From an optimization exercise on the open Yosys and OpenROAD flow, aimed at small area and a short achievable clock period; shortcuts taken in it are not production practice. Where RTL was checked, it was by simulation tests only, not by an equivalence proof against the original. Some runs may be left out. An edit can pass the tests and still lose a function that they never use. For runs 4 to 7, only the layout was checked, not whether the RTL still works.

Figure 1. Logic cells by family (run 1).
Drawn at 2 px/um.
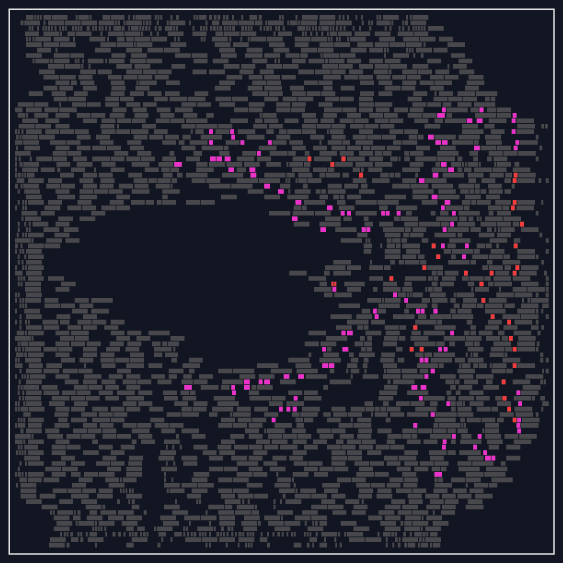
Figure 2. I/O nets highlighted (run 1).
Drawn at 2 px/um.
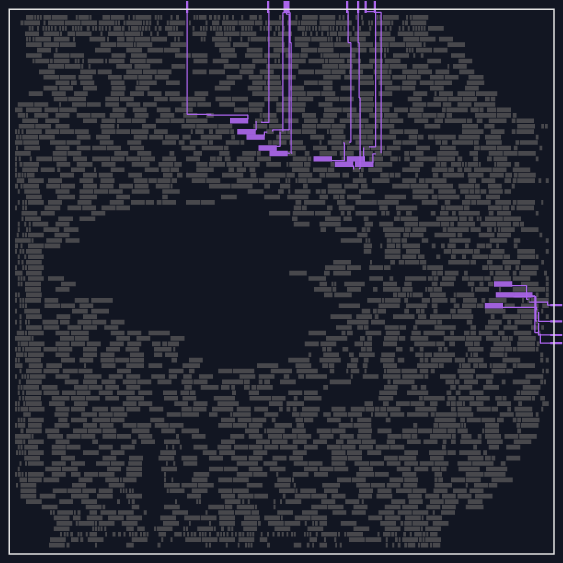
Figure 3. Cell outlines without signal wires (run 1).
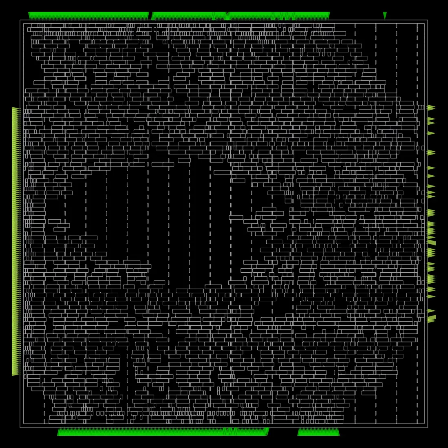
## flow/design.v in outline (module list and top-level ports)
// module DCIM: 1817 lines
module DCIM (
    input clk,
    input rst_n,
    input in_valid,
    input [127:0] in_data1,
    input [127:0] in_data2,
    input [127:0] in_data3,
    input [127:0] in_data4,
    output reg out_valid,
    output reg [12:0] O1,
    output reg [12:0] O2,
    output reg [12:0] O3,
    output reg [12:0] O4
);
  // ...
==> flow/flow/run.sh <==
#!/bin/bash
# Standard ORFS layout with two changes:
#  - SYNTH_ARGS=-noabc: skip the abc -fast inside Yosys's generic synth, so the
#    full adders written in the RTL reach extract_fa in their plain polarity
#    (no inverters around every full adder); the final liberty abc still runs.
#  - port buffers use buf_1.
set -euo pipefail
bash standard.sh SYNTH_ARGS=-noabc "BUFFER_PORTS_ARGS=-buffer_cell sky130_fd_sc_hd__buf_1" finish > flow_make.log 2>&1
==> flow/standard.sh <==
#!/bin/bash
# synth_recipe.tcl (not shown) runs the flow's synth.tcl, then flattens the netlist and writes it again
# the make line also repeats each setting of config.mk as NAME=value (left out here)
make -C /OpenROAD-flow-scripts/flow DESIGN_CONFIG=/design/flow/config.mk WORK_HOME=/design/flow/orfs CLKGATE_MAP_FILE= SYNTH_SCRIPT=/design/flow/synth_recipe.tcl "${@:-finish}"
==> flow/config.mk <==
export PLATFORM = sky130hd
export DESIGN_NAME = DCIM
export DESIGN_NICKNAME = DCIM
export VERILOG_FILES = /design/flow/design.v
export SDC_FILE = /design/flow/constraint.sdc
export NUM_CORES = 4
export LEC_CHECK = 0
export CAP_MARGIN = 20
export CORE_MARGIN = 2
export CORE_UTILIZATION = 40
export SETUP_SLACK_MARGIN = 1.0
export SLEW_MARGIN = 20
==> flow/constraint.sdc <==
create_clock -name core_clock -period 2.4 [get_ports {clk}]
set_input_delay 0.4800 -clock core_clock [delete_from_list [all_inputs] [get_ports {clk}]]
set_output_delay 0.4800 -clock core_clock [all_outputs]
set_load 0.01 [all_outputs]
==> implementation parameters, run 1 <==
Parameter                              Value

GRT
  Sum of overflow across all layers after global routing    0
  Number of global-route vias before repair    16600
  Maximum number of pins on one net before global-route repair    44
  Number of antenna violations at the first check in global routing    0
  Total routing usage reported by global routing    0.142
  Global-route wire length before repair    83.0 mm

Worst setup path
  Worst Path Max Fanout    16
  Required time at the endpoint of the critical path    about 2.7 ns
  Critical Path Source Type    flip-flop
  Depth of the worst register-to-register path    3
  Crit Path Category    flip-flop to flip-flop
  Crit. End Element    flip-flop
  Worst-case register-to-register setup slack    roughly 0.76 ns
  Arrival time worst endpoint    1.96 ns

Layout
  Share of layout cells above drive strength 1    0.353
  Final #Nets    3418
  Post-route insts no fill    approximately 3300
  Layout overhead on the synthesized area    28.8%

Clock tree
  Max Root-Sink Buffers    3
  Clock transition at path regs    roughly 0.06 ns
  Clock tree from TritonCTS    done
  Clock Root Buffer    clkbuf_16
  H-tree lvl count    3
  Inserted Clock Buffers    between 70 and 80
  Worst-Skew Late Latency    ~0.59 ns
  Sinks on the clock net    675

Detailed routing
  Total number of vias    approximately 14000
  Total Wirelength    approximately 52 mm
  Count of nets left with antenna violations after detail routing    0
  Number of detailed-route iterations in the first pass    4
  Highest routing layer actually used    met4
  DR iter-0 viols    approximately 240
  Wirelength per Cell    15.7 um
  Post-route DRC violation count    0
  Met2 wire length    roughly 28 mm
  Post-Route M1 WL    between 20 and 25 mm
  Length of routed met3 wiring    1.86 mm
  Routed via count divided by cell count    ~4.2

Synthesis
  Share of synthesized registers carrying an async set or reset    0.0933
  Number of different library cells in the post-synthesis netlist    22
  Number of flops mapped to enable cells by yosys    96
  Library cell occupying the most area in the post-synthesis netlist    fa_1
  Number of standard cells after synthesis    between 1500 and 2000
  Sequential-to-total area share from yosys stat    0.516
  Most frequent cells after synthesis    fa_1, dfxtp_1, and2_1, edfxtp_1, ha_1
  Post-synthesis area per instance    about 18 um^2
  YS warnings    1
  Fraction of synthesized cell area taken by the top area cell type    0.366
  Netlist Area Pre-Place    roughly 29000 um^2
  Most repeated cell in the gate-level netlist after synthesis    fa_1
  Net count after synthesis    between 2000 and 3000
  Post-synth top flop    dfxtp_1
  Top cells by area in the synthesized netlist    fa_1, dfxtp_1, edfxtp_1
  Flops & latches, synth    slightly below 700

Die
  I/O pin count    568
  Die width    roughly 270 um
  Initial core utilization    0.402
  Die Span Y    ~270 um
  Num rows    between 90 and 100
  Die area    73800 um^2

Timing
  Tightest Pin Transition    0.421 ns
  Setup Skew    0.0242 ns
  Final Max Tran Viols    0
  Setup Viol. Count Final    0
  Final setup TNS    0 ns
  Count of final hold-check violations    0
  Worst slew margin relative to its limit    0.719
  Slack of the critical path    about 0.76 ns
  Time the final worst path needs with I/O delays and setup    between 1.5 and 2 ns
  RSZ-0062 raised after global routing    yes
  Hold Slack    around 0.26 ns
  Ratio of final minimum period to clock period    0.681
  Maximum clock rate    between 600 and 700 MHz

Run
  Max capacitance violation total    0

Placement
  Post-Place Setup Slack    approximately 0.25 ns
  Port bufs    between 500 and 600
  Number of placed cells counting well taps    3110
  RD Place Congestion    slightly below 0.9
  Detailed Place HPWL    between 40 and 50 mm

Worst hold path
  Cell depth of the worst min-delay path    2
  Class of the most critical hold timing path    primary input to flip-flop

Status
  Status    finished clean
Notes on Figure 1 above:
magenta -> and/or cells  # cells 109, most used and2_1
red -> nor cells  # cells 34, most used nor2b_1, where right middle

Notes on Figure 2 above:
purple -> O2  # bits 13, direction output, end cells 13, buffers 13, wire 826 um

Notes on Figure 3 above:
Seq cells: 675
post-route core utilization: 0.518
Placeable Area: 71200 um^2
# fillers: 5880

run 1: layout by cell type (no fill, tap or decap), drive strengths merged:
cell type | Yosys | layout
fa | 524 | 524
a21oi | 4 | 4
nor2b | 32 | 32
edfxtp | 96 | 96
dfxtp | 516 | 516
clkbuf | 10 | 186
a21o | 24 | 24
xnor2 | 12 | 12
buf | 8 | 554
clkinvlp | 0 | 1
nor2 | 2 | 2
dfrtp | 63 | 63
and2 | 105 | 105
o21bai | 4 | 4
dlygate4sd3 | 0 | 2
clkinv | 0 | 14
and3 | 4 | 4
bufinv | 0 | 3
inv | 36 | 37
mux2i | 36 | 36
a31oi | 4 | 4
diode | 0 | 1
xor2 | 33 | 33
mux2 | 1 | 1
ha | 89 | 89
run 1: what timing repair did:
item | in CTS | in global routing
setup buffers | 36 | 16
cloned | 0 | 3
endpoints found under the hold margin | 27 | 0
pin swaps | 225 | 194
gates resized for setup | 215 | 247
endpoints found under the setup margin | 350 | 317
hold buffers | 2 | 0
run 1: through the flow:
| stage | cell area [um^2] | util |
|---|---|---|
| floorplan | 29500 | - |
| global placement | 32700 | 0.460 |
| detailed placement | 32700 | 0.460 |
| CTS | 36100 | 0.506 |
| global route | 36900 | 0.518 |
| finish | 36900 | 0.518 |
run 1: cell type report:
type	count	area [um^2]	share of cell area
repair buffers	632	3480	0.0943
flip-flops and latches	675	14800	0.402
diodes	1	2.50	0.0000678
multi-input cells	874	14900	0.403
clock buffers	110	2190	0.0593
clock inverters	19	203	0.00549
inverters	36	135	0.00366
well taps	950	1190	0.0322
run 1: metal layers:
metal	vias to the layer above	track usage
met5	-	0
met4	0	0.0505
met3	101	0.0236
met2	318	0.250
met1	7107	0.177
li1	6479	-
run 1: worst max-delay path, cell delays in order, from the launching register on:
cell and delay (ns):
dfrtp_4 0.57, buf_12 0.19, and2_1 0.15, fa_1 0.45
run 1: kinds of logic after synthesis:
kind of cell | Yosys count | synth area share
simple gates | 143 | 0.0317
mux | 37 | 0.0147
compound gates | 36 | 0.0103
buf+inv | 54 | 0.00830
fa+ha+maj | 613 | 0.405
flops | 675 | 0.516
xor+xnor | 45 | 0.0138
==> run 2, diff against run 1 <==
--- a/flow/config.mk
+++ b/flow/config.mk
@@ -7,6 +7,6 @@
 export LEC_CHECK = 0
 export CAP_MARGIN = 20
 export CORE_MARGIN = 2
-export CORE_UTILIZATION = 40
-export SETUP_SLACK_MARGIN = 1.0
+export CORE_UTILIZATION = 75
+export SETUP_SLACK_MARGIN = 0.8
 export SLEW_MARGIN = 20
==> run 2 against run 1 <==
The flow now stops in global routing; synthesized cell count unchanged; synthesized area unchanged.
==> implementation parameters, run 2 <==
Parameter                              Value

Status
  Status    aborted with a tool error
  Stopped at    global routing
  Err    [ERROR GRT-0232] Routing congestion too high. Check the congestion heatmap in the GUI.

Synthesis
  YS warnings    1 (unchanged)
  Number of flops mapped to enable cells by yosys    96 (unchanged)
  Fraction of synthesized cell area taken by the top area cell type    0.366 (unchanged)
  Share of synthesized registers carrying an async set or reset    0.0933 (unchanged)
  Flops & latches, synth    675 (unchanged)
  Number of different library cells in the post-synthesis netlist    22 (unchanged)
  Most repeated cell in the gate-level netlist after synthesis    fa_1
  Post-synth top flop    dfxtp_1
  Sequential-to-total area share from yosys stat    0.516 (unchanged)
  Library cell occupying the most area in the post-synthesis netlist    fa_1
  Post-synthesis area per instance    17.9 um^2 (unchanged)
  Top cells by area in the synthesized netlist    fa_1, dfxtp_1, edfxtp_1
  Number of standard cells after synthesis    1603 (unchanged)
  Most frequent cells after synthesis    fa_1, dfxtp_1, and2_1, edfxtp_1, ha_1
  Netlist Area Pre-Place    28700 um^2 (unchanged)
  Net count after synthesis    2731 (unchanged)

GRT
  Sum of overflow across all layers after global routing    7
  Total routing usage reported by global routing    0.485
  Maximum number of pins on one net before global-route repair    48

Clock tree
  Sinks on the clock net    675 (unchanged)
  Max Root-Sink Buffers    3 (unchanged)
  H-tree lvl count    2 (-1)
  Clock Root Buffer    clkbuf_16
  Inserted Clock Buffers    60 (-15%)

Placement
  Port bufs    567 (unchanged)
  RD Place Congestion    0.886 (+1.8%)
  Detailed Place HPWL    45.3 mm (+9.5%)

Die
  I/O pin count    568 (unchanged)
  Die Span Y    199 um (-27%)
  Initial core utilization    0.761 (+0.358)
  Num rows    71 (-28%)
  Die width    199 um (-27%)

Timing
  Kind of pin the worst path terminates on    register input
==> run 2: cell counts after synthesis <==
Identical to the previous run, type by type.
==> run 2: kinds of logic after synthesis <==
kind of cell	Yosys count	synth area share
buffers and inverters	54	0.00830
flip-flops	675	0.516
AO/OA/AOI/OAI	36	0.0103
multiplexers	37	0.0147
XOR/XNOR	45	0.0138
AND/OR/NAND/NOR	143	0.0317
adder cells (fa/ha/maj)	613	0.405
==> run 2: repair_timing <==
action,4_1_cts
gates cloned,0
pin swaps,7
resized for setup,78
hold endpoints to repair,29
buffers inserted,29
endpoints found under the setup margin,105
hold buffers,2
==> run 2: through the flow <==
step | cell area [um^2] | utilization | worst slack (ns) | cells
after floorplan | 29200 | - | 0.444 | 1603
after global placement | 32000 | 0.849 | 0.247 | 2671
after detailed placement | 32000 | 0.849 | 0.172 | 2671
after CTS | 34500 | 0.917 | 0.668 | 2815
==> run 2: per-layer routing <==
metal  global-route usage  overflow
met1                0.467         0
met2                0.794         1
met3                0.166         0
met4                0.485         6
met5               0.0192         0
==> run 3, diff against run 2 <==
--- a/flow/config.mk
+++ b/flow/config.mk
@@ -7,6 +7,6 @@
 export LEC_CHECK = 0
 export CAP_MARGIN = 20
 export CORE_MARGIN = 2
-export CORE_UTILIZATION = 75
+export CORE_UTILIZATION = 60
 export SETUP_SLACK_MARGIN = 0.8
 export SLEW_MARGIN = 20
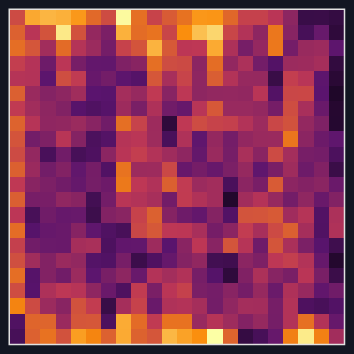
Figure 4: run 3, wiring heat map.
Drawn at 1.5 px/um. The die is cut into 22 by 22 equal tiles; black is low, pale yellow is high, scaled to the fullest tile. Values are wire area over tile area, all layers added.
mean over tiles = 0.15
densest ninth of the die = top middle
tiles over half the peak = 28%
fullest tile = 0.36

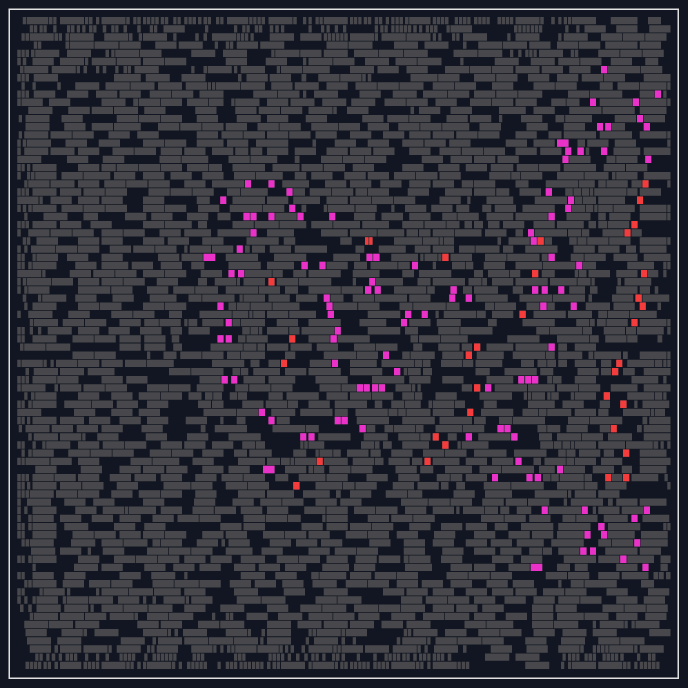
Figure 5: run 3, logic cells by family.
Drawn at 3 px/um.
red -> nor cells  # cells 34, most used nor2b_1
magenta -> and/or cells  # cells 109, most used and2_1

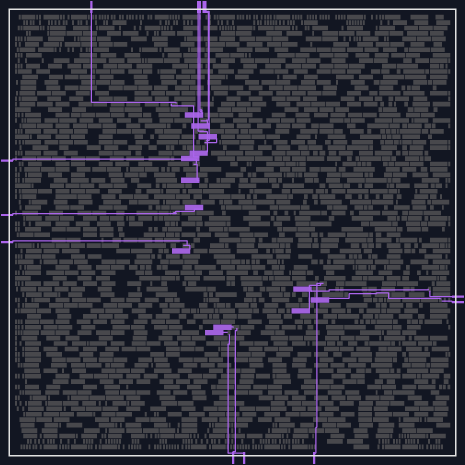
Figure 6: run 3, I/O nets highlighted.
Drawn at 2 px/um.
purple -> O2  # bits 13, direction output, end cells 13, buffers 13, wire 1090 um

==> run 3 against run 2 <==
The run now finishes clean; synthesized cell count is the same; synthesized area stayed put.
==> implementation parameters, run 3 <==
Parameter                              Value

Detailed routing
  Post-Route M1 WL    18.6 mm
  Total Wirelength    47.1 mm
  Routed via count divided by cell count    roughly 4.7
  Count of nets left with antenna violations after detail routing    0
  Wirelength per Cell    around 16 um
  Total number of vias    13800
  Met2 wire length    24.9 mm
  Post-route DRC violation count    0
  Highest routing layer actually used    met4
  Length of routed met3 wiring    2.00 mm
  DR iter-0 viols    360
  Number of detailed-route iterations in the first pass    4

Layout
  Layout overhead on the synthesized area    21.7%
  Most frequent cells in the layout    buf_1, dfxtp_1, fa_1
  Final #Nets    between 3000 and 4000
  Post-route core utilization    0.735
  Most common cell after layout, fill and taps aside    buf_1
  Ant diodes    0
  Share of layout cells above drive strength 1    0.184

Clock tree
  Clock tree from TritonCTS    done
  Worst-Skew Late Latency    between 0.5 and 0.6 ns
  Clock transition at path regs    ~0.06 ns
  Clock Root Buffer    clkbuf_16
  Max Root-Sink Buffers    3 (unchanged)
  H-tree lvl count    3 (+1)
  Inserted Clock Buffers    67 (+12%)
  Sinks on the clock net    675 (unchanged)

Run
  Max capacitance violation total    0

Synthesis
  Fraction of synthesized cell area taken by the top area cell type    0.366 (unchanged)
  Flops & latches, synth    675 (unchanged)
  Sequential-to-total area share from yosys stat    0.516 (unchanged)
  Library cell occupying the most area in the post-synthesis netlist    fa_1
  Most frequent cells after synthesis    fa_1, dfxtp_1, and2_1, edfxtp_1, ha_1
  Number of different library cells in the post-synthesis netlist    22 (unchanged)
  YS warnings    1 (unchanged)
  Netlist Area Pre-Place    28700 um^2 (unchanged)
  Post-synth top flop    dfxtp_1
  Net count after synthesis    2731 (unchanged)
  Share of synthesized registers carrying an async set or reset    0.0933 (unchanged)
  Post-synthesis area per instance    17.9 um^2 (unchanged)
  Most repeated cell in the gate-level netlist after synthesis    fa_1
  Number of standard cells after synthesis    1603 (unchanged)
  Top cells by area in the synthesized netlist    fa_1, dfxtp_1, edfxtp_1
  Number of flops mapped to enable cells by yosys    96 (unchanged)

GRT
  Number of global-route vias before repair    between 15000 and 20000
  Number of antenna violations at the first check in global routing    0
  Sum of overflow across all layers after global routing    0
  Total routing usage reported by global routing    0.204
  Global-route wire length before repair    between 70 and 80 mm
  Maximum number of pins on one net before global-route repair    44

Die
  Die width    223 um (+12%)
  Initial core utilization    0.604 (-0.157)
  Placeable Area    47400 um^2
  Die area    between 40000 and 50000 um^2
  Die Span Y    223 um (+12%)
  Num rows    80 (+13%)
  I/O pin count    568 (unchanged)

Timing
  Worst slew margin relative to its limit    0.631
  Setup Viol. Count Final    0
  Setup Skew    between 0.015 and 0.02 ns
  Maximum clock rate    611 MHz
  Tightest Pin Transition    approximately 0.55 ns
  Count of final hold-check violations    0
  Final Max Tran Viols    0
  Final setup TNS    0 ns
  Ratio of final minimum period to clock period    0.682
  RSZ-0062 raised after global routing    yes
  Time the final worst path needs with I/O delays and setup    around 1.6 ns

Placement
  RD Place Congestion    0.904 (+2.1%)
  Detailed Place HPWL    38.4 mm (-15%)
  Port bufs    567 (unchanged)

Worst setup path
  Crit. End Element    flip-flop
  Worst-case register-to-register setup slack    around 0.76 ns
  Required time at the endpoint of the critical path    2.84 ns
  Critical Path Source Type    flip-flop
  Worst Path Max Fanout    3
  Depth of the worst register-to-register path    4
  Crit Path Category    flip-flop to flip-flop
  Arrival time worst endpoint    2.08 ns

Worst hold path
  Cell depth of the worst min-delay path    2
  Class of the most critical hold timing path    primary input to flip-flop

Status
  Status    finished clean
==> run 3: cell counts after synthesis <==
No cell type changed its count.
==> run 3: repair_timing <==
item,CTS,global route
buffers inserted,22,5
gates resized for setup,52,39
endpoints found under the hold margin,33,0
hold buffers,2,0
endpoints found under the setup margin,65,61
pin swaps,5,6
==> run 3: final cells by class <==
cell class	instances	area, um^2
flip-flops and latches	675	14800
clock inverters	18	225
clock buffers	104	2090
repair buffers	603	2590
fillers	3029	12600
well taps	615	769
inverters	36	135
multi-input cells	874	14300
==> run 3: critical path: stages, from the launching register on <==
cell,delay [ns]
edfxtp_1,0.45
ha_1,0.31
a21o_1,0.15
a21o_1,0.16
fa_1,0.44
==> run 3: metal layers <==
| layer | vias up | GRT usage |
|---|---|---|
| met5 | - | 0 |
| met4 | 0 | 0.0756 |
| met3 | 118 | 0.0395 |
| met2 | 331 | 0.357 |
| met1 | 6971 | 0.253 |
| li1 | 6409 | - |
==> run 3: cells by family (layout without fill, tap and decap cells) <==
kind of cell             count (synthesis)  in the layout  synth area share
adder cells (fa/ha/maj)                613            613             0.405
AND/OR/NAND/NOR                        143            143            0.0317
XOR/XNOR                                45             45            0.0138
multiplexers                            37             37            0.0147
buffers and inverters                   54            761           0.00830
AO/OA/AOI/OAI                           36             36            0.0103
flip-flops                             675            675             0.516
==> run 3: stage by stage <==
stage	hold WS [ns]	setup slack (ns)	instances	instance area, um^2
4_1_cts	0.193	0.751	2920	34700
6_report	0.228	0.763	2925	34900
5_1_grt	0.204	0.699	2925	34900
2_1_floorplan	0.184	0.444	1603	29200
3_3_place_gp	0.310	0.277	2774	32100
3_5_place_dp	0.312	0.265	2774	32100
## Run 4: large edit since run 3, in outline
flow/design.v: 1817 -> 1897 lines; modules unchanged: 0
  DCIM: edited, 1817 -> 1897 lines
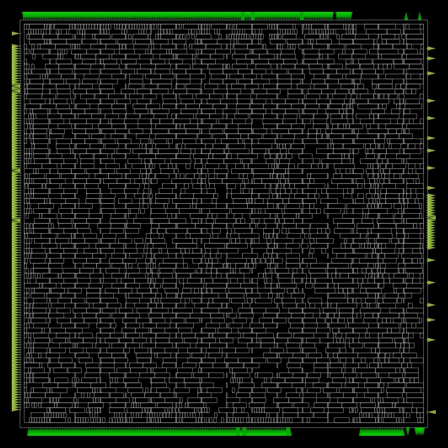
Figure 7: run 4, cell outlines without signal wires.
post-route insts no fill: 3046
Seq cells: 659
sequential portion of the cell area: 0.413

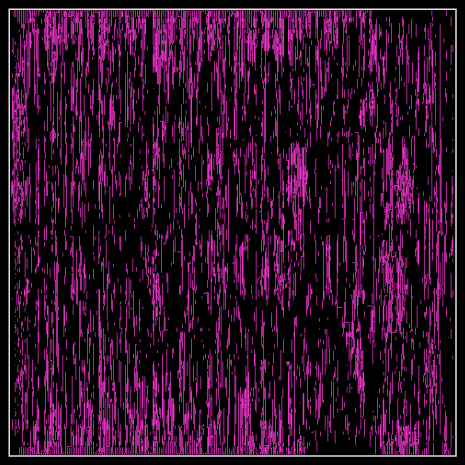
Figure 8: run 4, metal 2.
Drawn at 2 px/um.
wire length on this layer = 27.6 mm
main direction = vertical

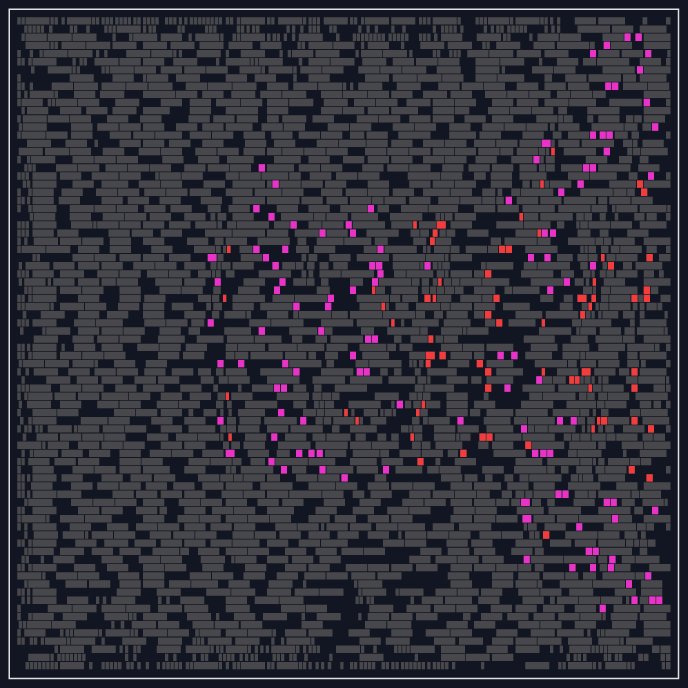
Figure 9: run 4, logic cells by family.
Drawn at 3 px/um.
magenta -> and/or cells  # cells 117, most used and2_1
red -> nor cells  # cells 70, most used nor2b_1

==> run 4 against run 3 <==
Still clean; die area is essentially flat; via count grew 8.9%; routed wire length grew 11%; worst hold slack lost 0.036 ns; register-to-register slack lost 0.03 ns; clock skew shrank 0.0018 ns.
==> implementation parameters, run 4 <==
Parameter                              Value

Status
  Status    finished clean

Worst hold path
  Class of the most critical hold timing path    primary input to flip-flop
  Cell depth of the worst min-delay path    2 (unchanged)

Detailed routing
  Number of detailed-route iterations in the first pass    5 (+1)
  Total Wirelength    52.1 mm (+11%)
  DR iter-0 viols    576 (+60%)
  Post-route DRC violation count    0 (unchanged)
  Routed via count divided by cell count    4.95 (+4.6%)
  Wirelength per Cell    17.1 um (+6.2%)
  Count of nets left with antenna violations after detail routing    0 (unchanged)
  Total number of vias    15100 (+8.9%)

Die
  Die area    49600 um^2 (about the same)
  Die width    223 um (about the same)
  I/O pin count    568 (unchanged)
  Die Span Y    223 um (about the same)
  Placeable Area    47400 um^2 (unchanged)
  Initial core utilization    0.604 (about the same)
  Num rows    80 (unchanged)

Placement
  Detailed Place HPWL    41.6 mm (+8.4%)
  RD Place Congestion    0.898 (-0.69%)
  Post-Place Setup Slack    0.204 ns (-0.0611 ns)
  Port bufs    567 (unchanged)
  Number of placed cells counting well taps    2897 (+4.4%)

Worst setup path
  Standard cell with the maximum stage delay on the critical path    edfxtp_1
  Worst path cell trace    ha_4 -> a211o_2 -> a2111oi_4 -> nor4b_1
  Worst-case register-to-register setup slack    0.73 ns (-0.03 ns)
  Required time at the endpoint of the critical path    2.89 ns (+0.05 ns)
  Crit Path Category    flip-flop to flip-flop
  Arrival time worst endpoint    2.15 ns (+0.07 ns)
  Crit path largest cell delay    0.48 ns (+0.03 ns)
  Crit. End Element    flip-flop
  Critical Path Source Type    flip-flop
  Worst Path Max Fanout    4 (+1)
  Depth of the worst register-to-register path    4 (unchanged)

Synthesis
  Share of synthesized registers carrying an async set or reset    0.0956 (+0.00227)
  Net count after synthesis    2821 (+3.3%)
  Sequential-to-total area share from yosys stat    0.505 (-0.0116)
  Most repeated cell in the gate-level netlist after synthesis    dfxtp_1
  Post-synth top flop    dfxtp_1
  Flops & latches, synth    659 (-2.4%)
  Top cells by area in the synthesized netlist    dfxtp_1, fa_1, edfxtp_1
  Netlist Area Pre-Place    28700 um^2 (about the same)
  Number of flops mapped to enable cells by yosys    96 (unchanged)
  Most frequent cells after synthesis    dfxtp_1, fa_1, and2_1, edfxtp_1, ha_1
  Number of different library cells in the post-synthesis netlist    48 (+120%)
  Fraction of synthesized cell area taken by the top area cell type    0.349 (-0.0170)
  YS warnings    1 (unchanged)
  Library cell occupying the most area in the post-synthesis netlist    dfxtp_1
  Post-synthesis area per instance    16.6 um^2 (-7.2%)
  Number of standard cells after synthesis    1729 (+7.9%)

Timing
  Setup Viol. Count Final    0 (unchanged)
  Time the final worst path needs with I/O delays and setup    1.67 ns (+0.0321 ns)
  Final Max Tran Viols    0 (unchanged)
  RSZ-0062 raised after global routing    yes
  Final setup TNS    0 ns (unchanged)
  Slack of the critical path    0.731 ns (-0.0321 ns)
  Setup Skew    0.0132 ns (-0.00178 ns)
  Worst slew margin relative to its limit    0.445 (-0.186)
  Count of final hold-check violations    0 (unchanged)
  Ratio of final minimum period to clock period    0.696 (+0.0134)
  Maximum clock rate    599 MHz (-1.9%)
  Tightest Pin Transition    0.833 ns (+0.280 ns)

Clock tree
  Sinks on the clock net    659 (-2.4%)
  H-tree lvl count    2 (-1)
  Max Root-Sink Buffers    3 (unchanged)
  Clock transition at path regs    0.06 ns (about the same)
  Inserted Clock Buffers    60 (-10%)
  Clock Root Buffer    clkbuf_16
  Worst-Skew Late Latency    0.60 ns (+0.03 ns)
  Clock tree from TritonCTS    done

GRT
  Maximum number of pins on one net before global-route repair    54 (+23%)
  Total routing usage reported by global routing    0.217 (+0.0132)
  Number of antenna violations at the first check in global routing    1 (+1)
  Sum of overflow across all layers after global routing    0 (unchanged)
  Global-route wire length before repair    84.2 mm (+7.0%)
  Number of global-route vias before repair    17400 (+6.0%)

Layout
  Most frequent cells in the layout    buf_1, dfxtp_1, fa_1
  Layout overhead on the synthesized area    22.4%
  Register cell area after layout    14500 um^2 (-2.2%)
  Final #Nets    3472 (+2.6%)
  Ant diodes    0 (unchanged)
  Multi-input gate area in the final layout    14900 um^2 (+4.8%)
  # fillers    3047 (+0.59%)
  Most common cell after layout, fill and taps aside    buf_1
  Post-route core utilization    0.740 (+0.00464)
  Share of layout cells above drive strength 1    0.195 (+0.0102)

Run
  Max capacitance violation total    0 (unchanged)
run 4: changes by cell type after synthesis, sizes merged, moves of 11 or more:
cell and change:
xor2 -16, o21ai +18, nor2 +28, nand2 +26
fa -28, xnor2 +38, a2111oi +12, dfxtp -16
a21oi +12, inv -11, mux2i -11
run 4: worst max-delay path: cells and delay by family (launching register included):
family / cells / cell delay, ns
AOI/OAI and AO/OA: 2 / 0.70
DFF: 1 / 0.48
adders and majority gates: 1 / 0.28
and+or+nand+nor: 1 / 0.09
run 4: logic make-up (layout without fill, tap and decap cells):
family                   count (synthesis)  in the layout  share of synthesized area
AO/OA/AOI/OAI                          117            117                     0.0300
XOR/XNOR                                67             67                     0.0215
adder cells (fa/ha/maj)                577            577                      0.382
buffers and inverters                   47            749                    0.00641
flip-flops                             659            659                      0.505
multiplexers                            26             26                    0.00912
AND/OR/NAND/NOR                        236            236                     0.0466
run 4: per-layer routing:
| metal | GRT usage | vias to the layer above | wire (um) |
|---|---|---|---|
| met5 | 0 | - | 13 |
| met2 | 0.389 | 358 | 27600 |
| li1 | - | 6982 | - |
| met3 | 0.0430 | 97 | 2470 |
| met1 | 0.269 | 7626 | 20900 |
| met4 | 0.0589 | 2 | 1170 |
run 4: what timing repair did:
action	CTS	global route
pin swaps	9	14
setup endpoints to repair	64	112
setup buffers	17	17
gates resized for setup	70	77
hold buffers	2	0
endpoints found under the hold margin	25	0
run 4: layout make-up:
| cell class | instances | area share |
|---|---|---|
| Clock inverter | 29 | 0.0102 |
| Clock buffer | 84 | 0.0500 |
| Tap cell | 615 | 0.0219 |
| Timing Repair Buffer | 611 | 0.0768 |
| Sequential cell | 659 | 0.413 |
| Inverter | 25 | 0.00278 |
| Multi-Input combinational cell | 1023 | 0.426 |
run 4: stage by stage:
stage               area [um^2]  hold WS [ns]
floorplan                 29300         0.184
global placement          32100         0.310
detailed placement        32100         0.312
CTS                       34600         0.152
global route              35100         0.173
finish                    35100         0.192
--- run 5: outline of the changes from run 4 ---
flow/design.v: 1897 -> 1769 lines; modules unchanged: 0
  DCIM: edited, 1897 -> 1769 lines
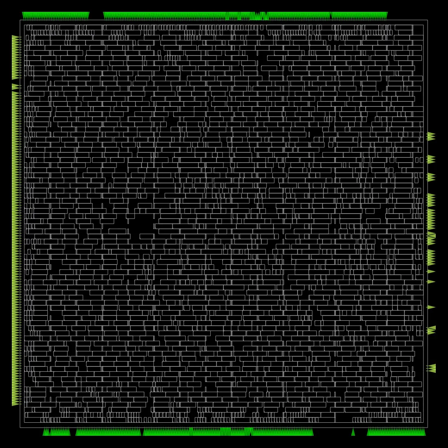
Figure 10: run 5, cell outlines without signal wires.
Seq cells: 631
sequential portion of the cell area: 0.408

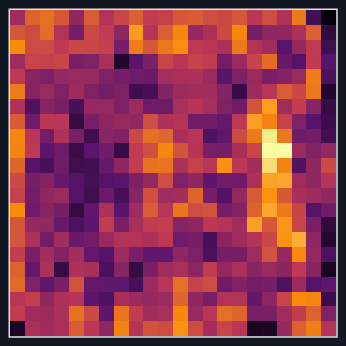
Figure 11: run 5, wiring heat map.
Drawn at 1.5 px/um. The die is cut into 22 by 22 equal tiles; black is low, pale yellow is high, scaled to the fullest tile. Values are wire area over tile area, all layers added.
emptiest ninth of the die = left middle
mean over tiles = 0.16
fullest tile = 0.36
densest ninth of the die = right middle
nearly empty tiles = 0.20%

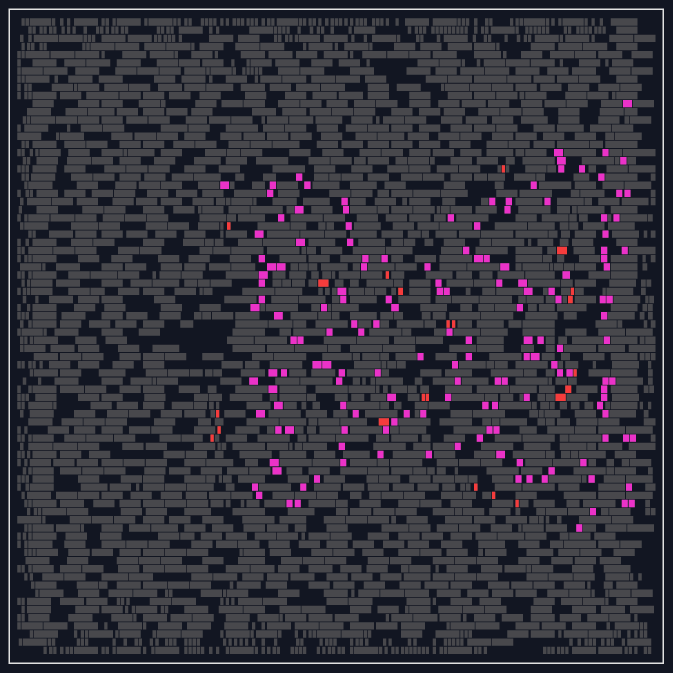
Figure 12: run 5, logic cells by family.
Drawn at 3 px/um.
red -> nor cells  # cells 22, most used nor2_1
magenta -> and/or cells  # cells 157, most used and2_1

==> run 5 against run 4 <==
Sequential share of layout area down 0.45 points; non-clock buffer count up 1; routed wire length is 8.9% lower; utilization increased by 1.5 points; synthesized area is 4.6% lower; cell count shrank 5.1%; cell area down 2.8%; synthesized cell count decreased by 8.4%; worst setup slack lost 0.0048 ns; critical path type unchanged; largest cell class unchanged.
==> implementation parameters, run 5 <==
Parameter                              Value

Clock tree
  Max Root-Sink Buffers    3 (unchanged)
  Inserted Clock Buffers    59 (-1.7%)
  H-tree lvl count    2 (unchanged)
  Worst-Skew Late Latency    0.61 ns (about the same)
  Clock Root Buffer    clkbuf_16
  Clock transition at path regs    0.06 ns (about the same)
  Clock tree from TritonCTS    done
  Sinks on the clock net    631 (-4.2%)

GRT
  Number of antenna violations at the first check in global routing    0 (-1)
  Maximum number of pins on one net before global-route repair    54 (unchanged)
  Number of global-route vias before repair    16000 (-8.4%)
  Sum of overflow across all layers after global routing    0 (unchanged)
  Total routing usage reported by global routing    0.205 (-0.0120)

Detailed routing
  Number of detailed-route iterations in the first pass    5 (unchanged)
  Wirelength per Cell    16.4 um (-4.0%)
  Total number of vias    14000 (-7.2%)
  Total Wirelength    47.5 mm (-8.9%)
  Routed via count divided by cell count    4.83 (-2.3%)
  DR iter-0 viols    461 (-20%)
  Count of nets left with antenna violations after detail routing    0 (unchanged)

Layout
  Design area    34100 um^2 (-2.8%)
  Layout overhead on the synthesized area    24.7%
  Most common cell after layout, fill and taps aside    buf_1
  Share of layout cells above drive strength 1    0.231 (+0.0363)
  Most frequent cells in the layout    buf_1, dfxtp_1, fa_1

Timing
  Setup Viol. Count Final    0 (unchanged)
  Final setup TNS    0 ns (unchanged)
  Tightest Pin Transition    0.625 ns (-0.207 ns)
  Worst slew margin relative to its limit    0.583 (+0.138)
  Hold Slack    0.220 ns (+0.0279 ns)
  Count of final hold-check violations    0 (unchanged)
  Final Max Tran Viols    0 (unchanged)
  Ratio of final minimum period to clock period    0.698 (+0.00199)
  RSZ-0062 raised after global routing    yes
  Maximum clock rate    597 MHz (-0.29%)
  Time the final worst path needs with I/O delays and setup    1.67 ns (+0.00477 ns)

Synthesis
  Library cell occupying the most area in the post-synthesis netlist    fa_1
  Netlist Area Pre-Place    27400 um^2 (-4.6%)
  Net count after synthesis    2667 (-5.5%)
  Sequential-to-total area share from yosys stat    0.508 (+0.00377)
  Most frequent cells after synthesis    fa_1, dfxtp_1, and2_1, edfxtp_1, ha_1
  Flops & latches, synth    631 (-4.2%)
  Most repeated cell in the gate-level netlist after synthesis    fa_1
  Fraction of synthesized cell area taken by the top area cell type    0.360 (+0.0109)
  Share of synthesized registers carrying an async set or reset    0.0998 (+0.00424)
  Top cells by area in the synthesized netlist    fa_1, dfxtp_1, edfxtp_1
  YS warnings    1 (unchanged)
  Number of standard cells after synthesis    1583 (-8.4%)
  Number of flops mapped to enable cells by yosys    96 (unchanged)

Die
  Placeable Area    45200 um^2 (-4.8%)
  Die Span Y    218 um (-2.3%)
  Num rows    78 (-2.5%)
  Die width    218 um (-2.3%)
  Initial core utilization    0.605 (+0.00112)

Status
  Status    finished clean

Worst setup path
  Worst Path Max Fanout    6 (+2)
  Required time at the endpoint of the critical path    2.74 ns (-0.15 ns)
  Critical Path Source Type    flip-flop
  Crit. End Element    flip-flop
  Depth of the worst register-to-register path    4 (unchanged)
  Worst-case register-to-register setup slack    0.73 ns (about the same)
  Crit Path Category    flip-flop to flip-flop
  Arrival time worst endpoint    2.01 ns (-0.14 ns)

Placement
  Post-Place Cell Area    30800 um^2 (-4.2%)
  RD Place Congestion    0.804 (-10%)
  Detailed Place HPWL    36.1 mm (-13%)

Run
  Max capacitance violation total    0 (unchanged)

Worst hold path
  Class of the most critical hold timing path    primary input to flip-flop
  Cell depth of the worst min-delay path    2 (unchanged)
run 5: cell type report:
| cell class | count | area (um^2) |
|---|---|---|
| fill | 2792 | 11100 |
| clock inverter | 27 | 305 |
| sequential | 631 | 13900 |
| inverter | 10 | 37.5 |
| timing repair buffer | 612 | 2850 |
| multi-input combinational | 928 | 14600 |
| tap | 600 | 751 |
| clock buffer | 83 | 1700 |
run 5: kinds of logic (layout without fill, tap and decap cells):
group | after synthesis | in the layout | share of synthesized area
DFF | 631 | 631 | 0.508
xor gates and xnor gates | 69 | 69 | 0.0221
AOI/OAI and AO/OA | 86 | 86 | 0.0268
muxes | 1 | 1 | 0.000412
adders and majority gates | 569 | 569 | 0.395
and+or+nand+nor | 203 | 203 | 0.0438
buffers and inverters | 24 | 732 | 0.00329
run 5: timing repair:
item,in CTS,in global routing
setup endpoints to repair,106,139
cloned,3,3
resized for setup,96,111
setup buffers,13,18
hold endpoints to repair,11,0
hold buffers,2,0
pin swaps,13,26
run 5: routing by layer:
layer / global-route usage / routed length [um] / vias up
li1: - / - / 6478
met1: 0.257 / 18800 / 7088
met2: 0.366 / 25700 / 327
met3: 0.0291 / 1780 / 80
met4: 0.0715 / 1180 / 0
met5: 0 / 0 / -
run 5: critical path: stages, from the launching register on:
cell,delay (ns)
dfrtp_4,0.53
buf_8,0.16
clkbuf_16,0.16
and2_1,0.16
fa_2,0.40
run 5: metrics by stage:
step                      utilization  std cells  worst slack (ns)
after floorplan                     -       1583             0.444
after detailed placement        0.682       2742             0.243
after global routing            0.755       2891             0.632
after CTS                       0.740       2870             0.707
after global placement          0.682       2742             0.303
final                           0.755       2891             0.726
==> run 6, diff against run 5 <==
--- a/flow/design.v
+++ b/flow/design.v
@@ -13,23 +13,25 @@
     output reg [12:0] O4
 );
 reg [5:1] v;
-reg [1:0] cnt;
+reg [1:0] cnt1;
+reg [1:0] cnt2;
+reg [1:0] cnt3;
+reg [1:0] cnt4;
 reg l5, l6;
-reg keepa1, keepc1;
-reg keepa2, keepc2;
-reg keepa3, keepc3;
-reg keepa4, keepc4;
+reg keep1;
+reg keep2;
+reg keep3;
+reg keep4;
 always @(posedge clk or negedge rst_n) begin
     if (!rst_n) begin
-        v <= 5'd0; cnt <= 2'd0; l5 <= 1'b0; l6 <= 1'b0; out_valid <= 1'b0; O1 <= 13'd0; keepa1 <= 1'b0; keepc1 <= 1'b0; O2 <= 13'd0; keepa2 <= 1'b0; keepc2 <= 1'b0; O3 <= 13'd0; keepa3 <= 1'b0; keepc3 <= 1'b0; O4 <= 13'd0; keepa4 <= 1'b0; keepc4 <= 1'b0;
+        v <= 5'd0; l5 <= 1'b0; l6 <= 1'b0; out_valid <= 1'b0; O1 <= 13'd0; cnt1 <= 2'd0; keep1 <= 1'b0; O2 <= 13'd0; cnt2 <= 2'd0; keep2 <= 1'b0; O3 <= 13'd0; cnt3 <= 2'd0; keep3 <= 1'b0; O4 <= 13'd0; cnt4 <= 2'd0; keep4 <= 1'b0;
     end else begin
         v <= {v[4:1], in_valid};
-        if (v[5]) cnt <= cnt + 2'd1;
-        if (v[5]) begin keepa1 <= ~(&cnt); keepc1 <= ~(&cnt); end
-        if (v[5]) begin keepa2 <= ~(&cnt); keepc2 <= ~(&cnt); end
-        if (v[5]) begin keepa3 <= ~(&cnt); keepc3 <= ~(&cnt); end
-        if (v[5]) begin keepa4 <= ~(&cnt); keepc4 <= ~(&cnt); end
-        l5 <= v[5] & (&cnt);
+        if (v[5]) begin cnt1 <= cnt1 + 2'd1; keep1 <= ~(&cnt1); end
+        if (v[5]) begin cnt2 <= cnt2 + 2'd1; keep2 <= ~(&cnt2); end
+        if (v[5]) begin cnt3 <= cnt3 + 2'd1; keep3 <= ~(&cnt3); end
+        if (v[5]) begin cnt4 <= cnt4 + 2'd1; keep4 <= ~(&cnt4); end
+        l5 <= v[5] & (&cnt1);
         l6 <= l5;
         out_valid <= l6;
         O1 <= l6 ? Q1 : 13'd0;
@@ -329,8 +331,8 @@
 reg [8:0] S1_r4;
 always @(posedge clk) S1_r4 <= S1_w;
 reg [12:0] as1, ac1;
-wire [12:0] ga1 = {as1[11:0], 1'b0} & {13{keepa1}};
-wire [12:0] gc1 = {ac1[11:0], 1'b0} & {13{keepc1}};
+wire [12:0] ga1 = {as1[11:0], 1'b0} & {13{keep1}};
+wire [12:0] gc1 = {ac1[11:0], 1'b0} & {13{keep1}};
 wire a1_s0 = S1_r4[0];
 wire a1_c0 = 1'b0;
 wire a1_s1 = S1_r4[1] ^ ga1[1] ^ gc1[1];
@@ -761,8 +763,8 @@
 reg [8:0] S2_r4;
 always @(posedge clk) S2_r4 <= S2_w;
 reg [12:0] as2, ac2;
-wire [12:0] ga2 = {as2[11:0], 1'b0} & {13{keepa2}};
-wire [12:0] gc2 = {ac2[11:0], 1'b0} & {13{keepc2}};
+wire [12:0] ga2 = {as2[11:0], 1'b0} & {13{keep2}};
+wire [12:0] gc2 = {ac2[11:0], 1'b0} & {13{keep2}};
 wire a2_s0 = S2_r4[0];
 wire a2_c0 = 1'b0;
 wire a2_s1 = S2_r4[1] ^ ga2[1] ^ gc2[1];
@@ -1193,8 +1195,8 @@
 reg [8:0] S3_r4;
 always @(posedge clk) S3_r4 <= S3_w;
 reg [12:0] as3, ac3;
-wire [12:0] ga3 = {as3[11:0], 1'b0} & {13{keepa3}};
-wire [12:0] gc3 = {ac3[11:0], 1'b0} & {13{keepc3}};
+wire [12:0] ga3 = {as3[11:0], 1'b0} & {13{keep3}};
+wire [12:0] gc3 = {ac3[11:0], 1'b0} & {13{keep3}};
 wire a3_s0 = S3_r4[0];
 wire a3_c0 = 1'b0;
 wire a3_s1 = S3_r4[1] ^ ga3[1] ^ gc3[1];
@@ -1625,8 +1627,8 @@
 reg [8:0] S4_r4;
 always @(posedge clk) S4_r4 <= S4_w;
 reg [12:0] as4, ac4;
-wire [12:0] ga4 = {as4[11:0], 1'b0} & {13{keepa4}};
-wire [12:0] gc4 = {ac4[11:0], 1'b0} & {13{keepc4}};
+wire [12:0] ga4 = {as4[11:0], 1'b0} & {13{keep4}};
+wire [12:0] gc4 = {ac4[11:0], 1'b0} & {13{keep4}};
 wire a4_s0 = S4_r4[0];
 wire a4_c0 = 1'b0;
 wire a4_s1 = S4_r4[1] ^ ga4[1] ^ gc4[1];
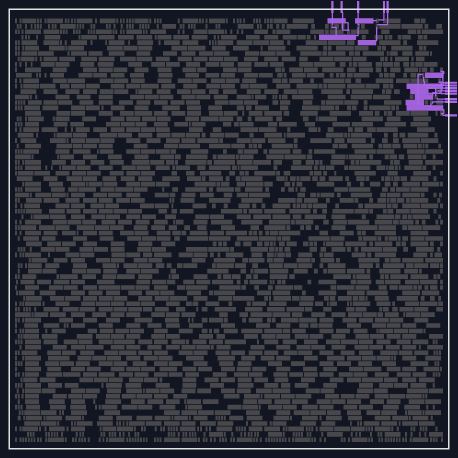
Figure 13: run 6, I/O nets highlighted.
Drawn at 2 px/um.
purple -> O2  # bits 13, direction output, end cells 13, buffers 13, wire 186 um

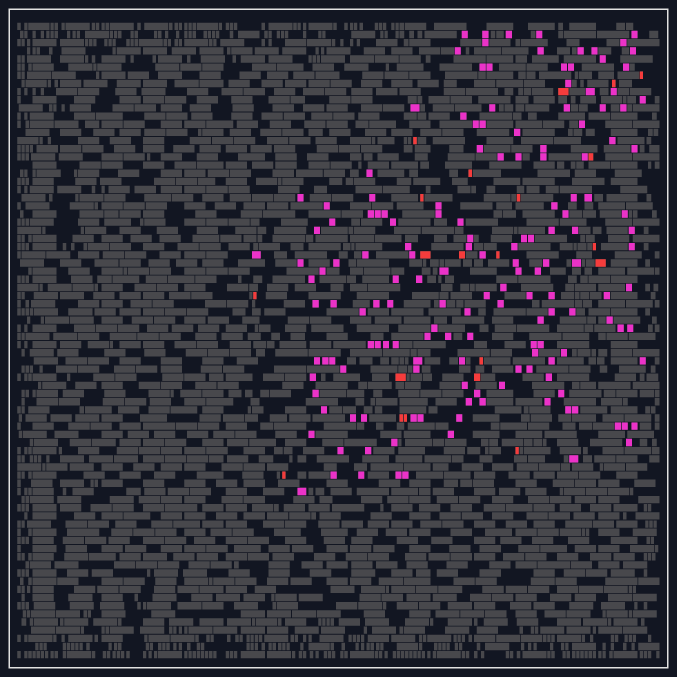
Figure 14: run 6, logic cells by family.
Drawn at 3 px/um.
magenta -> and/or cells  # cells 160, most used and2_1
red -> nor cells  # cells 21, most used nor2_1

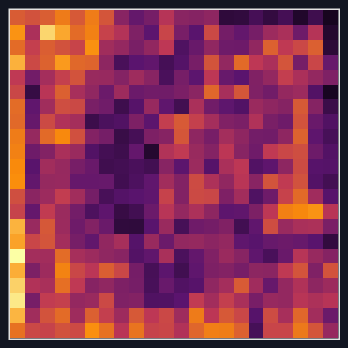
Figure 15: run 6, wiring heat map.
Drawn at 1.5 px/um. The die is cut into 22 by 22 equal tiles; black is low, pale yellow is high, scaled to the fullest tile. Values are wire area over tile area, all layers added.
tiles over half the peak = 29%
mean over tiles = 0.16
fullest tile = 0.40

==> run 6 against run 5 <==
Still clean on timing, DRC and antenna; maximum frequency up 0.79%; cell count up 0.24%; sequential cell count up 9; die area up 1.3%; first-iteration DRC count down 6.5%; cell area down 0.30%; utilization down 0.71 points; global-route usage up 1.4 points; critical path type unchanged; largest cell class unchanged.
==> implementation parameters, run 6 <==
Parameter                              Value

Synthesis
  Library cell occupying the most area in the post-synthesis netlist    fa_1
  Fraction of synthesized cell area taken by the top area cell type    0.355 (-0.00479)
  Number of standard cells after synthesis    1603 (+1.3%)
  Most frequent cells after synthesis    fa_1, dfxtp_1, and2_1, edfxtp_1, ha_1
  Sequential-to-total area share from yosys stat    0.510 (+0.00135)
  YS warnings    1 (unchanged)
  Top cells by area in the synthesized netlist    fa_1, dfxtp_1, edfxtp_1
  Post-synthesis area per instance    17.3 um^2
  Netlist Area Pre-Place    27700 um^2 (+1.3%)
  Most repeated cell in the gate-level netlist after synthesis    fa_1
  Number of flops mapped to enable cells by yosys    96 (unchanged)
  Flops & latches, synth    640 (+1.4%)
  Share of synthesized registers carrying an async set or reset    0.113 (+0.0127)
  Number of different library cells in the post-synthesis netlist    35
  Post-synth top flop    dfxtp_1
  Net count after synthesis    2690 (+0.86%)

GRT
  Total routing usage reported by global routing    0.219 (+0.0144)
  Global-route wire length before repair    80.8 mm
  Sum of overflow across all layers after global routing    0 (unchanged)
  Number of antenna violations at the first check in global routing    1 (+1)
  Maximum number of pins on one net before global-route repair    61 (+13%)
  Number of global-route vias before repair    16500 (+3.4%)

Timing
  Tightest Pin Transition    0.490 ns (-0.135 ns)
  Setup Skew    ~0.026 ns
  Slack of the critical path    0.739 ns (+0.0132 ns)
  Count of final hold-check violations    0 (unchanged)
  Final setup TNS    0 ns (unchanged)
  Setup Viol. Count Final    0 (unchanged)
  RSZ-0062 raised after global routing    yes
  Maximum clock rate    602 MHz (+0.79%)
  Final Max Tran Viols    0 (unchanged)
  Worst slew margin relative to its limit    0.669 (+0.0860)
  Ratio of final minimum period to clock period    0.692 (-0.00548)
  Time the final worst path needs with I/O delays and setup    1.66 ns (-0.0132 ns)

Layout
  Final #Nets    approximately 3300
  Most common cell after layout, fill and taps aside    buf_1
  Multi-input gate area in the final layout    14500 um^2 (-0.41%)
  Layout overhead on the synthesized area    22.6%
  # fillers    2913 (+4.3%)
  Share of layout cells above drive strength 1    0.213 (-0.0176)
  Register cell area after layout    14100 um^2 (+1.6%)
  Most frequent cells in the layout    buf_1, dfxtp_1, fa_1

Run
  Max capacitance violation total    0 (unchanged)

Die
  Num rows    78 (unchanged)
  I/O pin count    roughly 570
  Die Span Y    219 um (+0.66%)
  Die width    219 um (+0.66%)
  Die area    47900 um^2
  Initial core utilization    0.610 (+0.00422)
  Placeable Area    45500 um^2 (+0.65%)

Detailed routing
  DR iter-0 viols    431 (-6.5%)
  Total number of vias    14100 (+1.1%)
  Number of detailed-route iterations in the first pass    6 (+1)
  Routed via count divided by cell count    4.87 (+0.81%)
  Wirelength per Cell    17.4 um (+5.7%)
  Count of nets left with antenna violations after detail routing    0 (unchanged)
  Post-route DRC violation count    0
  Total Wirelength    50.3 mm (+5.9%)

Worst setup path
  Arrival time worst endpoint    2.19 ns (+0.18 ns)
  Crit path largest cell delay    0.45 ns (-0.08 ns)
  Worst path cell trace    ha_4 -> a211oi_4 -> buf_4 -> nor3_2 -> o2111a_1 -> a211oi_2
  Crit Path Category    flip-flop to flip-flop
  Depth of the worst register-to-register path    6 (+2)
  Standard cell with the maximum stage delay on the critical path    edfxtp_1
  Critical Path Source Type    flip-flop
  Worst Path Max Fanout    2 (-4)
  Required time at the endpoint of the critical path    2.93 ns (+0.19 ns)
  Crit. End Element    flip-flop
  Worst-case register-to-register setup slack    0.74 ns (about the same)

Placement
  RD Place Congestion    0.898 (+12%)
  Detailed Place HPWL    40.7 mm (+13%)
  Port bufs    567
  Post-Place Setup Slack    0.149 ns (-0.0939 ns)

Clock tree
  Sinks on the clock net    640 (+1.4%)
  Clock tree from TritonCTS    done
  H-tree lvl count    2 (unchanged)
  Inserted Clock Buffers    60 (+1.7%)
  Clock transition at path regs    0.06 ns (about the same)
  Max Root-Sink Buffers    3 (unchanged)
  Worst-Skew Late Latency    0.60 ns (about the same)
  Clock Root Buffer    clkbuf_16

Status
  Status    finished clean

Worst hold path
  Cell depth of the worst min-delay path    2 (unchanged)
  Class of the most critical hold timing path    primary input to flip-flop
run 6: changes by cell type after synthesis, moves of 3 or more:
cell / before / now
a21oi_1: 22 / 18
a21oi_2: 2 / 5
dfrtp_1: 63 / 72
ha_1: 77 / 80
mux2_2: 1 / 4
run 6: routing by layer:
metal	wire length [um]	global-route usage
met1	20100	0.272
met2	26900	0.397
met3	2080	0.0384
met4	1180	0.0610
met5	0	0
run 6: final cells by class:
cell class	instances	area share
sequential	640	0.416
inverter	12	0.00132
tap	600	0.0221
multi-input combinational	936	0.426
antenna	1	0.0000736
clock buffer	95	0.0546
timing repair buffer	597	0.0733
clock inverter	17	0.00655
run 6: logic make-up (layout without fill, tap and decap cells):
logic type               Yosys count  after routing  synth area share
AND/OR/NAND/NOR                  201            201            0.0432
XOR/XNOR                          72             72            0.0227
AO/OA/AOI/OAI                     87             87            0.0277
buffers and inverters             27            721           0.00370
adder cells (fa/ha/maj)          572            572             0.391
flip-flops                       640            640             0.510
other                              0              1                 0
multiplexers                       4              4           0.00162
run 6: worst max-delay path, delay by kind of cell (launching register included):
kind	cells	cell delay (ns)
AO/OA/AOI/OAI	3	0.65
flip-flops	1	0.45
adder cells (fa/ha/maj)	1	0.28
buffers and inverters	1	0.16
AND/OR/NAND/NOR	1	0.04
run 6: repair_timing:
action                     in CTS  in global routing
resized for setup              53                 87
hold endpoints to repair       29                  0
hold buffers                    2                  0
setup buffers                  11                 10
pin swaps                      14                 29
setup endpoints to repair      92                 86
run 6: metrics by stage:
stage | hold WS, ns | util | cells | cell area, um^2
2_1_floorplan | 0.184 | - | 1603 | 28300
6_report | 0.198 | 0.748 | 2898 | 34000
3_5_place_dp | 0.312 | 0.685 | 2762 | 31200
5_1_grt | 0.178 | 0.748 | 2898 | 34000
3_3_place_gp | 0.310 | 0.685 | 2762 | 31200
4_1_cts | 0.172 | 0.739 | 2887 | 33600
==> run 7, diff against run 6 <==
--- a/flow/config.mk
+++ b/flow/config.mk
@@ -8,5 +8,7 @@
 export CAP_MARGIN = 20
 export CORE_MARGIN = 2
 export CORE_UTILIZATION = 60
+export CTS_CLUSTER_DIAMETER = 80
+export CTS_CLUSTER_SIZE = 30
 export SETUP_SLACK_MARGIN = 0.8
 export SLEW_MARGIN = 20
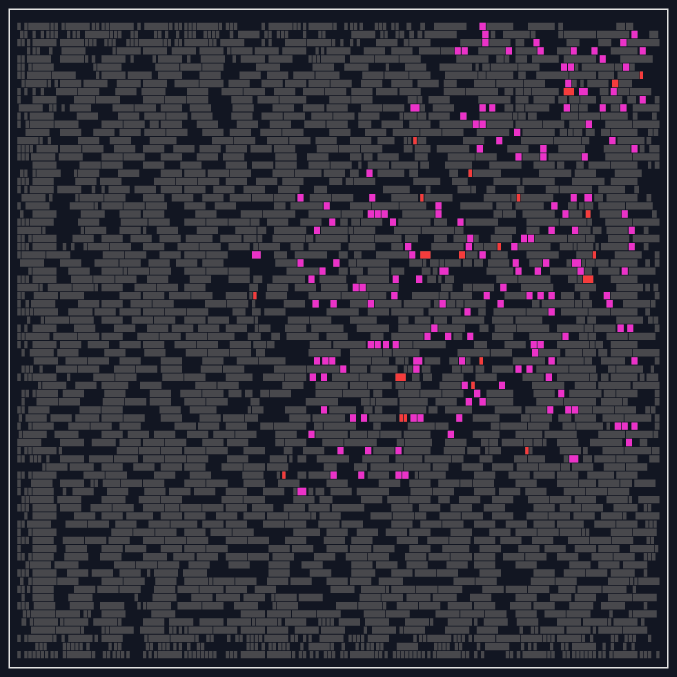
Figure 16: run 7, logic cells by family.
Drawn at 3 px/um.
red -> nor cells  # cells 21, most used nor2_1
magenta -> and/or cells  # cells 160, most used and2_1

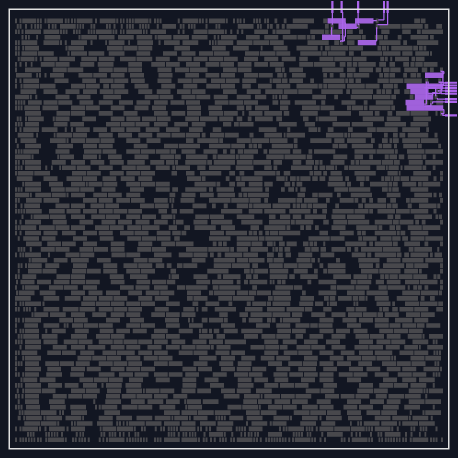
Figure 17: run 7, I/O nets highlighted.
Drawn at 2 px/um.
purple -> O2  # bits 13, direction output, end cells 13, buffers 13, wire 180 um

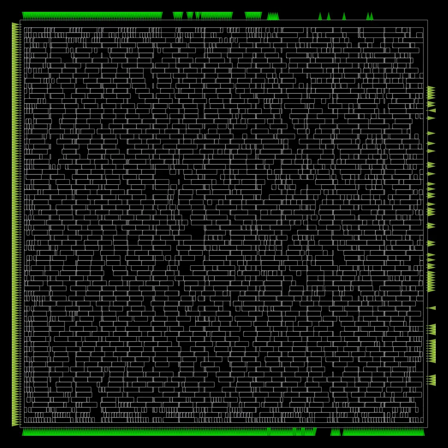
Figure 18: run 7, cell outlines without signal wires.
sequential portion of the cell area: 0.429
tap cell count: 600
Placeable Area: 45500 um^2

==> run 7 against run 6 <==
Count of clock-buffer cells in the layout decreased by 58; worst hold slack better by 0.025 ns; clock skew fell by 0.012 ns; maximum frequency shrank 2.8%; routed wire length fell by 2.2%; cell area is 2.9% lower; worst setup slack got worse by 0.048 ns; critical endpoint unchanged.
==> implementation parameters, run 7 <==
Parameter                              Value

Synthesis
  Number of standard cells after synthesis    1603 (unchanged)
  Sequential-to-total area share from yosys stat    0.510 (unchanged)
  Netlist Area Pre-Place    27700 um^2 (unchanged)
  Fraction of synthesized cell area taken by the top area cell type    0.355 (unchanged)
  Top cells by area in the synthesized netlist    fa_1, dfxtp_1, edfxtp_1
  YS warnings    1 (unchanged)
  Most frequent cells after synthesis    fa_1, dfxtp_1, and2_1, edfxtp_1, ha_1
  Number of different library cells in the post-synthesis netlist    35 (unchanged)
  Share of synthesized registers carrying an async set or reset    0.113 (unchanged)
  Library cell occupying the most area in the post-synthesis netlist    fa_1
  Most repeated cell in the gate-level netlist after synthesis    fa_1
  Number of flops mapped to enable cells by yosys    96 (unchanged)
  Net count after synthesis    2690 (unchanged)
  Flops & latches, synth    640 (unchanged)
  Post-synthesis area per instance    17.3 um^2 (unchanged)
  Post-synth top flop    dfxtp_1

Status
  Status    finished clean

Worst hold path
  Class of the most critical hold timing path    primary input to flip-flop
  Cell depth of the worst min-delay path    2 (unchanged)

Placement
  RD Place Congestion    0.898 (unchanged)
  Number of placed cells counting well taps    2762 (unchanged)
  Post-Place Setup Slack    0.149 ns (unchanged)
  Post-Place Cell Area    31200 um^2 (unchanged)
  Detailed Place HPWL    40.7 mm (unchanged)
  Port bufs    567 (unchanged)

Worst setup path
  Worst-case register-to-register setup slack    0.69 ns (-0.05 ns)
  Required time at the endpoint of the critical path    2.91 ns (-0.02 ns)
  Arrival time worst endpoint    2.22 ns (+0.03 ns)
  Critical Path Source Type    flip-flop
  Crit. End Element    flip-flop
  Depth of the worst register-to-register path    6 (unchanged)
  Worst Path Max Fanout    2 (unchanged)
  Crit Path Category    flip-flop to flip-flop

Layout
  Post-route insts no fill    2838 (-2.1%)
  Post-route core utilization    0.726 (-0.0220)
  Most frequent cells in the layout    buf_1, dfxtp_1, fa_1
  Layout overhead on the synthesized area    19.0%
  Share of layout cells above drive strength 1    0.199 (-0.0141)
  Most common cell after layout, fill and taps aside    buf_1
  Design area    33000 um^2 (-2.9%)
  Final #Nets    3303 (-0.93%)

Clock tree
  H-tree lvl count    1 (-1)
  Clock Root Buffer    clkbuf_16
  Max Root-Sink Buffers    3 (unchanged)
  Clock transition at path regs    0.11 ns (+0.05 ns)
  Inserted Clock Buffers    28 (-53%)
  Clock tree from TritonCTS    done
  Worst-Skew Late Latency    0.59 ns (about the same)
  Sinks on the clock net    640 (unchanged)

Timing
  Ratio of final minimum period to clock period    0.712 (+0.0202)
  Final setup TNS    0 ns (unchanged)
  Count of final hold-check violations    0 (unchanged)
  Worst slew margin relative to its limit    0.688 (+0.0193)
  Slack of the critical path    0.691 ns (-0.0484 ns)
  Setup Viol. Count Final    0 (unchanged)
  Maximum clock rate    585 MHz (-2.8%)
  RSZ-0062 raised after global routing    yes
  Final Max Tran Viols    0 (unchanged)
  Time the final worst path needs with I/O delays and setup    1.71 ns (+0.0484 ns)
  Setup Skew    0.0141 ns (-0.0116 ns)
  Tightest Pin Transition    0.462 ns (-0.0285 ns)

Die
  Die area    47900 um^2 (unchanged)
  Die width    219 um (unchanged)
  Num rows    78 (unchanged)
  I/O pin count    568 (unchanged)
  Initial core utilization    0.610 (unchanged)
  Die Span Y    219 um (unchanged)

Detailed routing
  Count of nets left with antenna violations after detail routing    0 (unchanged)
  DR iter-0 viols    502 (+16%)
  Post-route DRC violation count    0 (unchanged)
  Number of detailed-route iterations in the first pass    4 (-2)
  Wirelength per Cell    17.3 um (about the same)
  Total Wirelength    49.2 mm (-2.2%)
  Total number of vias    13800 (-2.1%)
  Routed via count divided by cell count    4.87 (about the same)

GRT
  Sum of overflow across all layers after global routing    0 (unchanged)
  Number of global-route vias before repair    16100 (-2.6%)
  Total routing usage reported by global routing    0.212 (-0.00719)
  Global-route wire length before repair    78.6 mm (-2.7%)
  Number of antenna violations at the first check in global routing    4 (+3)
  Maximum number of pins on one net before global-route repair    61 (unchanged)

Run
  Max capacitance violation total    0 (unchanged)
[run 7: cell counts after synthesis]
No cell type changed its count.
[run 7: metrics by stage]
| step | hold WS (ns) |
|---|---|
| floorplan | 0.184 |
| finish | 0.223 |
| detailed placement | 0.312 |
| global placement | 0.310 |
| CTS | 0.202 |
| global route | 0.215 |
[run 7: layout make-up]
| class | count | area (um^2) |
|---|---|---|
| antenna | 4 | 10.0 |
| clock buffer | 37 | 766 |
| clock inverter | 11 | 139 |
| fill | 3047 | 12500 |
| inverter | 12 | 45.0 |
| multi-input combinational | 936 | 14700 |
| sequential | 640 | 14100 |
| tap | 600 | 751 |
| timing repair buffer | 598 | 2500 |
[run 7: cell families after synthesis]
logic type | count (synthesis) | synth area share
simple gates | 201 | 0.0432
xor+xnor | 72 | 0.0227
fa+ha+maj | 572 | 0.391
compound gates | 87 | 0.0277
buf+inv | 27 | 0.00370
flops | 640 | 0.510
mux | 4 | 0.00162
[run 7: worst max-delay path, cell delays in order (launching register included)]
cell	delay, ns
edfxtp_1	0.45
ha_4	0.28
a211oi_4	0.28
buf_4	0.16
nor3_2	0.04
o2111a_1	0.26
a211oi_2	0.16
[run 7: what timing repair did]
action,4_1_cts,5_1_grt
gates cloned,0,0
pin swaps,16,37
gates resized for setup,51,107
endpoints found under the hold margin,29,0
setup endpoints to repair,73,84
hold buffers,2,0
buffers inserted,9,13
[run 7: metal layers]
| metal | up-vias | wire length (um) | global-route usage | share of wire |
|---|---|---|---|---|
| li1 | 6415 | - | - | - |
| met1 | 6987 | 19700 | 0.266 | 0.40 |
| met2 | 331 | 26100 | 0.382 | 0.53 |
| met3 | 90 | 1800 | 0.0251 | 0.037 |
| met4 | 0 | 1700 | 0.0732 | 0.035 |
| met5 | - | 0 | 0 | 0 |
==> run 8: too many edits to list; what changed since run 7 <==
flow/design.v: 1771 -> 1847 lines; modules unchanged: 0
  DCIM: edited, 1771 -> 1847 lines
--- a/flow/config.mk
+++ b/flow/config.mk
@@ -9,6 +9,4 @@
 export CORE_MARGIN = 2
 export CORE_UTILIZATION = 60
-export CTS_CLUSTER_DIAMETER = 80
-export CTS_CLUSTER_SIZE = 30
 export SETUP_SLACK_MARGIN = 0.8
 export SLEW_MARGIN = 20
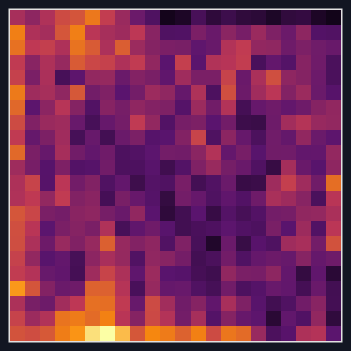
Figure 19: run 8, wiring heat map.
Drawn at 1.5 px/um. The die is cut into 22 by 22 equal tiles; black is low, pale yellow is high, scaled to the fullest tile. Values are wire area over tile area, all layers added.
fullest tile = 0.57
tiles over half the peak = 16%
mean over tiles = 0.20

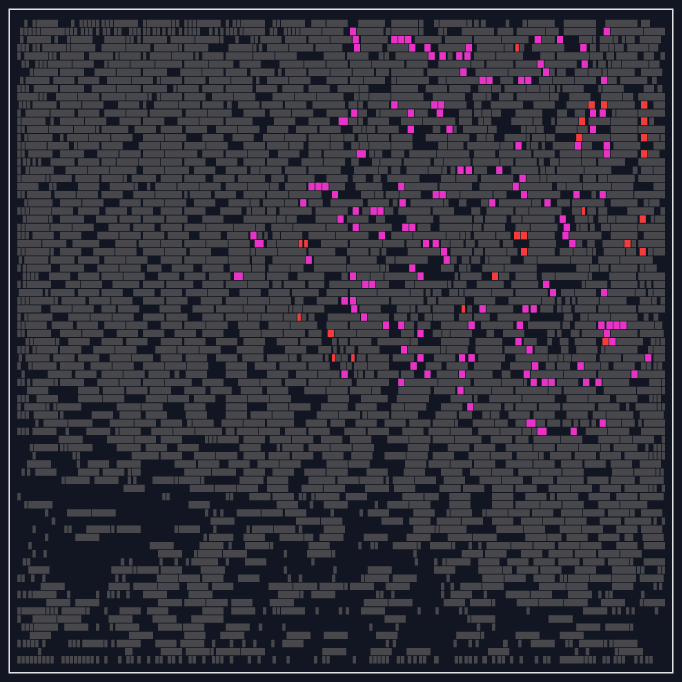
Figure 20: run 8, logic cells by family.
Drawn at 3 px/um.
magenta -> and/or cells  # cells 135, most used and2_1
red -> nor cells  # cells 25, most used nor2b_1

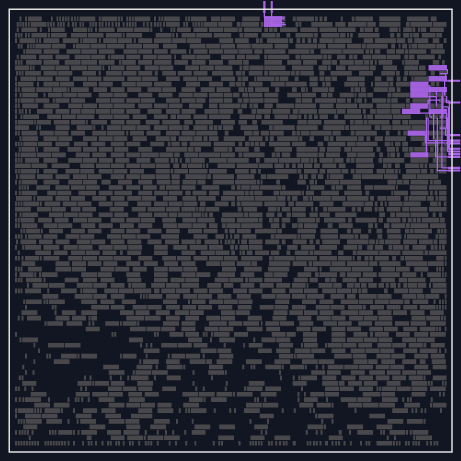
Figure 21: run 8, I/O nets highlighted.
Drawn at 2 px/um.
purple -> O2  # bits 13, direction output, end cells 13, buffers 13, wire 371 um

==> run 8 against run 7 <==
Non-clock buffer count fell by 15; register-to-register slack improved by 0.12 ns; utilization rose by 0.89 points; worst setup slack improved by 0.040 ns; critical endpoint is now O1[11]; highest routed layer unchanged.
==> implementation parameters, run 8 <==
Parameter                              Value

Synthesis
  YS warnings    1 (unchanged)
  Number of different library cells in the post-synthesis netlist    31 (-11%)
  Xor/xnor cell area share of the yosys netlist    0.0246 (+0.00182)
  Library cell occupying the most area in the post-synthesis netlist    fa_1
  Adder and majority gate portion of the synthesized area    0.390 (-0.00155)
  Netlist Area Pre-Place    28200 um^2 (+1.6%)
  Number of flops mapped to enable cells by yosys    96 (unchanged)
  Net count after synthesis    2737 (+1.7%)
  Post-synthesis area per instance    17.2 um^2 (-0.81%)
  Post-synth top flop    dfxtp_1
  Number of standard cells after synthesis    1642 (+2.4%)
  Share of synthesized registers carrying an async set or reset    0.109 (-0.00341)
  Top cells by area in the synthesized netlist    fa_1, dfxtp_1, edfxtp_1
  Most repeated cell in the gate-level netlist after synthesis    fa_1
  Area fraction in compound gates after synthesis    0.0175 (-0.0101)
  Most frequent cells after synthesis    fa_1, dfxtp_1, and2_1, edfxtp_1, ha_1
  Simple-gate area share of the yosys netlist    0.0402 (-0.00299)
  Flops & latches, synth    660 (+3.1%)
  Sequential-to-total area share from yosys stat    0.516 (+0.00618)
  Proportion of synthesized area in mux cells    0.00728 (+0.00566)
  Fraction of synthesized cell area taken by the top area cell type    0.352 (-0.00276)
  Largest family of logic cells by synthesized area    adder cells

Detailed routing
  Length of routed met3 wiring    3.36 mm (+87%)
  Wirelength per Cell    21.3 um (+23%)
  Number of detailed-route iterations in the first pass    4 (unchanged)
  Routed via count divided by cell count    4.99 (+2.5%)
  DR iter-0 viols    662 (+32%)
  Count of nets left with antenna violations after detail routing    0 (unchanged)
  Post-route DRC violation count    0 (unchanged)
  Post-Route M1 WL    22.6 mm (+15%)
  Highest routing layer actually used    met4
  Total number of vias    14700 (+6.0%)
  Met2 wire length    34.9 mm (+34%)
  Total Wirelength    62.6 mm (+27%)

Layout
  Most common cell after layout, fill and taps aside    buf_1
  Final #Nets    3364 (+1.8%)
  Layout overhead on the synthesized area    21.1%
  Most frequent cells in the layout    buf_1, dfxtp_1, fa_1
  Share of layout cells above drive strength 1    0.183 (-0.0164)
  Design area    34100 um^2 (+3.4%)

Timing
  Hold Slack    0.0213 ns (-0.202 ns)
  Slack of the critical path    0.730 ns (+0.0395 ns)
  Final Max Tran Viols    0 (unchanged)
  Tightest Pin Transition    0.904 ns (+0.442 ns)
  Setup Viol. Count Final    0 (unchanged)
  RSZ-0062 raised after global routing    yes
  Final setup TNS    0 ns (unchanged)
  Worst slew margin relative to its limit    0.398 (-0.291)
  Setup Skew    0.0148 ns (+0.000673 ns)
  Ratio of final minimum period to clock period    0.696 (-0.0165)
  Count of final hold-check violations    0 (unchanged)
  Time the final worst path needs with I/O delays and setup    1.67 ns (-0.0395 ns)
  Maximum clock rate    599 MHz (+2.4%)

Clock tree
  Clock tree from TritonCTS    done
  Max Root-Sink Buffers    3 (unchanged)
  Worst-Skew Late Latency    0.61 ns (+0.02 ns)
  Clock Root Buffer    clkbuf_16
  Clock transition at path regs    0.07 ns (-0.04 ns)
  H-tree lvl count    2 (+1)
  Sinks on the clock net    660 (+3.1%)
  Inserted Clock Buffers    61 (+120%)

Placement
  Post-Place Cell Area    31600 um^2 (+1.4%)
  Post-Place Setup Slack    0.109 ns (-0.0407 ns)
  Detailed Place HPWL    49.3 mm (+21%)
  RD Place Congestion    0.973 (+8.3%)
  Port bufs    567 (unchanged)

Die
  Die width    221 um (+0.78%)
  Die area    48700 um^2 (+1.6%)
  Placeable Area    46500 um^2 (+2.2%)
  Initial core utilization    0.606 (-0.00328)
  Num rows    79 (+1.3%)
  I/O pin count    568 (unchanged)
  Die Span Y    221 um (+0.78%)

Worst setup path
  Depth of the worst register-to-register path    5 (-1)
  Crit. End Element    primary output
  Crit path largest cell delay    0.42 ns (-0.03 ns)
  Category of cells accounting for the largest share of critical-path delay    flip-flops
  Required time at the endpoint of the critical path    1.92 ns (-0.99 ns)
  Standard cell with the maximum stage delay on the critical path    dfrtp_1
  Arrival time worst endpoint    1.19 ns (-1.03 ns)
  Critical Path Source Type    flip-flop
  Worst path cell trace    clkbuf_2
  Crit Path Category    flip-flop to primary output
  Worst Path Max Fanout    1 (-1)
  Worst-case register-to-register setup slack    0.81 ns (+0.12 ns)
  Path length in cells of the critical path    1 (-5)
  Sum of buffers and inverters on the critical path    1 (unchanged)

GRT
  Maximum number of pins on one net before global-route repair    64 (+4.9%)
  Total routing usage reported by global routing    0.268 (+0.0559)
  Global-route wire length before repair    94.8 mm (+21%)
  Number of global-route vias before repair    17200 (+7.1%)
  Number of antenna violations at the first check in global routing    8 (+4)
  Sum of overflow across all layers after global routing    0 (unchanged)

Status
  Status    finished clean

Run
  Max capacitance violation total    0 (unchanged)

Worst hold path
  Class of the most critical hold timing path    primary input to asynchronous set/reset pin
[run 8: cell types whose count changed after synthesis, moves of 8 or more]
cell,change
mux2i_1,+16
a21oi_1,+17
xnor2_1,+11
a21o_1,+9
dfxtp_1,+20
nor2_1,-8
and2_1,-24
nor2b_1,+17
a211oi_2,-8
[run 8: kinds of logic after synthesis]
logic type      count (synthesis)
xor+xnor                       79
mux                            20
fa+ha+maj                     580
simple gates                  189
flops                         660
buf+inv                        35
compound gates                 79
[run 8: repair_timing]
| action | 4_1_cts | 5_1_grt |
|---|---|---|
| setup buffers | 8 | 1 |
| gates resized for setup | 38 | 71 |
| setup endpoints to repair | 79 | 72 |
| hold endpoints to repair | 1 | 0 |
| gates cloned | 0 | 0 |
| hold buffers | 1 | 0 |
| pin swaps | 2 | 2 |
[run 8: routing by layer]
metal  global-route usage  vias up
li1                     -     6565
met1                0.304     7506
met2                0.499      469
met3               0.0612      113
met4               0.0849        0
met5                    0        -
[run 8: layout make-up]
cell class | count | area [um^2]
inverter | 16 | 60.1
timing repair buffer | 583 | 2430
antenna | 9 | 22.5
clock inverter | 22 | 283
fill | 2882 | 12300
clock buffer | 92 | 1890
sequential | 660 | 14500
tap | 607 | 759
multi-input combinational | 947 | 14100
[run 8: stage by stage]
stage / std cells / util
4_1_cts: 2926 / 0.730
6_report: 2936 / 0.735
3_3_place_gp: 2803 / 0.680
5_1_grt: 2935 / 0.735
2_1_floorplan: 1642 / -
3_5_place_dp: 2803 / 0.680
==> run 9, diff against run 8 <==
--- a/flow/config.mk
+++ b/flow/config.mk
@@ -8,5 +8,7 @@
 export CAP_MARGIN = 20
 export CORE_MARGIN = 2
 export CORE_UTILIZATION = 60
-export SETUP_SLACK_MARGIN = 0.8
+export CTS_CLUSTER_DIAMETER = 80
+export CTS_CLUSTER_SIZE = 30
+export SETUP_SLACK_MARGIN = 0.76
 export SLEW_MARGIN = 20
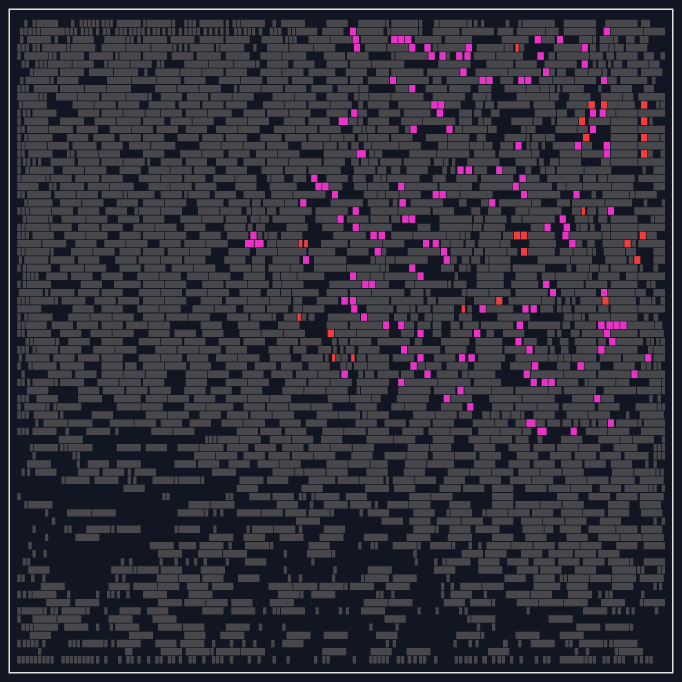
Figure 22: run 9, logic cells by family.
Drawn at 3 px/um.
red -> nor cells  # cells 25, most used nor2b_1
magenta -> and/or cells  # cells 135, most used and2_1

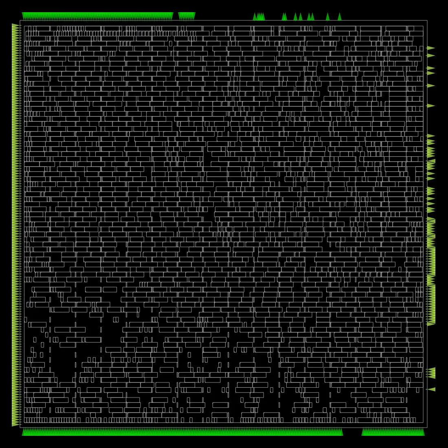
Figure 23: run 9, cell outlines without signal wires.
tap cell count: 607
Placeable Area: 46500 um^2
num rows: 79
Seq cells: 660

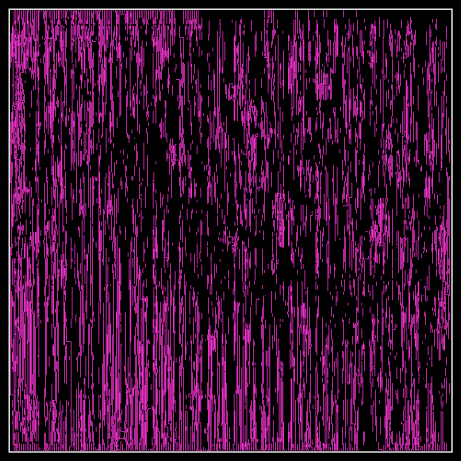
Figure 24: run 9, metal 2.
Drawn at 2 px/um.
wire length on this layer = 32.5 mm
longest straight run = 74.0 um
nets with wire on the layer = 2957
share of all routed wire = 56%
main direction = vertical

==> run 9 against run 8 <==
Still clean on timing, DRC and antenna; die area did not move; global-route usage fell by 2.0 points; synthesized area did not move; worst setup slack improved by 0.012 ns.
==> implementation parameters, run 9 <==
Parameter                              Value

Synthesis
  Number of flops mapped to enable cells by yosys    96 (unchanged)
  Number of different library cells in the post-synthesis netlist    31 (unchanged)
  Netlist Area Pre-Place    28200 um^2 (unchanged)
  Fraction of synthesized cell area taken by the top area cell type    0.352 (unchanged)
  Flops & latches, synth    660 (unchanged)
  Net count after synthesis    2737 (unchanged)
  Share of synthesized registers carrying an async set or reset    0.109 (unchanged)
  Most frequent cells after synthesis    fa_1, dfxtp_1, and2_1, edfxtp_1, ha_1
  Post-synthesis area per instance    17.2 um^2 (unchanged)
  Number of standard cells after synthesis    1642 (unchanged)
  Post-synth top flop    dfxtp_1
  Most repeated cell in the gate-level netlist after synthesis    fa_1
  Library cell occupying the most area in the post-synthesis netlist    fa_1
  Sequential-to-total area share from yosys stat    0.516 (unchanged)
  YS warnings    1 (unchanged)
  Top cells by area in the synthesized netlist    fa_1, dfxtp_1, edfxtp_1

Die
  Die width    221 um (unchanged)
  I/O pin count    568 (unchanged)
  Initial core utilization    0.606 (unchanged)
  Die area    48700 um^2 (unchanged)
  Die Span Y    221 um (unchanged)

Detailed routing
  Number of detailed-route iterations in the first pass    4 (unchanged)
  Post-route DRC violation count    0 (unchanged)
  DR iter-0 viols    670 (+1.2%)
  Wirelength per Cell    20.4 um (-4.5%)
  Routed via count divided by cell count    4.95 (-0.92%)
  Count of nets left with antenna violations after detail routing    0 (unchanged)
  Total number of vias    14100 (-3.4%)
  Total Wirelength    58.2 mm (-7.0%)

Timing
  Maximum clock rate    603 MHz (+0.73%)
  Count of final hold-check violations    0 (unchanged)
  Ratio of final minimum period to clock period    0.691 (-0.00505)
  Time the final worst path needs with I/O delays and setup    1.66 ns (-0.0121 ns)
  Final setup TNS    0 ns (unchanged)
  RSZ-0062 raised after global routing    yes
  Slack of the critical path    0.742 ns (+0.0121 ns)
  Final Max Tran Viols    0 (unchanged)
  Hold Slack    0.0118 ns (-0.00948 ns)
  Worst slew margin relative to its limit    0.396 (-0.00187)
  Tightest Pin Transition    0.906 ns (+0.00281 ns)
  Setup Skew    0.0221 ns (+0.00736 ns)
  Setup Viol. Count Final    0 (unchanged)

GRT
  Number of antenna violations at the first check in global routing    2 (-6)
  Global-route wire length before repair    89.4 mm (-5.7%)
  Sum of overflow across all layers after global routing    0 (unchanged)
  Total routing usage reported by global routing    0.248 (-0.0202)
  Number of global-route vias before repair    16400 (-4.9%)
  Maximum number of pins on one net before global-route repair    64 (unchanged)

Worst hold path
  Class of the most critical hold timing path    primary input to asynchronous set/reset pin

Run
  Max capacitance violation total    0 (unchanged)

Layout
  Most frequent cells in the layout    buf_1, dfxtp_1, fa_1
  Most common cell after layout, fill and taps aside    buf_1
  Post-route insts no fill    2861 (-2.6%)
  # fillers    3084 (+7.0%)
  Share of layout cells above drive strength 1    0.148 (-0.0348)
  Layout overhead on the synthesized area    16.1%
  Final #Nets    3329 (-1.0%)

Worst setup path
  Standard cell with the maximum stage delay on the critical path    fa_1
  Crit path largest cell delay    0.42 ns (about the same)
  Arrival time worst endpoint    2.20 ns (+1.01 ns)
  Worst Path Max Fanout    3 (+2)
  Sum of buffers and inverters on the critical path    0 (-1)
  Crit Path Category    flip-flop to flip-flop
  Required time at the endpoint of the critical path    2.94 ns (+1.02 ns)
  Crit. End Element    flip-flop
  Critical Path Source Type    flip-flop
  Worst path cell trace    ha_1 -> fa_1 -> a21o_1 -> a21oi_2 -> xnor2_1
  Worst-case register-to-register setup slack    0.74 ns (-0.07 ns)
  Path length in cells of the critical path    5 (+4)
  Category of cells accounting for the largest share of critical-path delay    adder cells
  Depth of the worst register-to-register path    5 (unchanged)

Placement
  Port bufs    567 (unchanged)
  Number of placed cells counting well taps    2803 (unchanged)
  Detailed Place HPWL    49.3 mm (unchanged)
  Post-Place Setup Slack    0.109 ns (unchanged)
  RD Place Congestion    0.973 (unchanged)

Clock tree
  Clock transition at path regs    0.11 ns (+0.04 ns)
  Clock Root Buffer    clkbuf_16
  Inserted Clock Buffers    28 (-54%)
  Sinks on the clock net    660 (unchanged)
  Clock tree from TritonCTS    done
  Worst-Skew Late Latency    0.61 ns (about the same)
  H-tree lvl count    1 (-1)
  Max Root-Sink Buffers    3 (unchanged)

Status
  Status    finished clean
run 9: kinds of logic (layout without fill, tap and decap cells):
kind of cell	Yosys count	count (layout)	synth area share
adders and majority gates	580	580	0.390
AOI/OAI and AO/OA	79	79	0.0175
DFF	660	660	0.516
xor gates and xnor gates	79	79	0.0246
other	0	3	0
buffers and inverters	35	644	0.00471
muxes	20	20	0.00728
and+or+nand+nor	189	189	0.0402
run 9: layout make-up:
| cell class | instances | area [um^2] | share of cell area |
|---|---|---|---|
| Antenna cell | 3 | 7.51 | 0.000230 |
| Clock buffer | 33 | 729 | 0.0223 |
| Clock inverter | 14 | 139 | 0.00425 |
| Inverter | 16 | 60.1 | 0.00184 |
| Multi-Input combinational cell | 947 | 14100 | 0.431 |
| Sequential cell | 660 | 14500 | 0.445 |
| Tap cell | 607 | 759 | 0.0232 |
| Timing Repair Buffer | 581 | 2370 | 0.0725 |
run 9: metal layers:
layer  share of wire  up-vias  GRT usage
met5               0        -          0
met4           0.016        0     0.0500
met3           0.046       57     0.0375
met2            0.56      360      0.467
met1            0.38     7270      0.302
li1                -     6461          -
run 9: stage by stage:
step	cell area (um^2)	util
after floorplan	28700	-
after global placement	31600	0.680
after detailed placement	31600	0.680
after CTS	32500	0.700
after global routing	32700	0.704
final	32700	0.704
run 9: repair_timing:
action,4_1_cts,5_1_grt
hold endpoints to repair,1,0
hold buffers,1,0
pin swaps,0,1
endpoints found under the setup margin,27,53
resized for setup,19,59
buffers inserted,3,4
==> run 10, diff against run 9 <==
--- a/flow/config.mk
+++ b/flow/config.mk
@@ -7,8 +7,8 @@
 export LEC_CHECK = 0
 export CAP_MARGIN = 20
 export CORE_MARGIN = 2
-export CORE_UTILIZATION = 60
+export CORE_UTILIZATION = 66
 export CTS_CLUSTER_DIAMETER = 80
 export CTS_CLUSTER_SIZE = 30
-export SETUP_SLACK_MARGIN = 0.76
+export SETUP_SLACK_MARGIN = 0.8
 export SLEW_MARGIN = 20
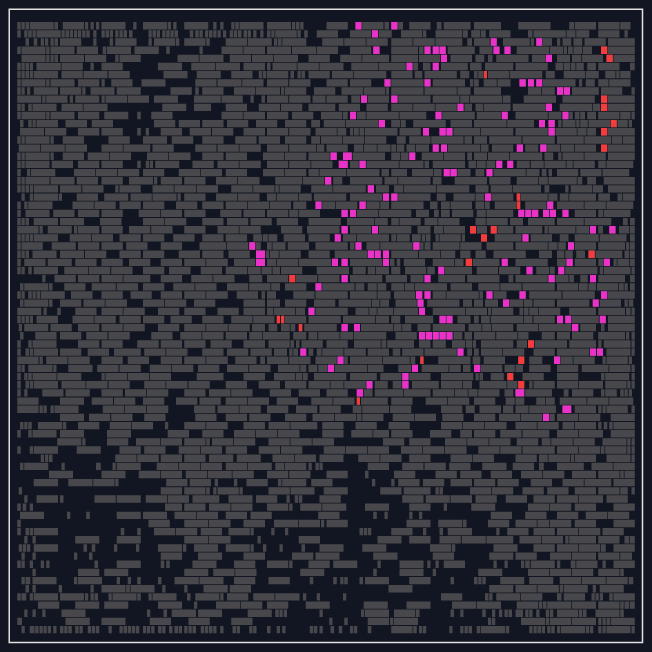
Figure 25: run 10, logic cells by family.
Drawn at 3 px/um.
magenta -> and/or cells  # cells 135, most used and2_1
red -> nor cells  # cells 25, most used nor2b_1

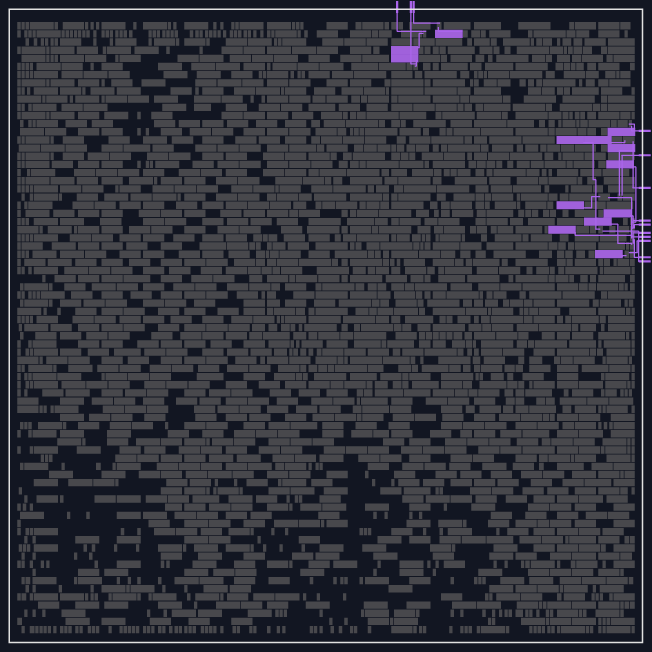
Figure 26: run 10, I/O nets highlighted.
Drawn at 3 px/um.
purple -> O2  # bits 13, direction output, end cells 13, buffers 13, wire 319 um

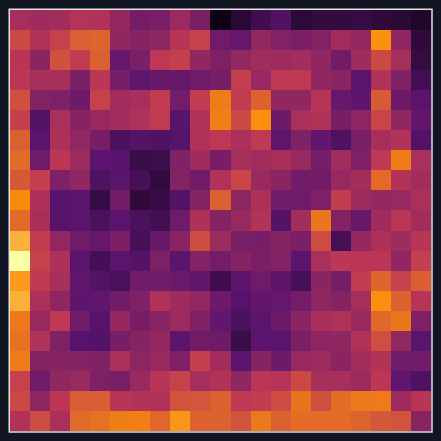
Figure 27: run 10, wiring heat map.
Drawn at 2 px/um. The die is cut into 21 by 21 equal tiles; black is low, pale yellow is high, scaled to the fullest tile. Values are wire area over tile area, all layers added.
fullest tile = 0.57
mean over tiles = 0.23
tiles over half the peak = 23%

==> run 10 against run 9 <==
Still clean on timing, DRC and antenna; register-to-register slack gained 0.04 ns; cell area grew 0.15%; sequential share of layout area shrank 0.061 points; worst setup slack lost 0.012 ns; critical path type is now flip-flop to primary output; critical endpoint is now O3[10]; largest cell class unchanged; highest routed layer unchanged.
==> implementation parameters, run 10 <==
Parameter                              Value

Status
  Status    finished clean

Detailed routing
  Post-route DRC violation count    0 (unchanged)
  Number of detailed-route iterations in the first pass    6 (+2)
  Total number of vias    14800 (+4.7%)
  Total Wirelength    65.9 mm (+13%)
  Wirelength per Cell    23.6 um (+16%)

Synthesis
  Simple-gate area share of the yosys netlist    0.0402 (unchanged)
  Xor/xnor cell area share of the yosys netlist    0.0246 (unchanged)
  Most repeated cell in the gate-level netlist after synthesis    fa_1
  Top cells by area in the synthesized netlist    fa_1, dfxtp_1, edfxtp_1
  Net count after synthesis    2737 (unchanged)
  Number of flops mapped to enable cells by yosys    96 (unchanged)
  Area fraction in compound gates after synthesis    0.0175 (unchanged)
  Share of synthesized registers carrying an async set or reset    0.109 (unchanged)
  Most frequent cells after synthesis    fa_1, dfxtp_1, and2_1, edfxtp_1, ha_1
  Number of standard cells after synthesis    1642 (unchanged)
  Sequential-to-total area share from yosys stat    0.516 (unchanged)
  YS warnings    1 (unchanged)
  Post-synth top flop    dfxtp_1
  Netlist Area Pre-Place    28200 um^2 (unchanged)
  Number of different library cells in the post-synthesis netlist    31 (unchanged)
  Adder and majority gate portion of the synthesized area    0.390 (unchanged)

Timing
  Ratio of final minimum period to clock period    0.696 (+0.00504)
  Time the final worst path needs with I/O delays and setup    1.67 ns (+0.0121 ns)
  Worst slew margin relative to its limit    0.674 (+0.278)
  Hold Slack    0.230 ns (+0.218 ns)
  Tightest Pin Transition    0.489 ns (-0.417 ns)
  Final setup TNS    0 ns (unchanged)
  Setup Skew    0.0140 ns (-0.00808 ns)

Worst setup path
  Standard cell with the maximum stage delay on the critical path    dfrtp_1
  Depth of the worst register-to-register path    5 (unchanged)
  Worst-case register-to-register setup slack    0.78 ns (+0.04 ns)
  Crit Path Category    flip-flop to primary output
  Critical Path Source Type    flip-flop
  Worst Path Max Fanout    1 (-2)
  Path length in cells of the critical path    1 (-4)
  Required time at the endpoint of the critical path    1.92 ns (-1.02 ns)
  Category of cells accounting for the largest share of critical-path delay    flip-flops
  Crit path largest cell delay    0.45 ns (+0.03 ns)

Worst hold path
  Class of the most critical hold timing path    primary input to flip-flop

Clock tree
  Inserted Clock Buffers    27 (-3.6%)
  Clock Root Buffer    clkbuf_16
  Sinks on the clock net    660 (unchanged)
  Clock tree from TritonCTS    done
  Worst-Skew Late Latency    0.59 ns (-0.02 ns)
  Clock transition at path regs    0.11 ns (about the same)
  H-tree lvl count    1 (unchanged)

Die
  Die area    44400 um^2 (-8.9%)
  Die width    211 um (-4.6%)

Layout
  Share of layout cells above drive strength 1    0.162 (+0.0144)
  Post-route insts no fill    2797 (-2.2%)
  Most frequent cells in the layout    buf_1, dfxtp_1, fa_1
  Most common cell after layout, fill and taps aside    buf_1
  Post-route core utilization    0.779 (+0.0751)
  Final #Nets    3333 (+0.12%)

GRT
  Number of global-route vias before repair    17600 (+7.6%)
  Maximum number of pins on one net before global-route repair    46 (-28%)

Placement
  Post-Place Setup Slack    -0.0249 ns (-0.133 ns)
  Port bufs    567 (unchanged)
==> run 10: cell counts after synthesis <==
No cell type changed its count.
==> run 10: final cells by class <==
type                       instances  area, um^2
clock inverter                     8        83.8
fill                            2254        9290
clock buffer                      37         723
multi-input combinational        947       14200
sequential                       660       14500
antenna                            4        10.0
inverter                          16        60.1
timing repair buffer             586        2460
tap                              539         674
==> run 10: cell families after synthesis <==
logic type,after synthesis
simple gates,189
mux,20
xor+xnor,79
buf+inv,35
flops,660
compound gates,79
fa+ha+maj,580
==> run 10: metal layers <==
layer / global-route usage / vias to the layer above / share of wire / wire length, um
li1: - / 6460 / - / -
met1: 0.377 / 7768 / 0.38 / 24800
met2: 0.568 / 482 / 0.56 / 36900
met3: 0.0301 / 101 / 0.040 / 2660
met4: 0.0692 / 0 / 0.024 / 1600
met5: 0 / - / 0 / 0
==> run 10: timing repair <==
action | in CTS | in global routing
pin swaps | 4 | 11
hold buffers | 2 | 0
endpoints found under the hold margin | 31 | 0
gates resized for setup | 55 | 56
gates cloned | 0 | 0
setup buffers | 6 | 5
setup endpoints to repair | 70 | 57
==> run 10: metrics by stage <==
stage,instance area [um^2]
floorplan,28700
global route,32800
CTS,32500
finish,32800
global placement,31500
detailed placement,31500
==> run 11, diff against run 10 <==
--- a/flow/config.mk
+++ b/flow/config.mk
@@ -7,8 +7,9 @@
 export LEC_CHECK = 0
 export CAP_MARGIN = 20
 export CORE_MARGIN = 2
-export CORE_UTILIZATION = 66
+export CORE_UTILIZATION = 60
 export CTS_CLUSTER_DIAMETER = 80
 export CTS_CLUSTER_SIZE = 30
 export SETUP_SLACK_MARGIN = 0.8
 export SLEW_MARGIN = 20
+export TNS_END_PERCENT = 10
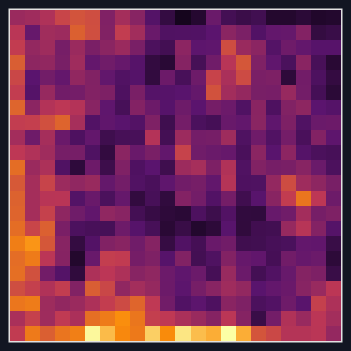
Figure 28: run 11, wiring heat map.
Drawn at 1.5 px/um. The die is cut into 22 by 22 equal tiles; black is low, pale yellow is high, scaled to the fullest tile. Values are wire area over tile area, all layers added.
fullest tile = 0.54
densest ninth of the die = bottom left
tiles over half the peak = 17%
mean over tiles = 0.19

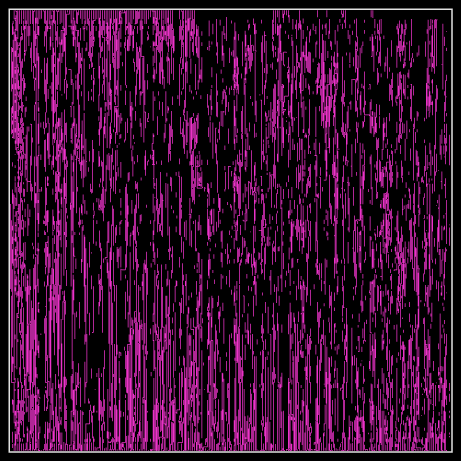
Figure 29: run 11, metal 2.
Drawn at 2 px/um.
longest straight run = 78.5 um
share of all routed wire = 54%

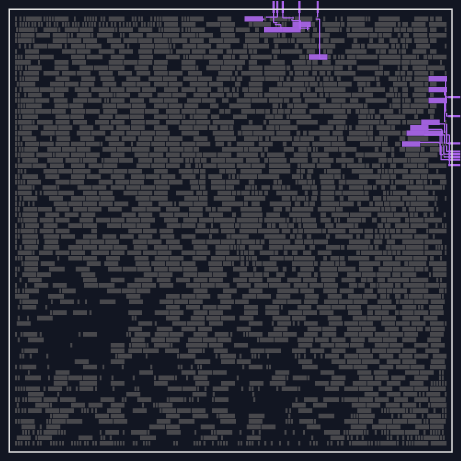
Figure 30: run 11, I/O nets highlighted.
Drawn at 2 px/um.
purple -> O2  # bits 13, direction output, end cells 13, buffers 13, wire 236 um

==> run 11 against run 10 <==
Still clean; first-iteration DRC count is 26% lower; sequential share of layout area grew 0.61 points; worst setup slack got worse by 0.022 ns; utilization is 8.4 points lower; worst hold slack lost 0.012 ns; via count is 4.8% lower; highest routed layer unchanged.
==> implementation parameters, run 11 <==
Parameter                              Value

Layout
  Most frequent cells in the layout    buf_1, dfxtp_1, fa_1
  Post-route insts no fill    2865 (+2.4%)
  Final #Nets    3328 (-0.15%)
  Design area    32300 um^2 (-1.4%)
  Share of layout cells above drive strength 1    0.0720 (-0.0903)
  Layout overhead on the synthesized area    14.7%
  Most common cell after layout, fill and taps aside    buf_1

Placement
  Post-Place Setup Slack    0.00270 ns (+0.0276 ns)
  Detailed Place HPWL    just over 50 mm
  Number of placed cells counting well taps    2805
  Port bufs    567 (unchanged)
  RD Place Congestion    slightly above 1
  Post-Place Cell Area    31300 um^2 (-0.63%)

Timing
  Ratio of final minimum period to clock period    0.705 (+0.00914)
  Final Max Tran Viols    0
  RSZ-0062 raised after global routing    yes
  Setup Skew    0.0130 ns (-0.00102 ns)
  Final setup TNS    0 ns (unchanged)
  Time the final worst path needs with I/O delays and setup    1.69 ns (+0.0219 ns)
  Setup Viol. Count Final    0
  Hold Slack    0.218 ns (-0.0121 ns)
  Worst slew margin relative to its limit    0.631 (-0.0430)
  Maximum clock rate    591 MHz
  Slack of the critical path    between 0.7 and 0.8 ns
  Tightest Pin Transition    0.554 ns (+0.0645 ns)
  Count of final hold-check violations    0

Synthesis
  Sequential-to-total area share from yosys stat    0.516 (unchanged)
  Xor/xnor cell area share of the yosys netlist    0.0246 (unchanged)
  Post-synthesis area per instance    roughly 17 um^2
  Largest family of logic cells by synthesized area    adder cells
  Area fraction in compound gates after synthesis    0.0175 (unchanged)
  Netlist Area Pre-Place    28200 um^2 (unchanged)
  Number of different library cells in the post-synthesis netlist    31 (unchanged)
  Flops & latches, synth    660
  Net count after synthesis    2737 (unchanged)
  Most frequent cells after synthesis    fa_1, dfxtp_1, and2_1, edfxtp_1, ha_1
  Most repeated cell in the gate-level netlist after synthesis    fa_1
  Post-synth top flop    dfxtp_1
  Fraction of synthesized cell area taken by the top area cell type    0.352
  Simple-gate area share of the yosys netlist    0.0402 (unchanged)
  Proportion of synthesized area in mux cells    0.00728
  YS warnings    1 (unchanged)
  Top cells by area in the synthesized netlist    fa_1, dfxtp_1, edfxtp_1
  Number of flops mapped to enable cells by yosys    96 (unchanged)
  Number of standard cells after synthesis    1642 (unchanged)
  Library cell occupying the most area in the post-synthesis netlist    fa_1
  Adder and majority gate portion of the synthesized area    0.390 (unchanged)
  Share of synthesized registers carrying an async set or reset    0.109 (unchanged)

Worst setup path
  Arrival time worst endpoint    2.21 ns
  Crit Path Category    flip-flop to flip-flop
  Standard cell with the maximum stage delay on the critical path    edfxtp_1
  Category of cells accounting for the largest share of critical-path delay    adder cells
  Depth of the worst register-to-register path    5 (unchanged)
  Path length in cells of the critical path    5 (+4)
  Worst-case register-to-register setup slack    0.71 ns (-0.07 ns)
  Worst path cell trace    ha_1 -> fa_1 -> a21o_1 -> a21oi_1 -> xnor2_1
  Required time at the endpoint of the critical path    2.91 ns (+0.99 ns)
  Crit. End Element    flip-flop
  Worst Path Max Fanout    3 (+2)
  Critical Path Source Type    flip-flop
  Sum of buffers and inverters on the critical path    0
  Crit path largest cell delay    0.42 ns (-0.03 ns)

Clock tree
  Clock Root Buffer    clkbuf_16
  Clock tree from TritonCTS    done
  Worst-Skew Late Latency    0.58 ns (about the same)
  Inserted Clock Buffers    27 (unchanged)
  H-tree lvl count    1 (unchanged)
  Sinks on the clock net    660 (unchanged)
  Max Root-Sink Buffers    3
  Clock transition at path regs    0.11 ns (about the same)

GRT
  Total routing usage reported by global routing    0.249
  Number of antenna violations at the first check in global routing    8
  Number of global-route vias before repair    16200 (-7.9%)
  Sum of overflow across all layers after global routing    0
  Global-route wire length before repair    a little under 90 mm
  Maximum number of pins on one net before global-route repair    41 (-11%)

Detailed routing
  Wirelength per Cell    20.3 um (-14%)
  Count of nets left with antenna violations after detail routing    0
  Total Wirelength    58.2 mm (-12%)
  Post-route DRC violation count    0 (unchanged)
  Routed via count divided by cell count    4.92
  Number of detailed-route iterations in the first pass    4 (-2)
  Total number of vias    14100 (-4.8%)
  DR iter-0 viols    638

Die
  Die area    48700 um^2 (+9.8%)
  Die width    221 um (+4.8%)
  Die Span Y    about 220 um
  I/O pin count    between 500 and 600
  Initial core utilization    0.606
  Num rows    roughly 80
  Placeable Area    46500 um^2

Status
  Status    finished clean

Run
  Max capacitance violation total    0

Worst hold path
  Cell depth of the worst min-delay path    2
  Class of the most critical hold timing path    primary input to flip-flop
==> run 11: cell count changes in the layout (fill, tap and decap cells not counted), moves of 12 or more <==
cell	previous run	this run
fa_2	219	90
buf_2	13	1
buf_6	12	0
buf_1	514	565
clkbuf_2	27	0
fa_1	277	406
==> run 11: logic make-up after synthesis <==
logic type | after synthesis
buf+inv | 35
fa+ha+maj | 580
simple gates | 189
xor+xnor | 79
compound gates | 79
flops | 660
mux | 20
==> run 11: per-layer routing <==
layer	vias to the layer above	share of wire	GRT usage
li1	6460	-	-
met1	7179	0.38	0.305
met2	370	0.54	0.449
met3	89	0.048	0.0438
met4	0	0.033	0.0816
met5	-	0	0
==> run 11: stage by stage <==
| stage | util |
|---|---|
| after floorplan | - |
| after global placement | 0.675 |
| after detailed placement | 0.675 |
| after CTS | 0.693 |
| after global routing | 0.695 |
| final | 0.695 |
==> run 11: what timing repair did <==
| action | CTS | global route |
|---|---|---|
| hold buffers | 2 | 0 |
| resized for setup | 7 | 12 |
| endpoints found under the setup margin | 62 | 103 |
| endpoints found under the hold margin | 37 | 0 |
| buffers inserted | 2 | 2 |
| pin swaps | 0 | 2 |
==> run 11: area by class of cell <==
type | count | area [um^2]
diodes | 9 | 22.5
well taps | 607 | 759
clock buffers | 39 | 731
multi-input cells | 947 | 13800
clock inverters | 6 | 90.1
fillers | 3122 | 14200
inverters | 16 | 60.1
repair buffers | 581 | 2290
flip-flops and latches | 660 | 14500
==> run 12, diff against run 11 <==
--- a/flow/config.mk
+++ b/flow/config.mk
@@ -5,6 +5,7 @@
 export SDC_FILE = /design/flow/constraint.sdc
 export NUM_CORES = 4
 export LEC_CHECK = 0
+export ABC_AREA = 1
 export CAP_MARGIN = 20
 export CORE_MARGIN = 2
 export CORE_UTILIZATION = 60
@@ -12,4 +13,3 @@
 export CTS_CLUSTER_SIZE = 30
 export SETUP_SLACK_MARGIN = 0.8
 export SLEW_MARGIN = 20
-export TNS_END_PERCENT = 10
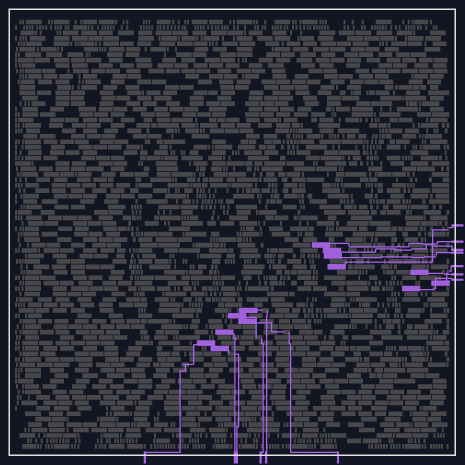
Figure 31: run 12, I/O nets highlighted.
Drawn at 2 px/um.
purple -> O2  # bits 13, direction output, end cells 13, buffers 13, wire 766 um

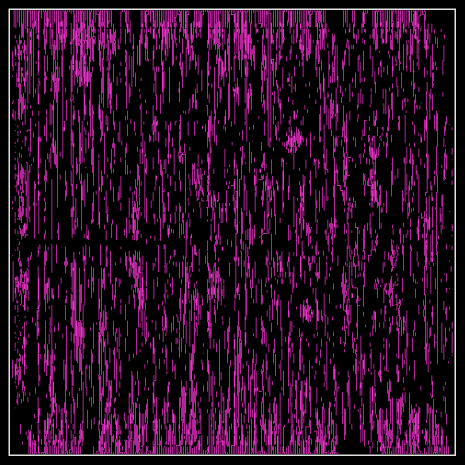
Figure 32: run 12, metal 2.
Drawn at 2 px/um.
main direction = vertical
wire length on this layer = 23.9 mm

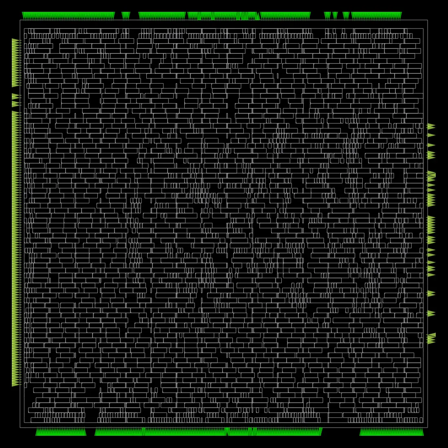
Figure 33: run 12, cell outlines without signal wires.
# fillers: 3266
post-route core utilization: 0.709
Placeable Area: 46800 um^2
post-route insts no fill: 3141

==> run 12 against run 11 <==
Still clean; worst setup slack better by 0.030 ns; utilization rose by 1.4 points; routed wire length down 21%; sequential cell count did not move; cell count rose by 9.6%; global-route usage fell by 5.2 points; via count grew 4.4%; critical path depth down 4; die area up 1.4%; first-iteration DRC count fell by 11%; register-to-register slack better by 0.17 ns; critical path type is now flip-flop to primary output; critical endpoint is now O1[7]; largest cell class unchanged.
==> implementation parameters, run 12 <==
Parameter                              Value

Status
  Status    finished clean

Clock tree
  H-tree lvl count    1 (unchanged)
  Sinks on the clock net    660 (unchanged)
  Max Root-Sink Buffers    3 (unchanged)
  Clock tree from TritonCTS    done
  Clock Root Buffer    clkbuf_16
  Worst-Skew Late Latency    0.60 ns (+0.02 ns)

Timing
  Maximum clock rate    602 MHz (+1.8%)
  Tightest Pin Transition    0.754 ns (+0.200 ns)
  Time the final worst path needs with I/O delays and setup    1.66 ns (-0.0297 ns)
  Setup Viol. Count Final    0 (unchanged)
  Final setup TNS    0 ns (unchanged)
  Count of final hold-check violations    0 (unchanged)
  Final Max Tran Viols    0 (unchanged)
  Slack of the critical path    0.738 ns (+0.0297 ns)
  Setup Skew    0.0177 ns (+0.00467 ns)
  Worst slew margin relative to its limit    0.498 (-0.133)

GRT
  Number of global-route vias before repair    16900 (+4.4%)
  Total routing usage reported by global routing    0.197 (-0.0518)
  Number of antenna violations at the first check in global routing    0 (-8)
  Maximum number of pins on one net before global-route repair    73 (+78%)
  Sum of overflow across all layers after global routing    0 (unchanged)

Worst setup path
  Worst Path Max Fanout    1 (-2)
  Depth of the worst register-to-register path    3 (-2)
  Worst-case register-to-register setup slack    0.88 ns (+0.17 ns)
  Arrival time worst endpoint    1.18 ns (-1.03 ns)
  Worst path cell trace    buf_2
  Sum of buffers and inverters on the critical path    1 (+1)
  Crit path largest cell delay    0.43 ns (about the same)

Layout
  Multi-input gate area in the final layout    13800 um^2 (+0.30%)
  Most common cell after layout, fill and taps aside    buf_1
  Layout overhead on the synthesized area    16.0%
  Register cell area after layout    14500 um^2 (about the same)
  Ant diodes    0 (-9)

Synthesis
  Netlist Area Pre-Place    28600 um^2 (+1.5%)
  Top cells by area in the synthesized netlist    fa_1, dfxtp_1, edfxtp_1
  Post-synth top flop    dfxtp_1
  Post-synthesis area per instance    14.9 um^2 (-13%)
  YS warnings    1 (unchanged)
  Library cell occupying the most area in the post-synthesis netlist    fa_1
  Most repeated cell in the gate-level netlist after synthesis    fa_1
  Number of flops mapped to enable cells by yosys    96 (unchanged)
  Flops & latches, synth    660 (unchanged)

Worst hold path
  Cell depth of the worst min-delay path    2 (unchanged)

Detailed routing
  Count of nets left with antenna violations after detail routing    0 (unchanged)
  Routed via count divided by cell count    4.69 (-4.8%)
  Post-route DRC violation count    0 (unchanged)
  DR iter-0 viols    569 (-11%)
  Total number of vias    14700 (+4.4%)
  Wirelength per Cell    14.6 um (-28%)
  Number of detailed-route iterations in the first pass    7 (+3)
  Total Wirelength    45.7 mm (-21%)

Placement
  RD Place Congestion    0.880 (-13%)

Run
  Max capacitance violation total    0 (unchanged)

Die
  Initial core utilization    0.611 (+0.00493)
  I/O pin count    568 (unchanged)
-- run 12: cell families after synthesis --
kind of cell,Yosys count,share of synthesized area
AO/OA/AOI/OAI,60,0.0106
flip-flops,660,0.509
AND/OR/NAND/NOR,367,0.0527
XOR/XNOR,60,0.0184
buffers and inverters,190,0.0256
adder cells (fa/ha/maj),580,0.384
-- run 12: cell type report --
cell class / count / share of cell area
well taps: 607 / 0.0229
clock buffers: 41 / 0.0239
flip-flops and latches: 660 / 0.439
inverters: 175 / 0.0198
clock inverters: 11 / 0.00456
repair buffers: 580 / 0.0728
multi-input cells: 1067 / 0.417
-- run 12: layer usage --
metal | GRT usage | share of wire | wire length [um]
met5 | 0 | 0 | 0
met3 | 0.0262 | 0.037 | 1680
met2 | 0.353 | 0.52 | 23900
met4 | 0.0506 | 0.026 | 1200
met1 | 0.256 | 0.41 | 19000
-- run 12: through the flow --
stage | cell area, um^2 | hold WS (ns)
floorplan | 29100 | 0.184
global placement | 32000 | 0.310
detailed placement | 32000 | 0.312
CTS | 33100 | 0.168
global route | 33200 | 0.190
finish | 33200 | 0.197
-- run 12: what timing repair did --
action	CTS	global route
pin swaps	0	0
endpoints found under the hold margin	73	0
setup buffers	1	0
hold buffers	2	0
gates resized for setup	41	37
setup endpoints to repair	67	63
==> run 13, diff against run 12 <==
--- a/flow/config.mk
+++ b/flow/config.mk
@@ -5,7 +5,6 @@
 export SDC_FILE = /design/flow/constraint.sdc
 export NUM_CORES = 4
 export LEC_CHECK = 0
-export ABC_AREA = 1
 export CAP_MARGIN = 20
 export CORE_MARGIN = 2
 export CORE_UTILIZATION = 60
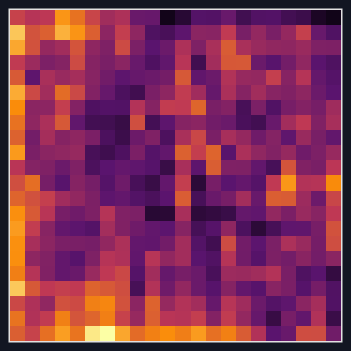
Figure 34: run 13, wiring heat map.
Drawn at 1.5 px/um. The die is cut into 22 by 22 equal tiles; black is low, pale yellow is high, scaled to the fullest tile. Values are wire area over tile area, all layers added.
tiles over half the peak = 24%
mean over tiles = 0.19
fullest tile = 0.47
densest ninth of the die = bottom left

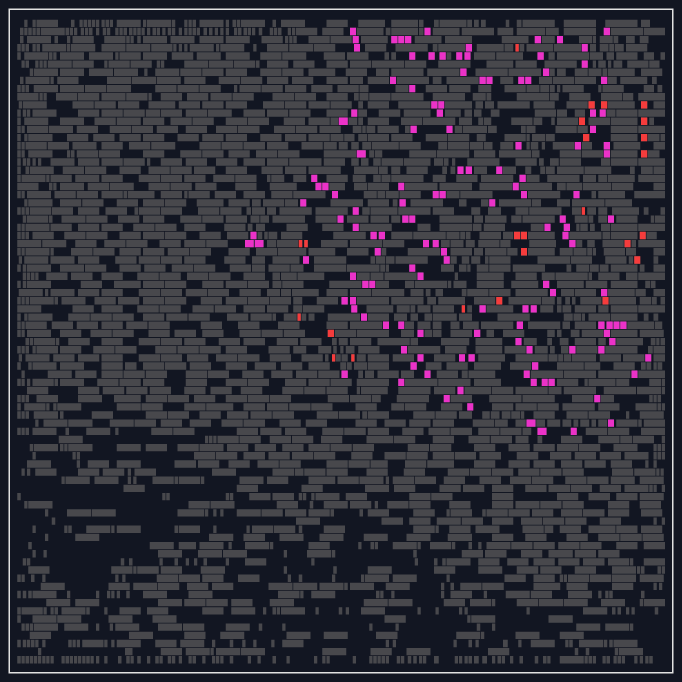
Figure 35: run 13, logic cells by family.
Drawn at 3 px/um.
magenta -> and/or cells  # cells 135, most used and2_1
red -> nor cells  # cells 25, most used nor2b_1

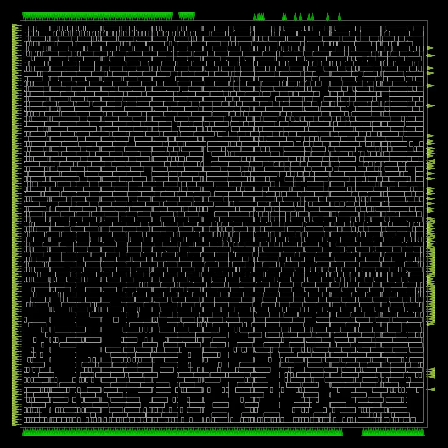
Figure 36: run 13, cell outlines without signal wires.
post-route core utilization: 0.707
post-route insts no fill: 2865
Placeable Area: 46500 um^2
# fillers: 3063
sequential portion of the cell area: 0.443

==> run 13 against run 12 <==
Count of clock-buffer cells in the layout decreased by 8; synthesized area decreased by 1.4%; register-to-register slack got worse by 0.08 ns; critical path type unchanged; critical endpoint is now O4[3].
==> implementation parameters, run 13 <==
Parameter                              Value

Synthesis
  Share of synthesized registers carrying an async set or reset    0.109
  YS warnings    1 (unchanged)
  Most frequent cells after synthesis    fa_1, dfxtp_1, and2_1, edfxtp_1, ha_1
  Library cell occupying the most area in the post-synthesis netlist    fa_1
  Net count after synthesis    between 2000 and 3000
  Flops & latches, synth    660 (unchanged)
  Post-synth top flop    dfxtp_1
  Number of different library cells in the post-synthesis netlist    31
  Netlist Area Pre-Place    28200 um^2 (-1.4%)
  Post-synthesis area per instance    17.2 um^2 (+15%)
  Most repeated cell in the gate-level netlist after synthesis    fa_1
  Number of standard cells after synthesis    approximately 1600
  Fraction of synthesized cell area taken by the top area cell type    0.352
  Number of flops mapped to enable cells by yosys    96 (unchanged)
  Top cells by area in the synthesized netlist    fa_1, dfxtp_1, edfxtp_1
  Sequential-to-total area share from yosys stat    0.516

Die
  Die Span Y    between 200 and 250 um
  Num rows    79
  Die width    ~220 um
  I/O pin count    568 (unchanged)
  Die area    a little under 50000 um^2
  Initial core utilization    0.606 (-0.00493)

Layout
  Final #Nets    between 3000 and 4000
  Most common cell after layout, fill and taps aside    buf_1
  Multi-input gate area in the final layout    14100 um^2 (+2.1%)
  Most frequent cells in the layout    buf_1, dfxtp_1, fa_1
  Register cell area after layout    14500 um^2 (unchanged)
  Layout overhead on the synthesized area    16.5%
  Share of layout cells above drive strength 1    0.162

Worst setup path
  Depth of the worst register-to-register path    5 (+2)
  Worst path cell trace    buf_6
  Critical Path Source Type    flip-flop
  Arrival time worst endpoint    1.16 ns (-0.02 ns)
  Worst-case register-to-register setup slack    0.80 ns (-0.08 ns)
  Crit. End Element    primary output
  Standard cell with the maximum stage delay on the critical path    dfrtp_1
  Crit Path Category    flip-flop to primary output
  Sum of buffers and inverters on the critical path    1 (unchanged)
  Crit path largest cell delay    0.44 ns (about the same)
  Path length in cells of the critical path    1
  Worst Path Max Fanout    1 (unchanged)
  Required time at the endpoint of the critical path    between 1.5 and 2 ns
  Category of cells accounting for the largest share of critical-path delay    flip-flops

Clock tree
  Inserted Clock Buffers    28
  H-tree lvl count    1 (unchanged)
  Clock transition at path regs    between 0.1 and 0.15 ns
  Sinks on the clock net    660 (unchanged)
  Max Root-Sink Buffers    3 (unchanged)
  Clock tree from TritonCTS    done
  Clock Root Buffer    clkbuf_16
  Worst-Skew Late Latency    0.61 ns (about the same)

Timing
  Final Max Tran Viols    0 (unchanged)
  Tightest Pin Transition    0.906 ns (+0.152 ns)
  Final setup TNS    0 ns (unchanged)
  Setup Skew    0.0216 ns (+0.00394 ns)
  Hold Slack    0.0126 ns (-0.185 ns)
  Count of final hold-check violations    0 (unchanged)
  Maximum clock rate    608 MHz (+1.0%)
  Worst slew margin relative to its limit    0.396 (-0.101)
  RSZ-0062 raised after global routing    yes
  Ratio of final minimum period to clock period    0.685
  Time the final worst path needs with I/O delays and setup    1.64 ns (-0.0170 ns)
  Setup Viol. Count Final    0 (unchanged)

GRT
  Sum of overflow across all layers after global routing    0 (unchanged)
  Number of global-route vias before repair    16400 (-3.2%)
  Number of antenna violations at the first check in global routing    2 (+2)
  Global-route wire length before repair    roughly 90 mm
  Maximum number of pins on one net before global-route repair    64 (-12%)
  Total routing usage reported by global routing    0.248 (+0.0511)

Placement
  Port bufs    between 500 and 600
  Detailed Place HPWL    between 40 and 50 mm
  Number of placed cells counting well taps    between 2000 and 3000
  RD Place Congestion    0.973 (+11%)

Worst hold path
  Class of the most critical hold timing path    primary input to asynchronous set/reset pin

Detailed routing
  Count of nets left with antenna violations after detail routing    0 (unchanged)
  DR iter-0 viols    635 (+12%)
  Post-route DRC violation count    0 (unchanged)
  Routed via count divided by cell count    4.94 (+5.4%)
  Number of detailed-route iterations in the first pass    4 (-3)
  Total number of vias    14200 (-3.8%)
  Total Wirelength    58.5 mm (+28%)
  Wirelength per Cell    20.4 um (+40%)

Status
  Status    finished clean

Run
  Max capacitance violation total    0 (unchanged)
[run 13: cell count changes in the layout (fill, tap and decap cells not counted), sizes merged, moves of 11 or more]
| cell | change |
|---|---|
| a21o | +19 |
| nand2 | -239 |
| nand3 | -32 |
| mux2i | +16 |
| nor2 | -55 |
| xnor2 | +30 |
| inv | -156 |
| nor2b | +17 |
| and2 | +124 |
| xor2 | -11 |
| o21ai | -20 |
[run 13: final cells by class]
| type | count | share of cell area |
|---|---|---|
| sequential | 660 | 0.443 |
| clock buffer | 33 | 0.0222 |
| multi-input combinational | 947 | 0.431 |
| antenna | 3 | 0.000229 |
| inverter | 16 | 0.00183 |
| timing repair buffer | 585 | 0.0747 |
| clock inverter | 14 | 0.00423 |
| tap | 607 | 0.0231 |
[run 13: kinds of logic (layout without fill, tap and decap cells)]
logic type	count (synthesis)	count (layout)	share of synthesized area
XOR/XNOR	79	79	0.0246
adder cells (fa/ha/maj)	580	580	0.390
buffers and inverters	35	648	0.00471
AND/OR/NAND/NOR	189	189	0.0402
flip-flops	660	660	0.516
other	0	3	0
AO/OA/AOI/OAI	79	79	0.0175
multiplexers	20	20	0.00728
[run 13: layer usage]
metal | part of all wire | global-route usage | vias up
li1 | - | - | 6465
met1 | 0.38 | 0.303 | 7270
met2 | 0.56 | 0.468 | 357
met3 | 0.045 | 0.0375 | 62
met4 | 0.017 | 0.0516 | 0
met5 | 0 | 0 | -
[run 13: through the flow]
stage | worst slack, ns | area (um^2) | utilization
after detailed placement | 0.109 | 31600 | 0.680
after floorplan | 0.444 | 28700 | -
after global placement | 0.138 | 31600 | 0.680
after CTS | 0.721 | 32600 | 0.702
after global routing | 0.723 | 32800 | 0.707
final | 0.755 | 32800 | 0.707
[run 13: timing repair]
action                     CTS  global route
setup endpoints to repair   77            65
hold buffers                 1             0
buffers inserted             6             5
resized for setup           42            67
hold endpoints to repair     1             0
pin swaps                    0             7
cloned                       0             0
==> run 14, diff against run 13 <==
--- a/flow/config.mk
+++ b/flow/config.mk
@@ -7,7 +7,7 @@
 export LEC_CHECK = 0
 export CAP_MARGIN = 20
 export CORE_MARGIN = 2
-export CORE_UTILIZATION = 60
+export CORE_UTILIZATION = 55
 export CTS_CLUSTER_DIAMETER = 80
 export CTS_CLUSTER_SIZE = 30
 export SETUP_SLACK_MARGIN = 0.8
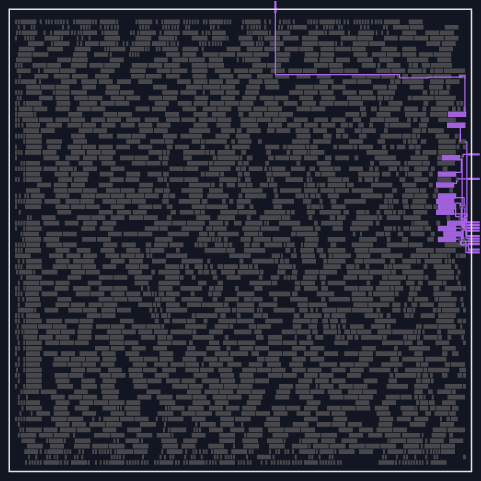
Figure 37: run 14, I/O nets highlighted.
Drawn at 2 px/um.
purple -> O2  # bits 13, direction output, end cells 13, buffers 13, wire 383 um

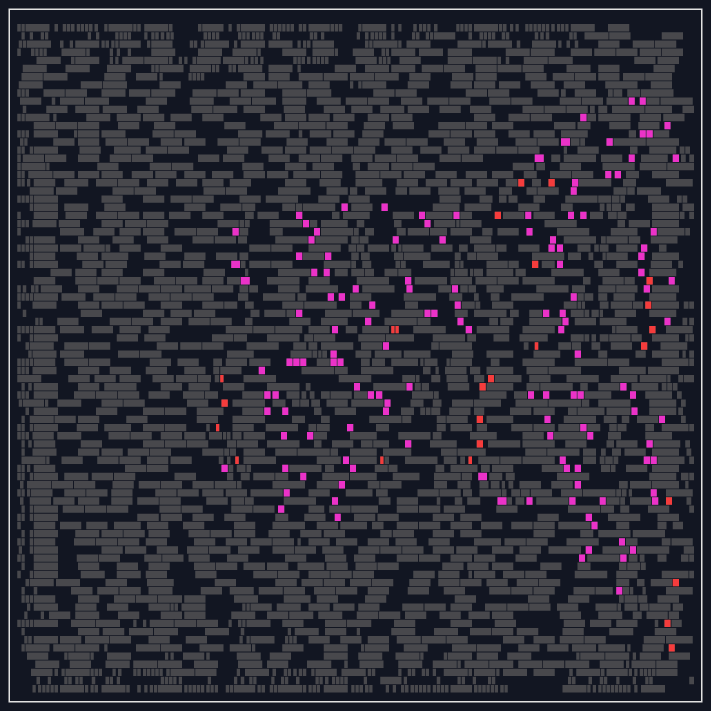
Figure 38: run 14, logic cells by family.
Drawn at 3 px/um.
red -> nor cells  # cells 25, most used nor2b_1
magenta -> and/or cells  # cells 135, most used and2_1

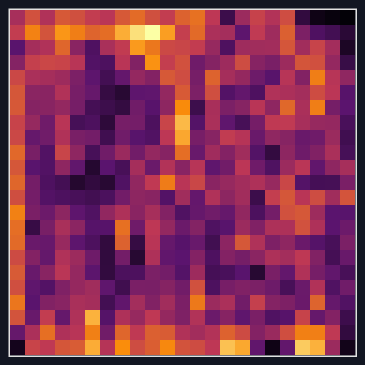
Figure 39: run 14, wiring heat map.
Drawn at 1.5 px/um. The die is cut into 23 by 23 equal tiles; black is low, pale yellow is high, scaled to the fullest tile. Values are wire area over tile area, all layers added.
fullest tile = 0.34
densest ninth of the die = top middle
tiles over half the peak = 25%
mean over tiles = 0.14

==> run 14 against run 13 <==
Still clean on timing, DRC and antenna; sequential share of layout area down 0.41 points; critical path depth unchanged; maximum frequency down 0.56%; utilization decreased by 4.9 points; global-route usage fell by 6.8 points; sequential cell count is the same; highest routed layer unchanged.
==> implementation parameters, run 14 <==
Parameter                              Value

Worst setup path
  Worst-case register-to-register setup slack    0.81 ns (about the same)
  Crit Path Category    flip-flop to primary output
  Standard cell with the maximum stage delay on the critical path    dfrtp_1
  Required time at the endpoint of the critical path    1.92 ns (about the same)
  Crit. End Element    primary output
  Worst Path Max Fanout    1 (unchanged)
  Crit path largest cell delay    0.43 ns (about the same)
  Sum of buffers and inverters on the critical path    1 (unchanged)
  Category of cells accounting for the largest share of critical-path delay    flip-flops
  Depth of the worst register-to-register path    4 (-1)
  Worst path cell trace    buf_6

Synthesis
  Post-synthesis area per instance    17.2 um^2 (unchanged)
  Netlist Area Pre-Place    28200 um^2 (unchanged)
  Top cells by area in the synthesized netlist    fa_1, dfxtp_1, edfxtp_1
  YS warnings    1 (unchanged)
  Most repeated cell in the gate-level netlist after synthesis    fa_1
  Net count after synthesis    2737 (unchanged)
  Number of standard cells after synthesis    1642 (unchanged)
  Number of flops mapped to enable cells by yosys    96 (unchanged)
  Library cell occupying the most area in the post-synthesis netlist    fa_1
  Fraction of synthesized cell area taken by the top area cell type    0.352 (unchanged)

Layout
  Layout overhead on the synthesized area    17.6%
  Most frequent cells in the layout    buf_1, dfxtp_1, fa_1
  Final #Nets    3338 (+0.15%)
  Most common cell after layout, fill and taps aside    buf_1
  Ant diodes    0 (-3)

Die
  Initial core utilization    0.559 (-0.0472)
  I/O pin count    568 (unchanged)
  Num rows    82 (+3.8%)
  Placeable Area    50400 um^2 (+8.4%)
  Die area    53000 um^2 (+8.9%)

Clock tree
  Sinks on the clock net    660 (unchanged)
  Worst-Skew Late Latency    0.61 ns (about the same)
  Clock transition at path regs    0.10 ns (about the same)
  Max Root-Sink Buffers    3 (unchanged)
  H-tree lvl count    1 (unchanged)

Status
  Status    finished clean

Detailed routing
  Routed via count divided by cell count    4.68 (-5.3%)
  DR iter-0 viols    509 (-20%)
  Total number of vias    13700 (-2.9%)
  Number of detailed-route iterations in the first pass    6 (+2)
  Wirelength per Cell    15.8 um (-22%)
  Count of nets left with antenna violations after detail routing    0 (unchanged)

Timing
  Setup Skew    0.0325 ns (+0.0109 ns)
  Time the final worst path needs with I/O delays and setup    1.65 ns (+0.00929 ns)
  RSZ-0062 raised after global routing    yes
  Count of final hold-check violations    0 (unchanged)

GRT
  Global-route wire length before repair    76.1 mm (-15%)
  Number of global-route vias before repair    15700 (-4.1%)
  Sum of overflow across all layers after global routing    0 (unchanged)
  Total routing usage reported by global routing    0.180 (-0.0684)

Placement
  Port bufs    567 (unchanged)
  Number of placed cells counting well taps    2867 (+2.3%)
  RD Place Congestion    0.863 (-11%)
  Detailed Place HPWL    39.1 mm (-21%)

Worst hold path
  Class of the most critical hold timing path    primary input to flip-flop

Run
  Max capacitance violation total    0 (unchanged)
==> run 14: cell counts after synthesis <==
Identical to the previous run, type by type.
==> run 14: kinds of logic (layout without fill, tap and decap cells) <==
group / Yosys count / after routing / synth area share
compound gates: 79 / 79 / 0.0175
xor+xnor: 79 / 79 / 0.0246
buf+inv: 35 / 658 / 0.00471
mux: 20 / 20 / 0.00728
fa+ha+maj: 580 / 580 / 0.390
simple gates: 189 / 189 / 0.0402
flops: 660 / 660 / 0.516
==> run 14: routing by layer <==
metal / vias up / track usage / part of all wire
met2: 259 / 0.328 / 0.54
met1: 6935 / 0.231 / 0.41
met4: 0 / 0.0435 / 0.025
li1: 6470 / - / -
met3: 74 / 0.0206 / 0.030
met5: - / 0 / 0
==> run 14: through the flow <==
| step | worst slack, ns | instance area, um^2 | hold WS, ns |
|---|---|---|---|
| 2_1_floorplan | 0.444 | 28700 | 0.184 |
| 3_3_place_gp | 0.275 | 31700 | 0.310 |
| 3_5_place_dp | 0.261 | 31700 | 0.312 |
| 4_1_cts | 0.716 | 32900 | 0.160 |
| 5_1_grt | 0.715 | 33100 | 0.189 |
| 6_report | 0.746 | 33100 | 0.197 |
==> run 14: final cells by class <==
type	instances	area (um^2)
Clock buffer	38	845
Sequential cell	660	14500
Multi-Input combinational cell	947	14200
Inverter	16	60.1
Clock inverter	16	205
Timing Repair Buffer	588	2480
Tap cell	672	841
Fill cell	3682	17200
==> run 14: timing repair <==
item	in CTS	in global routing
endpoints found under the setup margin	68	60
resized for setup	61	50
endpoints found under the hold margin	41	0
pin swaps	2	9
hold buffers	2	0
buffers inserted	7	7

==> separate check: timing with driven ports <==
Ports are ideal in the flow. The routed layouts listed here were re-timed in OpenROAD. Step 1 sets driving cells, clkbuf_16 on the clock port and buf_2 on the other inputs (assumed; they add their load-dependent delay and slew). Step 2 moves the port delays by t, midway between the first and last clock arrival at a register: inputs arrive t later, outputs are due t later. That takes back most of the time a late clock gives input paths. Slacks: ideal ports / drivers / drivers and shift; pairs: ideal ports / drivers.
| run | t, ns | setup slack, ns | hold slack, ns | latest minus earliest clock arrival (ns) | cell pins on the clock port's net |
|---|---|---|---|---|---|
| run 1 | 0.633 | 0.765 / 0.760 / 0.213 | 0.262 / 0.233 / 0.321 | 0.024 / 0.024 | 1 |
| run 3 | 0.624 | 0.763 / 0.731 / 0.263 | 0.228 / 0.207 / 0.318 | 0.016 / 0.016 | 1 |
| run 4 | 0.662 | 0.731 / 0.684 / 0.173 | 0.192 / 0.162 / 0.322 | 0.018 / 0.018 | 1 |
| run 5 | 0.649 | 0.726 / 0.700 / 0.246 | 0.220 / 0.191 / 0.317 | 0.021 / 0.021 | 1 |
| run 6 | 0.659 | 0.739 / 0.693 / 0.194 | 0.198 / 0.157 / 0.317 | 0.033 / 0.033 | 1 |
| run 7 | 0.643 | 0.691 / 0.691 / 0.212 | 0.223 / 0.188 / 0.329 | 0.018 / 0.018 | 1 |
| run 8 | 0.670 | 0.730 / 0.667 / 0.142 | 0.021 / -0.015 / 0.326 | 0.025 / 0.024 | 1 |
| run 9 | 0.661 | 0.742 / 0.692 / 0.132 | 0.012 / -0.026 / 0.331 | 0.026 / 0.025 | 1 |
| run 10 | 0.640 | 0.730 / 0.664 / 0.107 | 0.230 / 0.192 / 0.333 | 0.024 / 0.024 | 1 |
| run 11 | 0.639 | 0.708 / 0.708 / 0.135 | 0.218 / 0.189 / 0.331 | 0.021 / 0.022 | 1 |
| run 12 | 0.649 | 0.738 / 0.680 / 0.246 | 0.197 / 0.189 / 0.322 | 0.021 / 0.021 | 1 |
| run 13 | 0.661 | 0.755 / 0.690 / 0.178 | 0.013 / -0.026 / 0.331 | 0.025 / 0.025 | 1 |
| run 14 | 0.655 | 0.746 / 0.685 / 0.265 | 0.197 / 0.166 / 0.323 | 0.033 / 0.033 | 1 |
After both steps setup and hold are still met in every run listed. The setup slack of run 10, which loses most, moves by -0.066 ns with the drivers and by -0.623 ns with both steps.
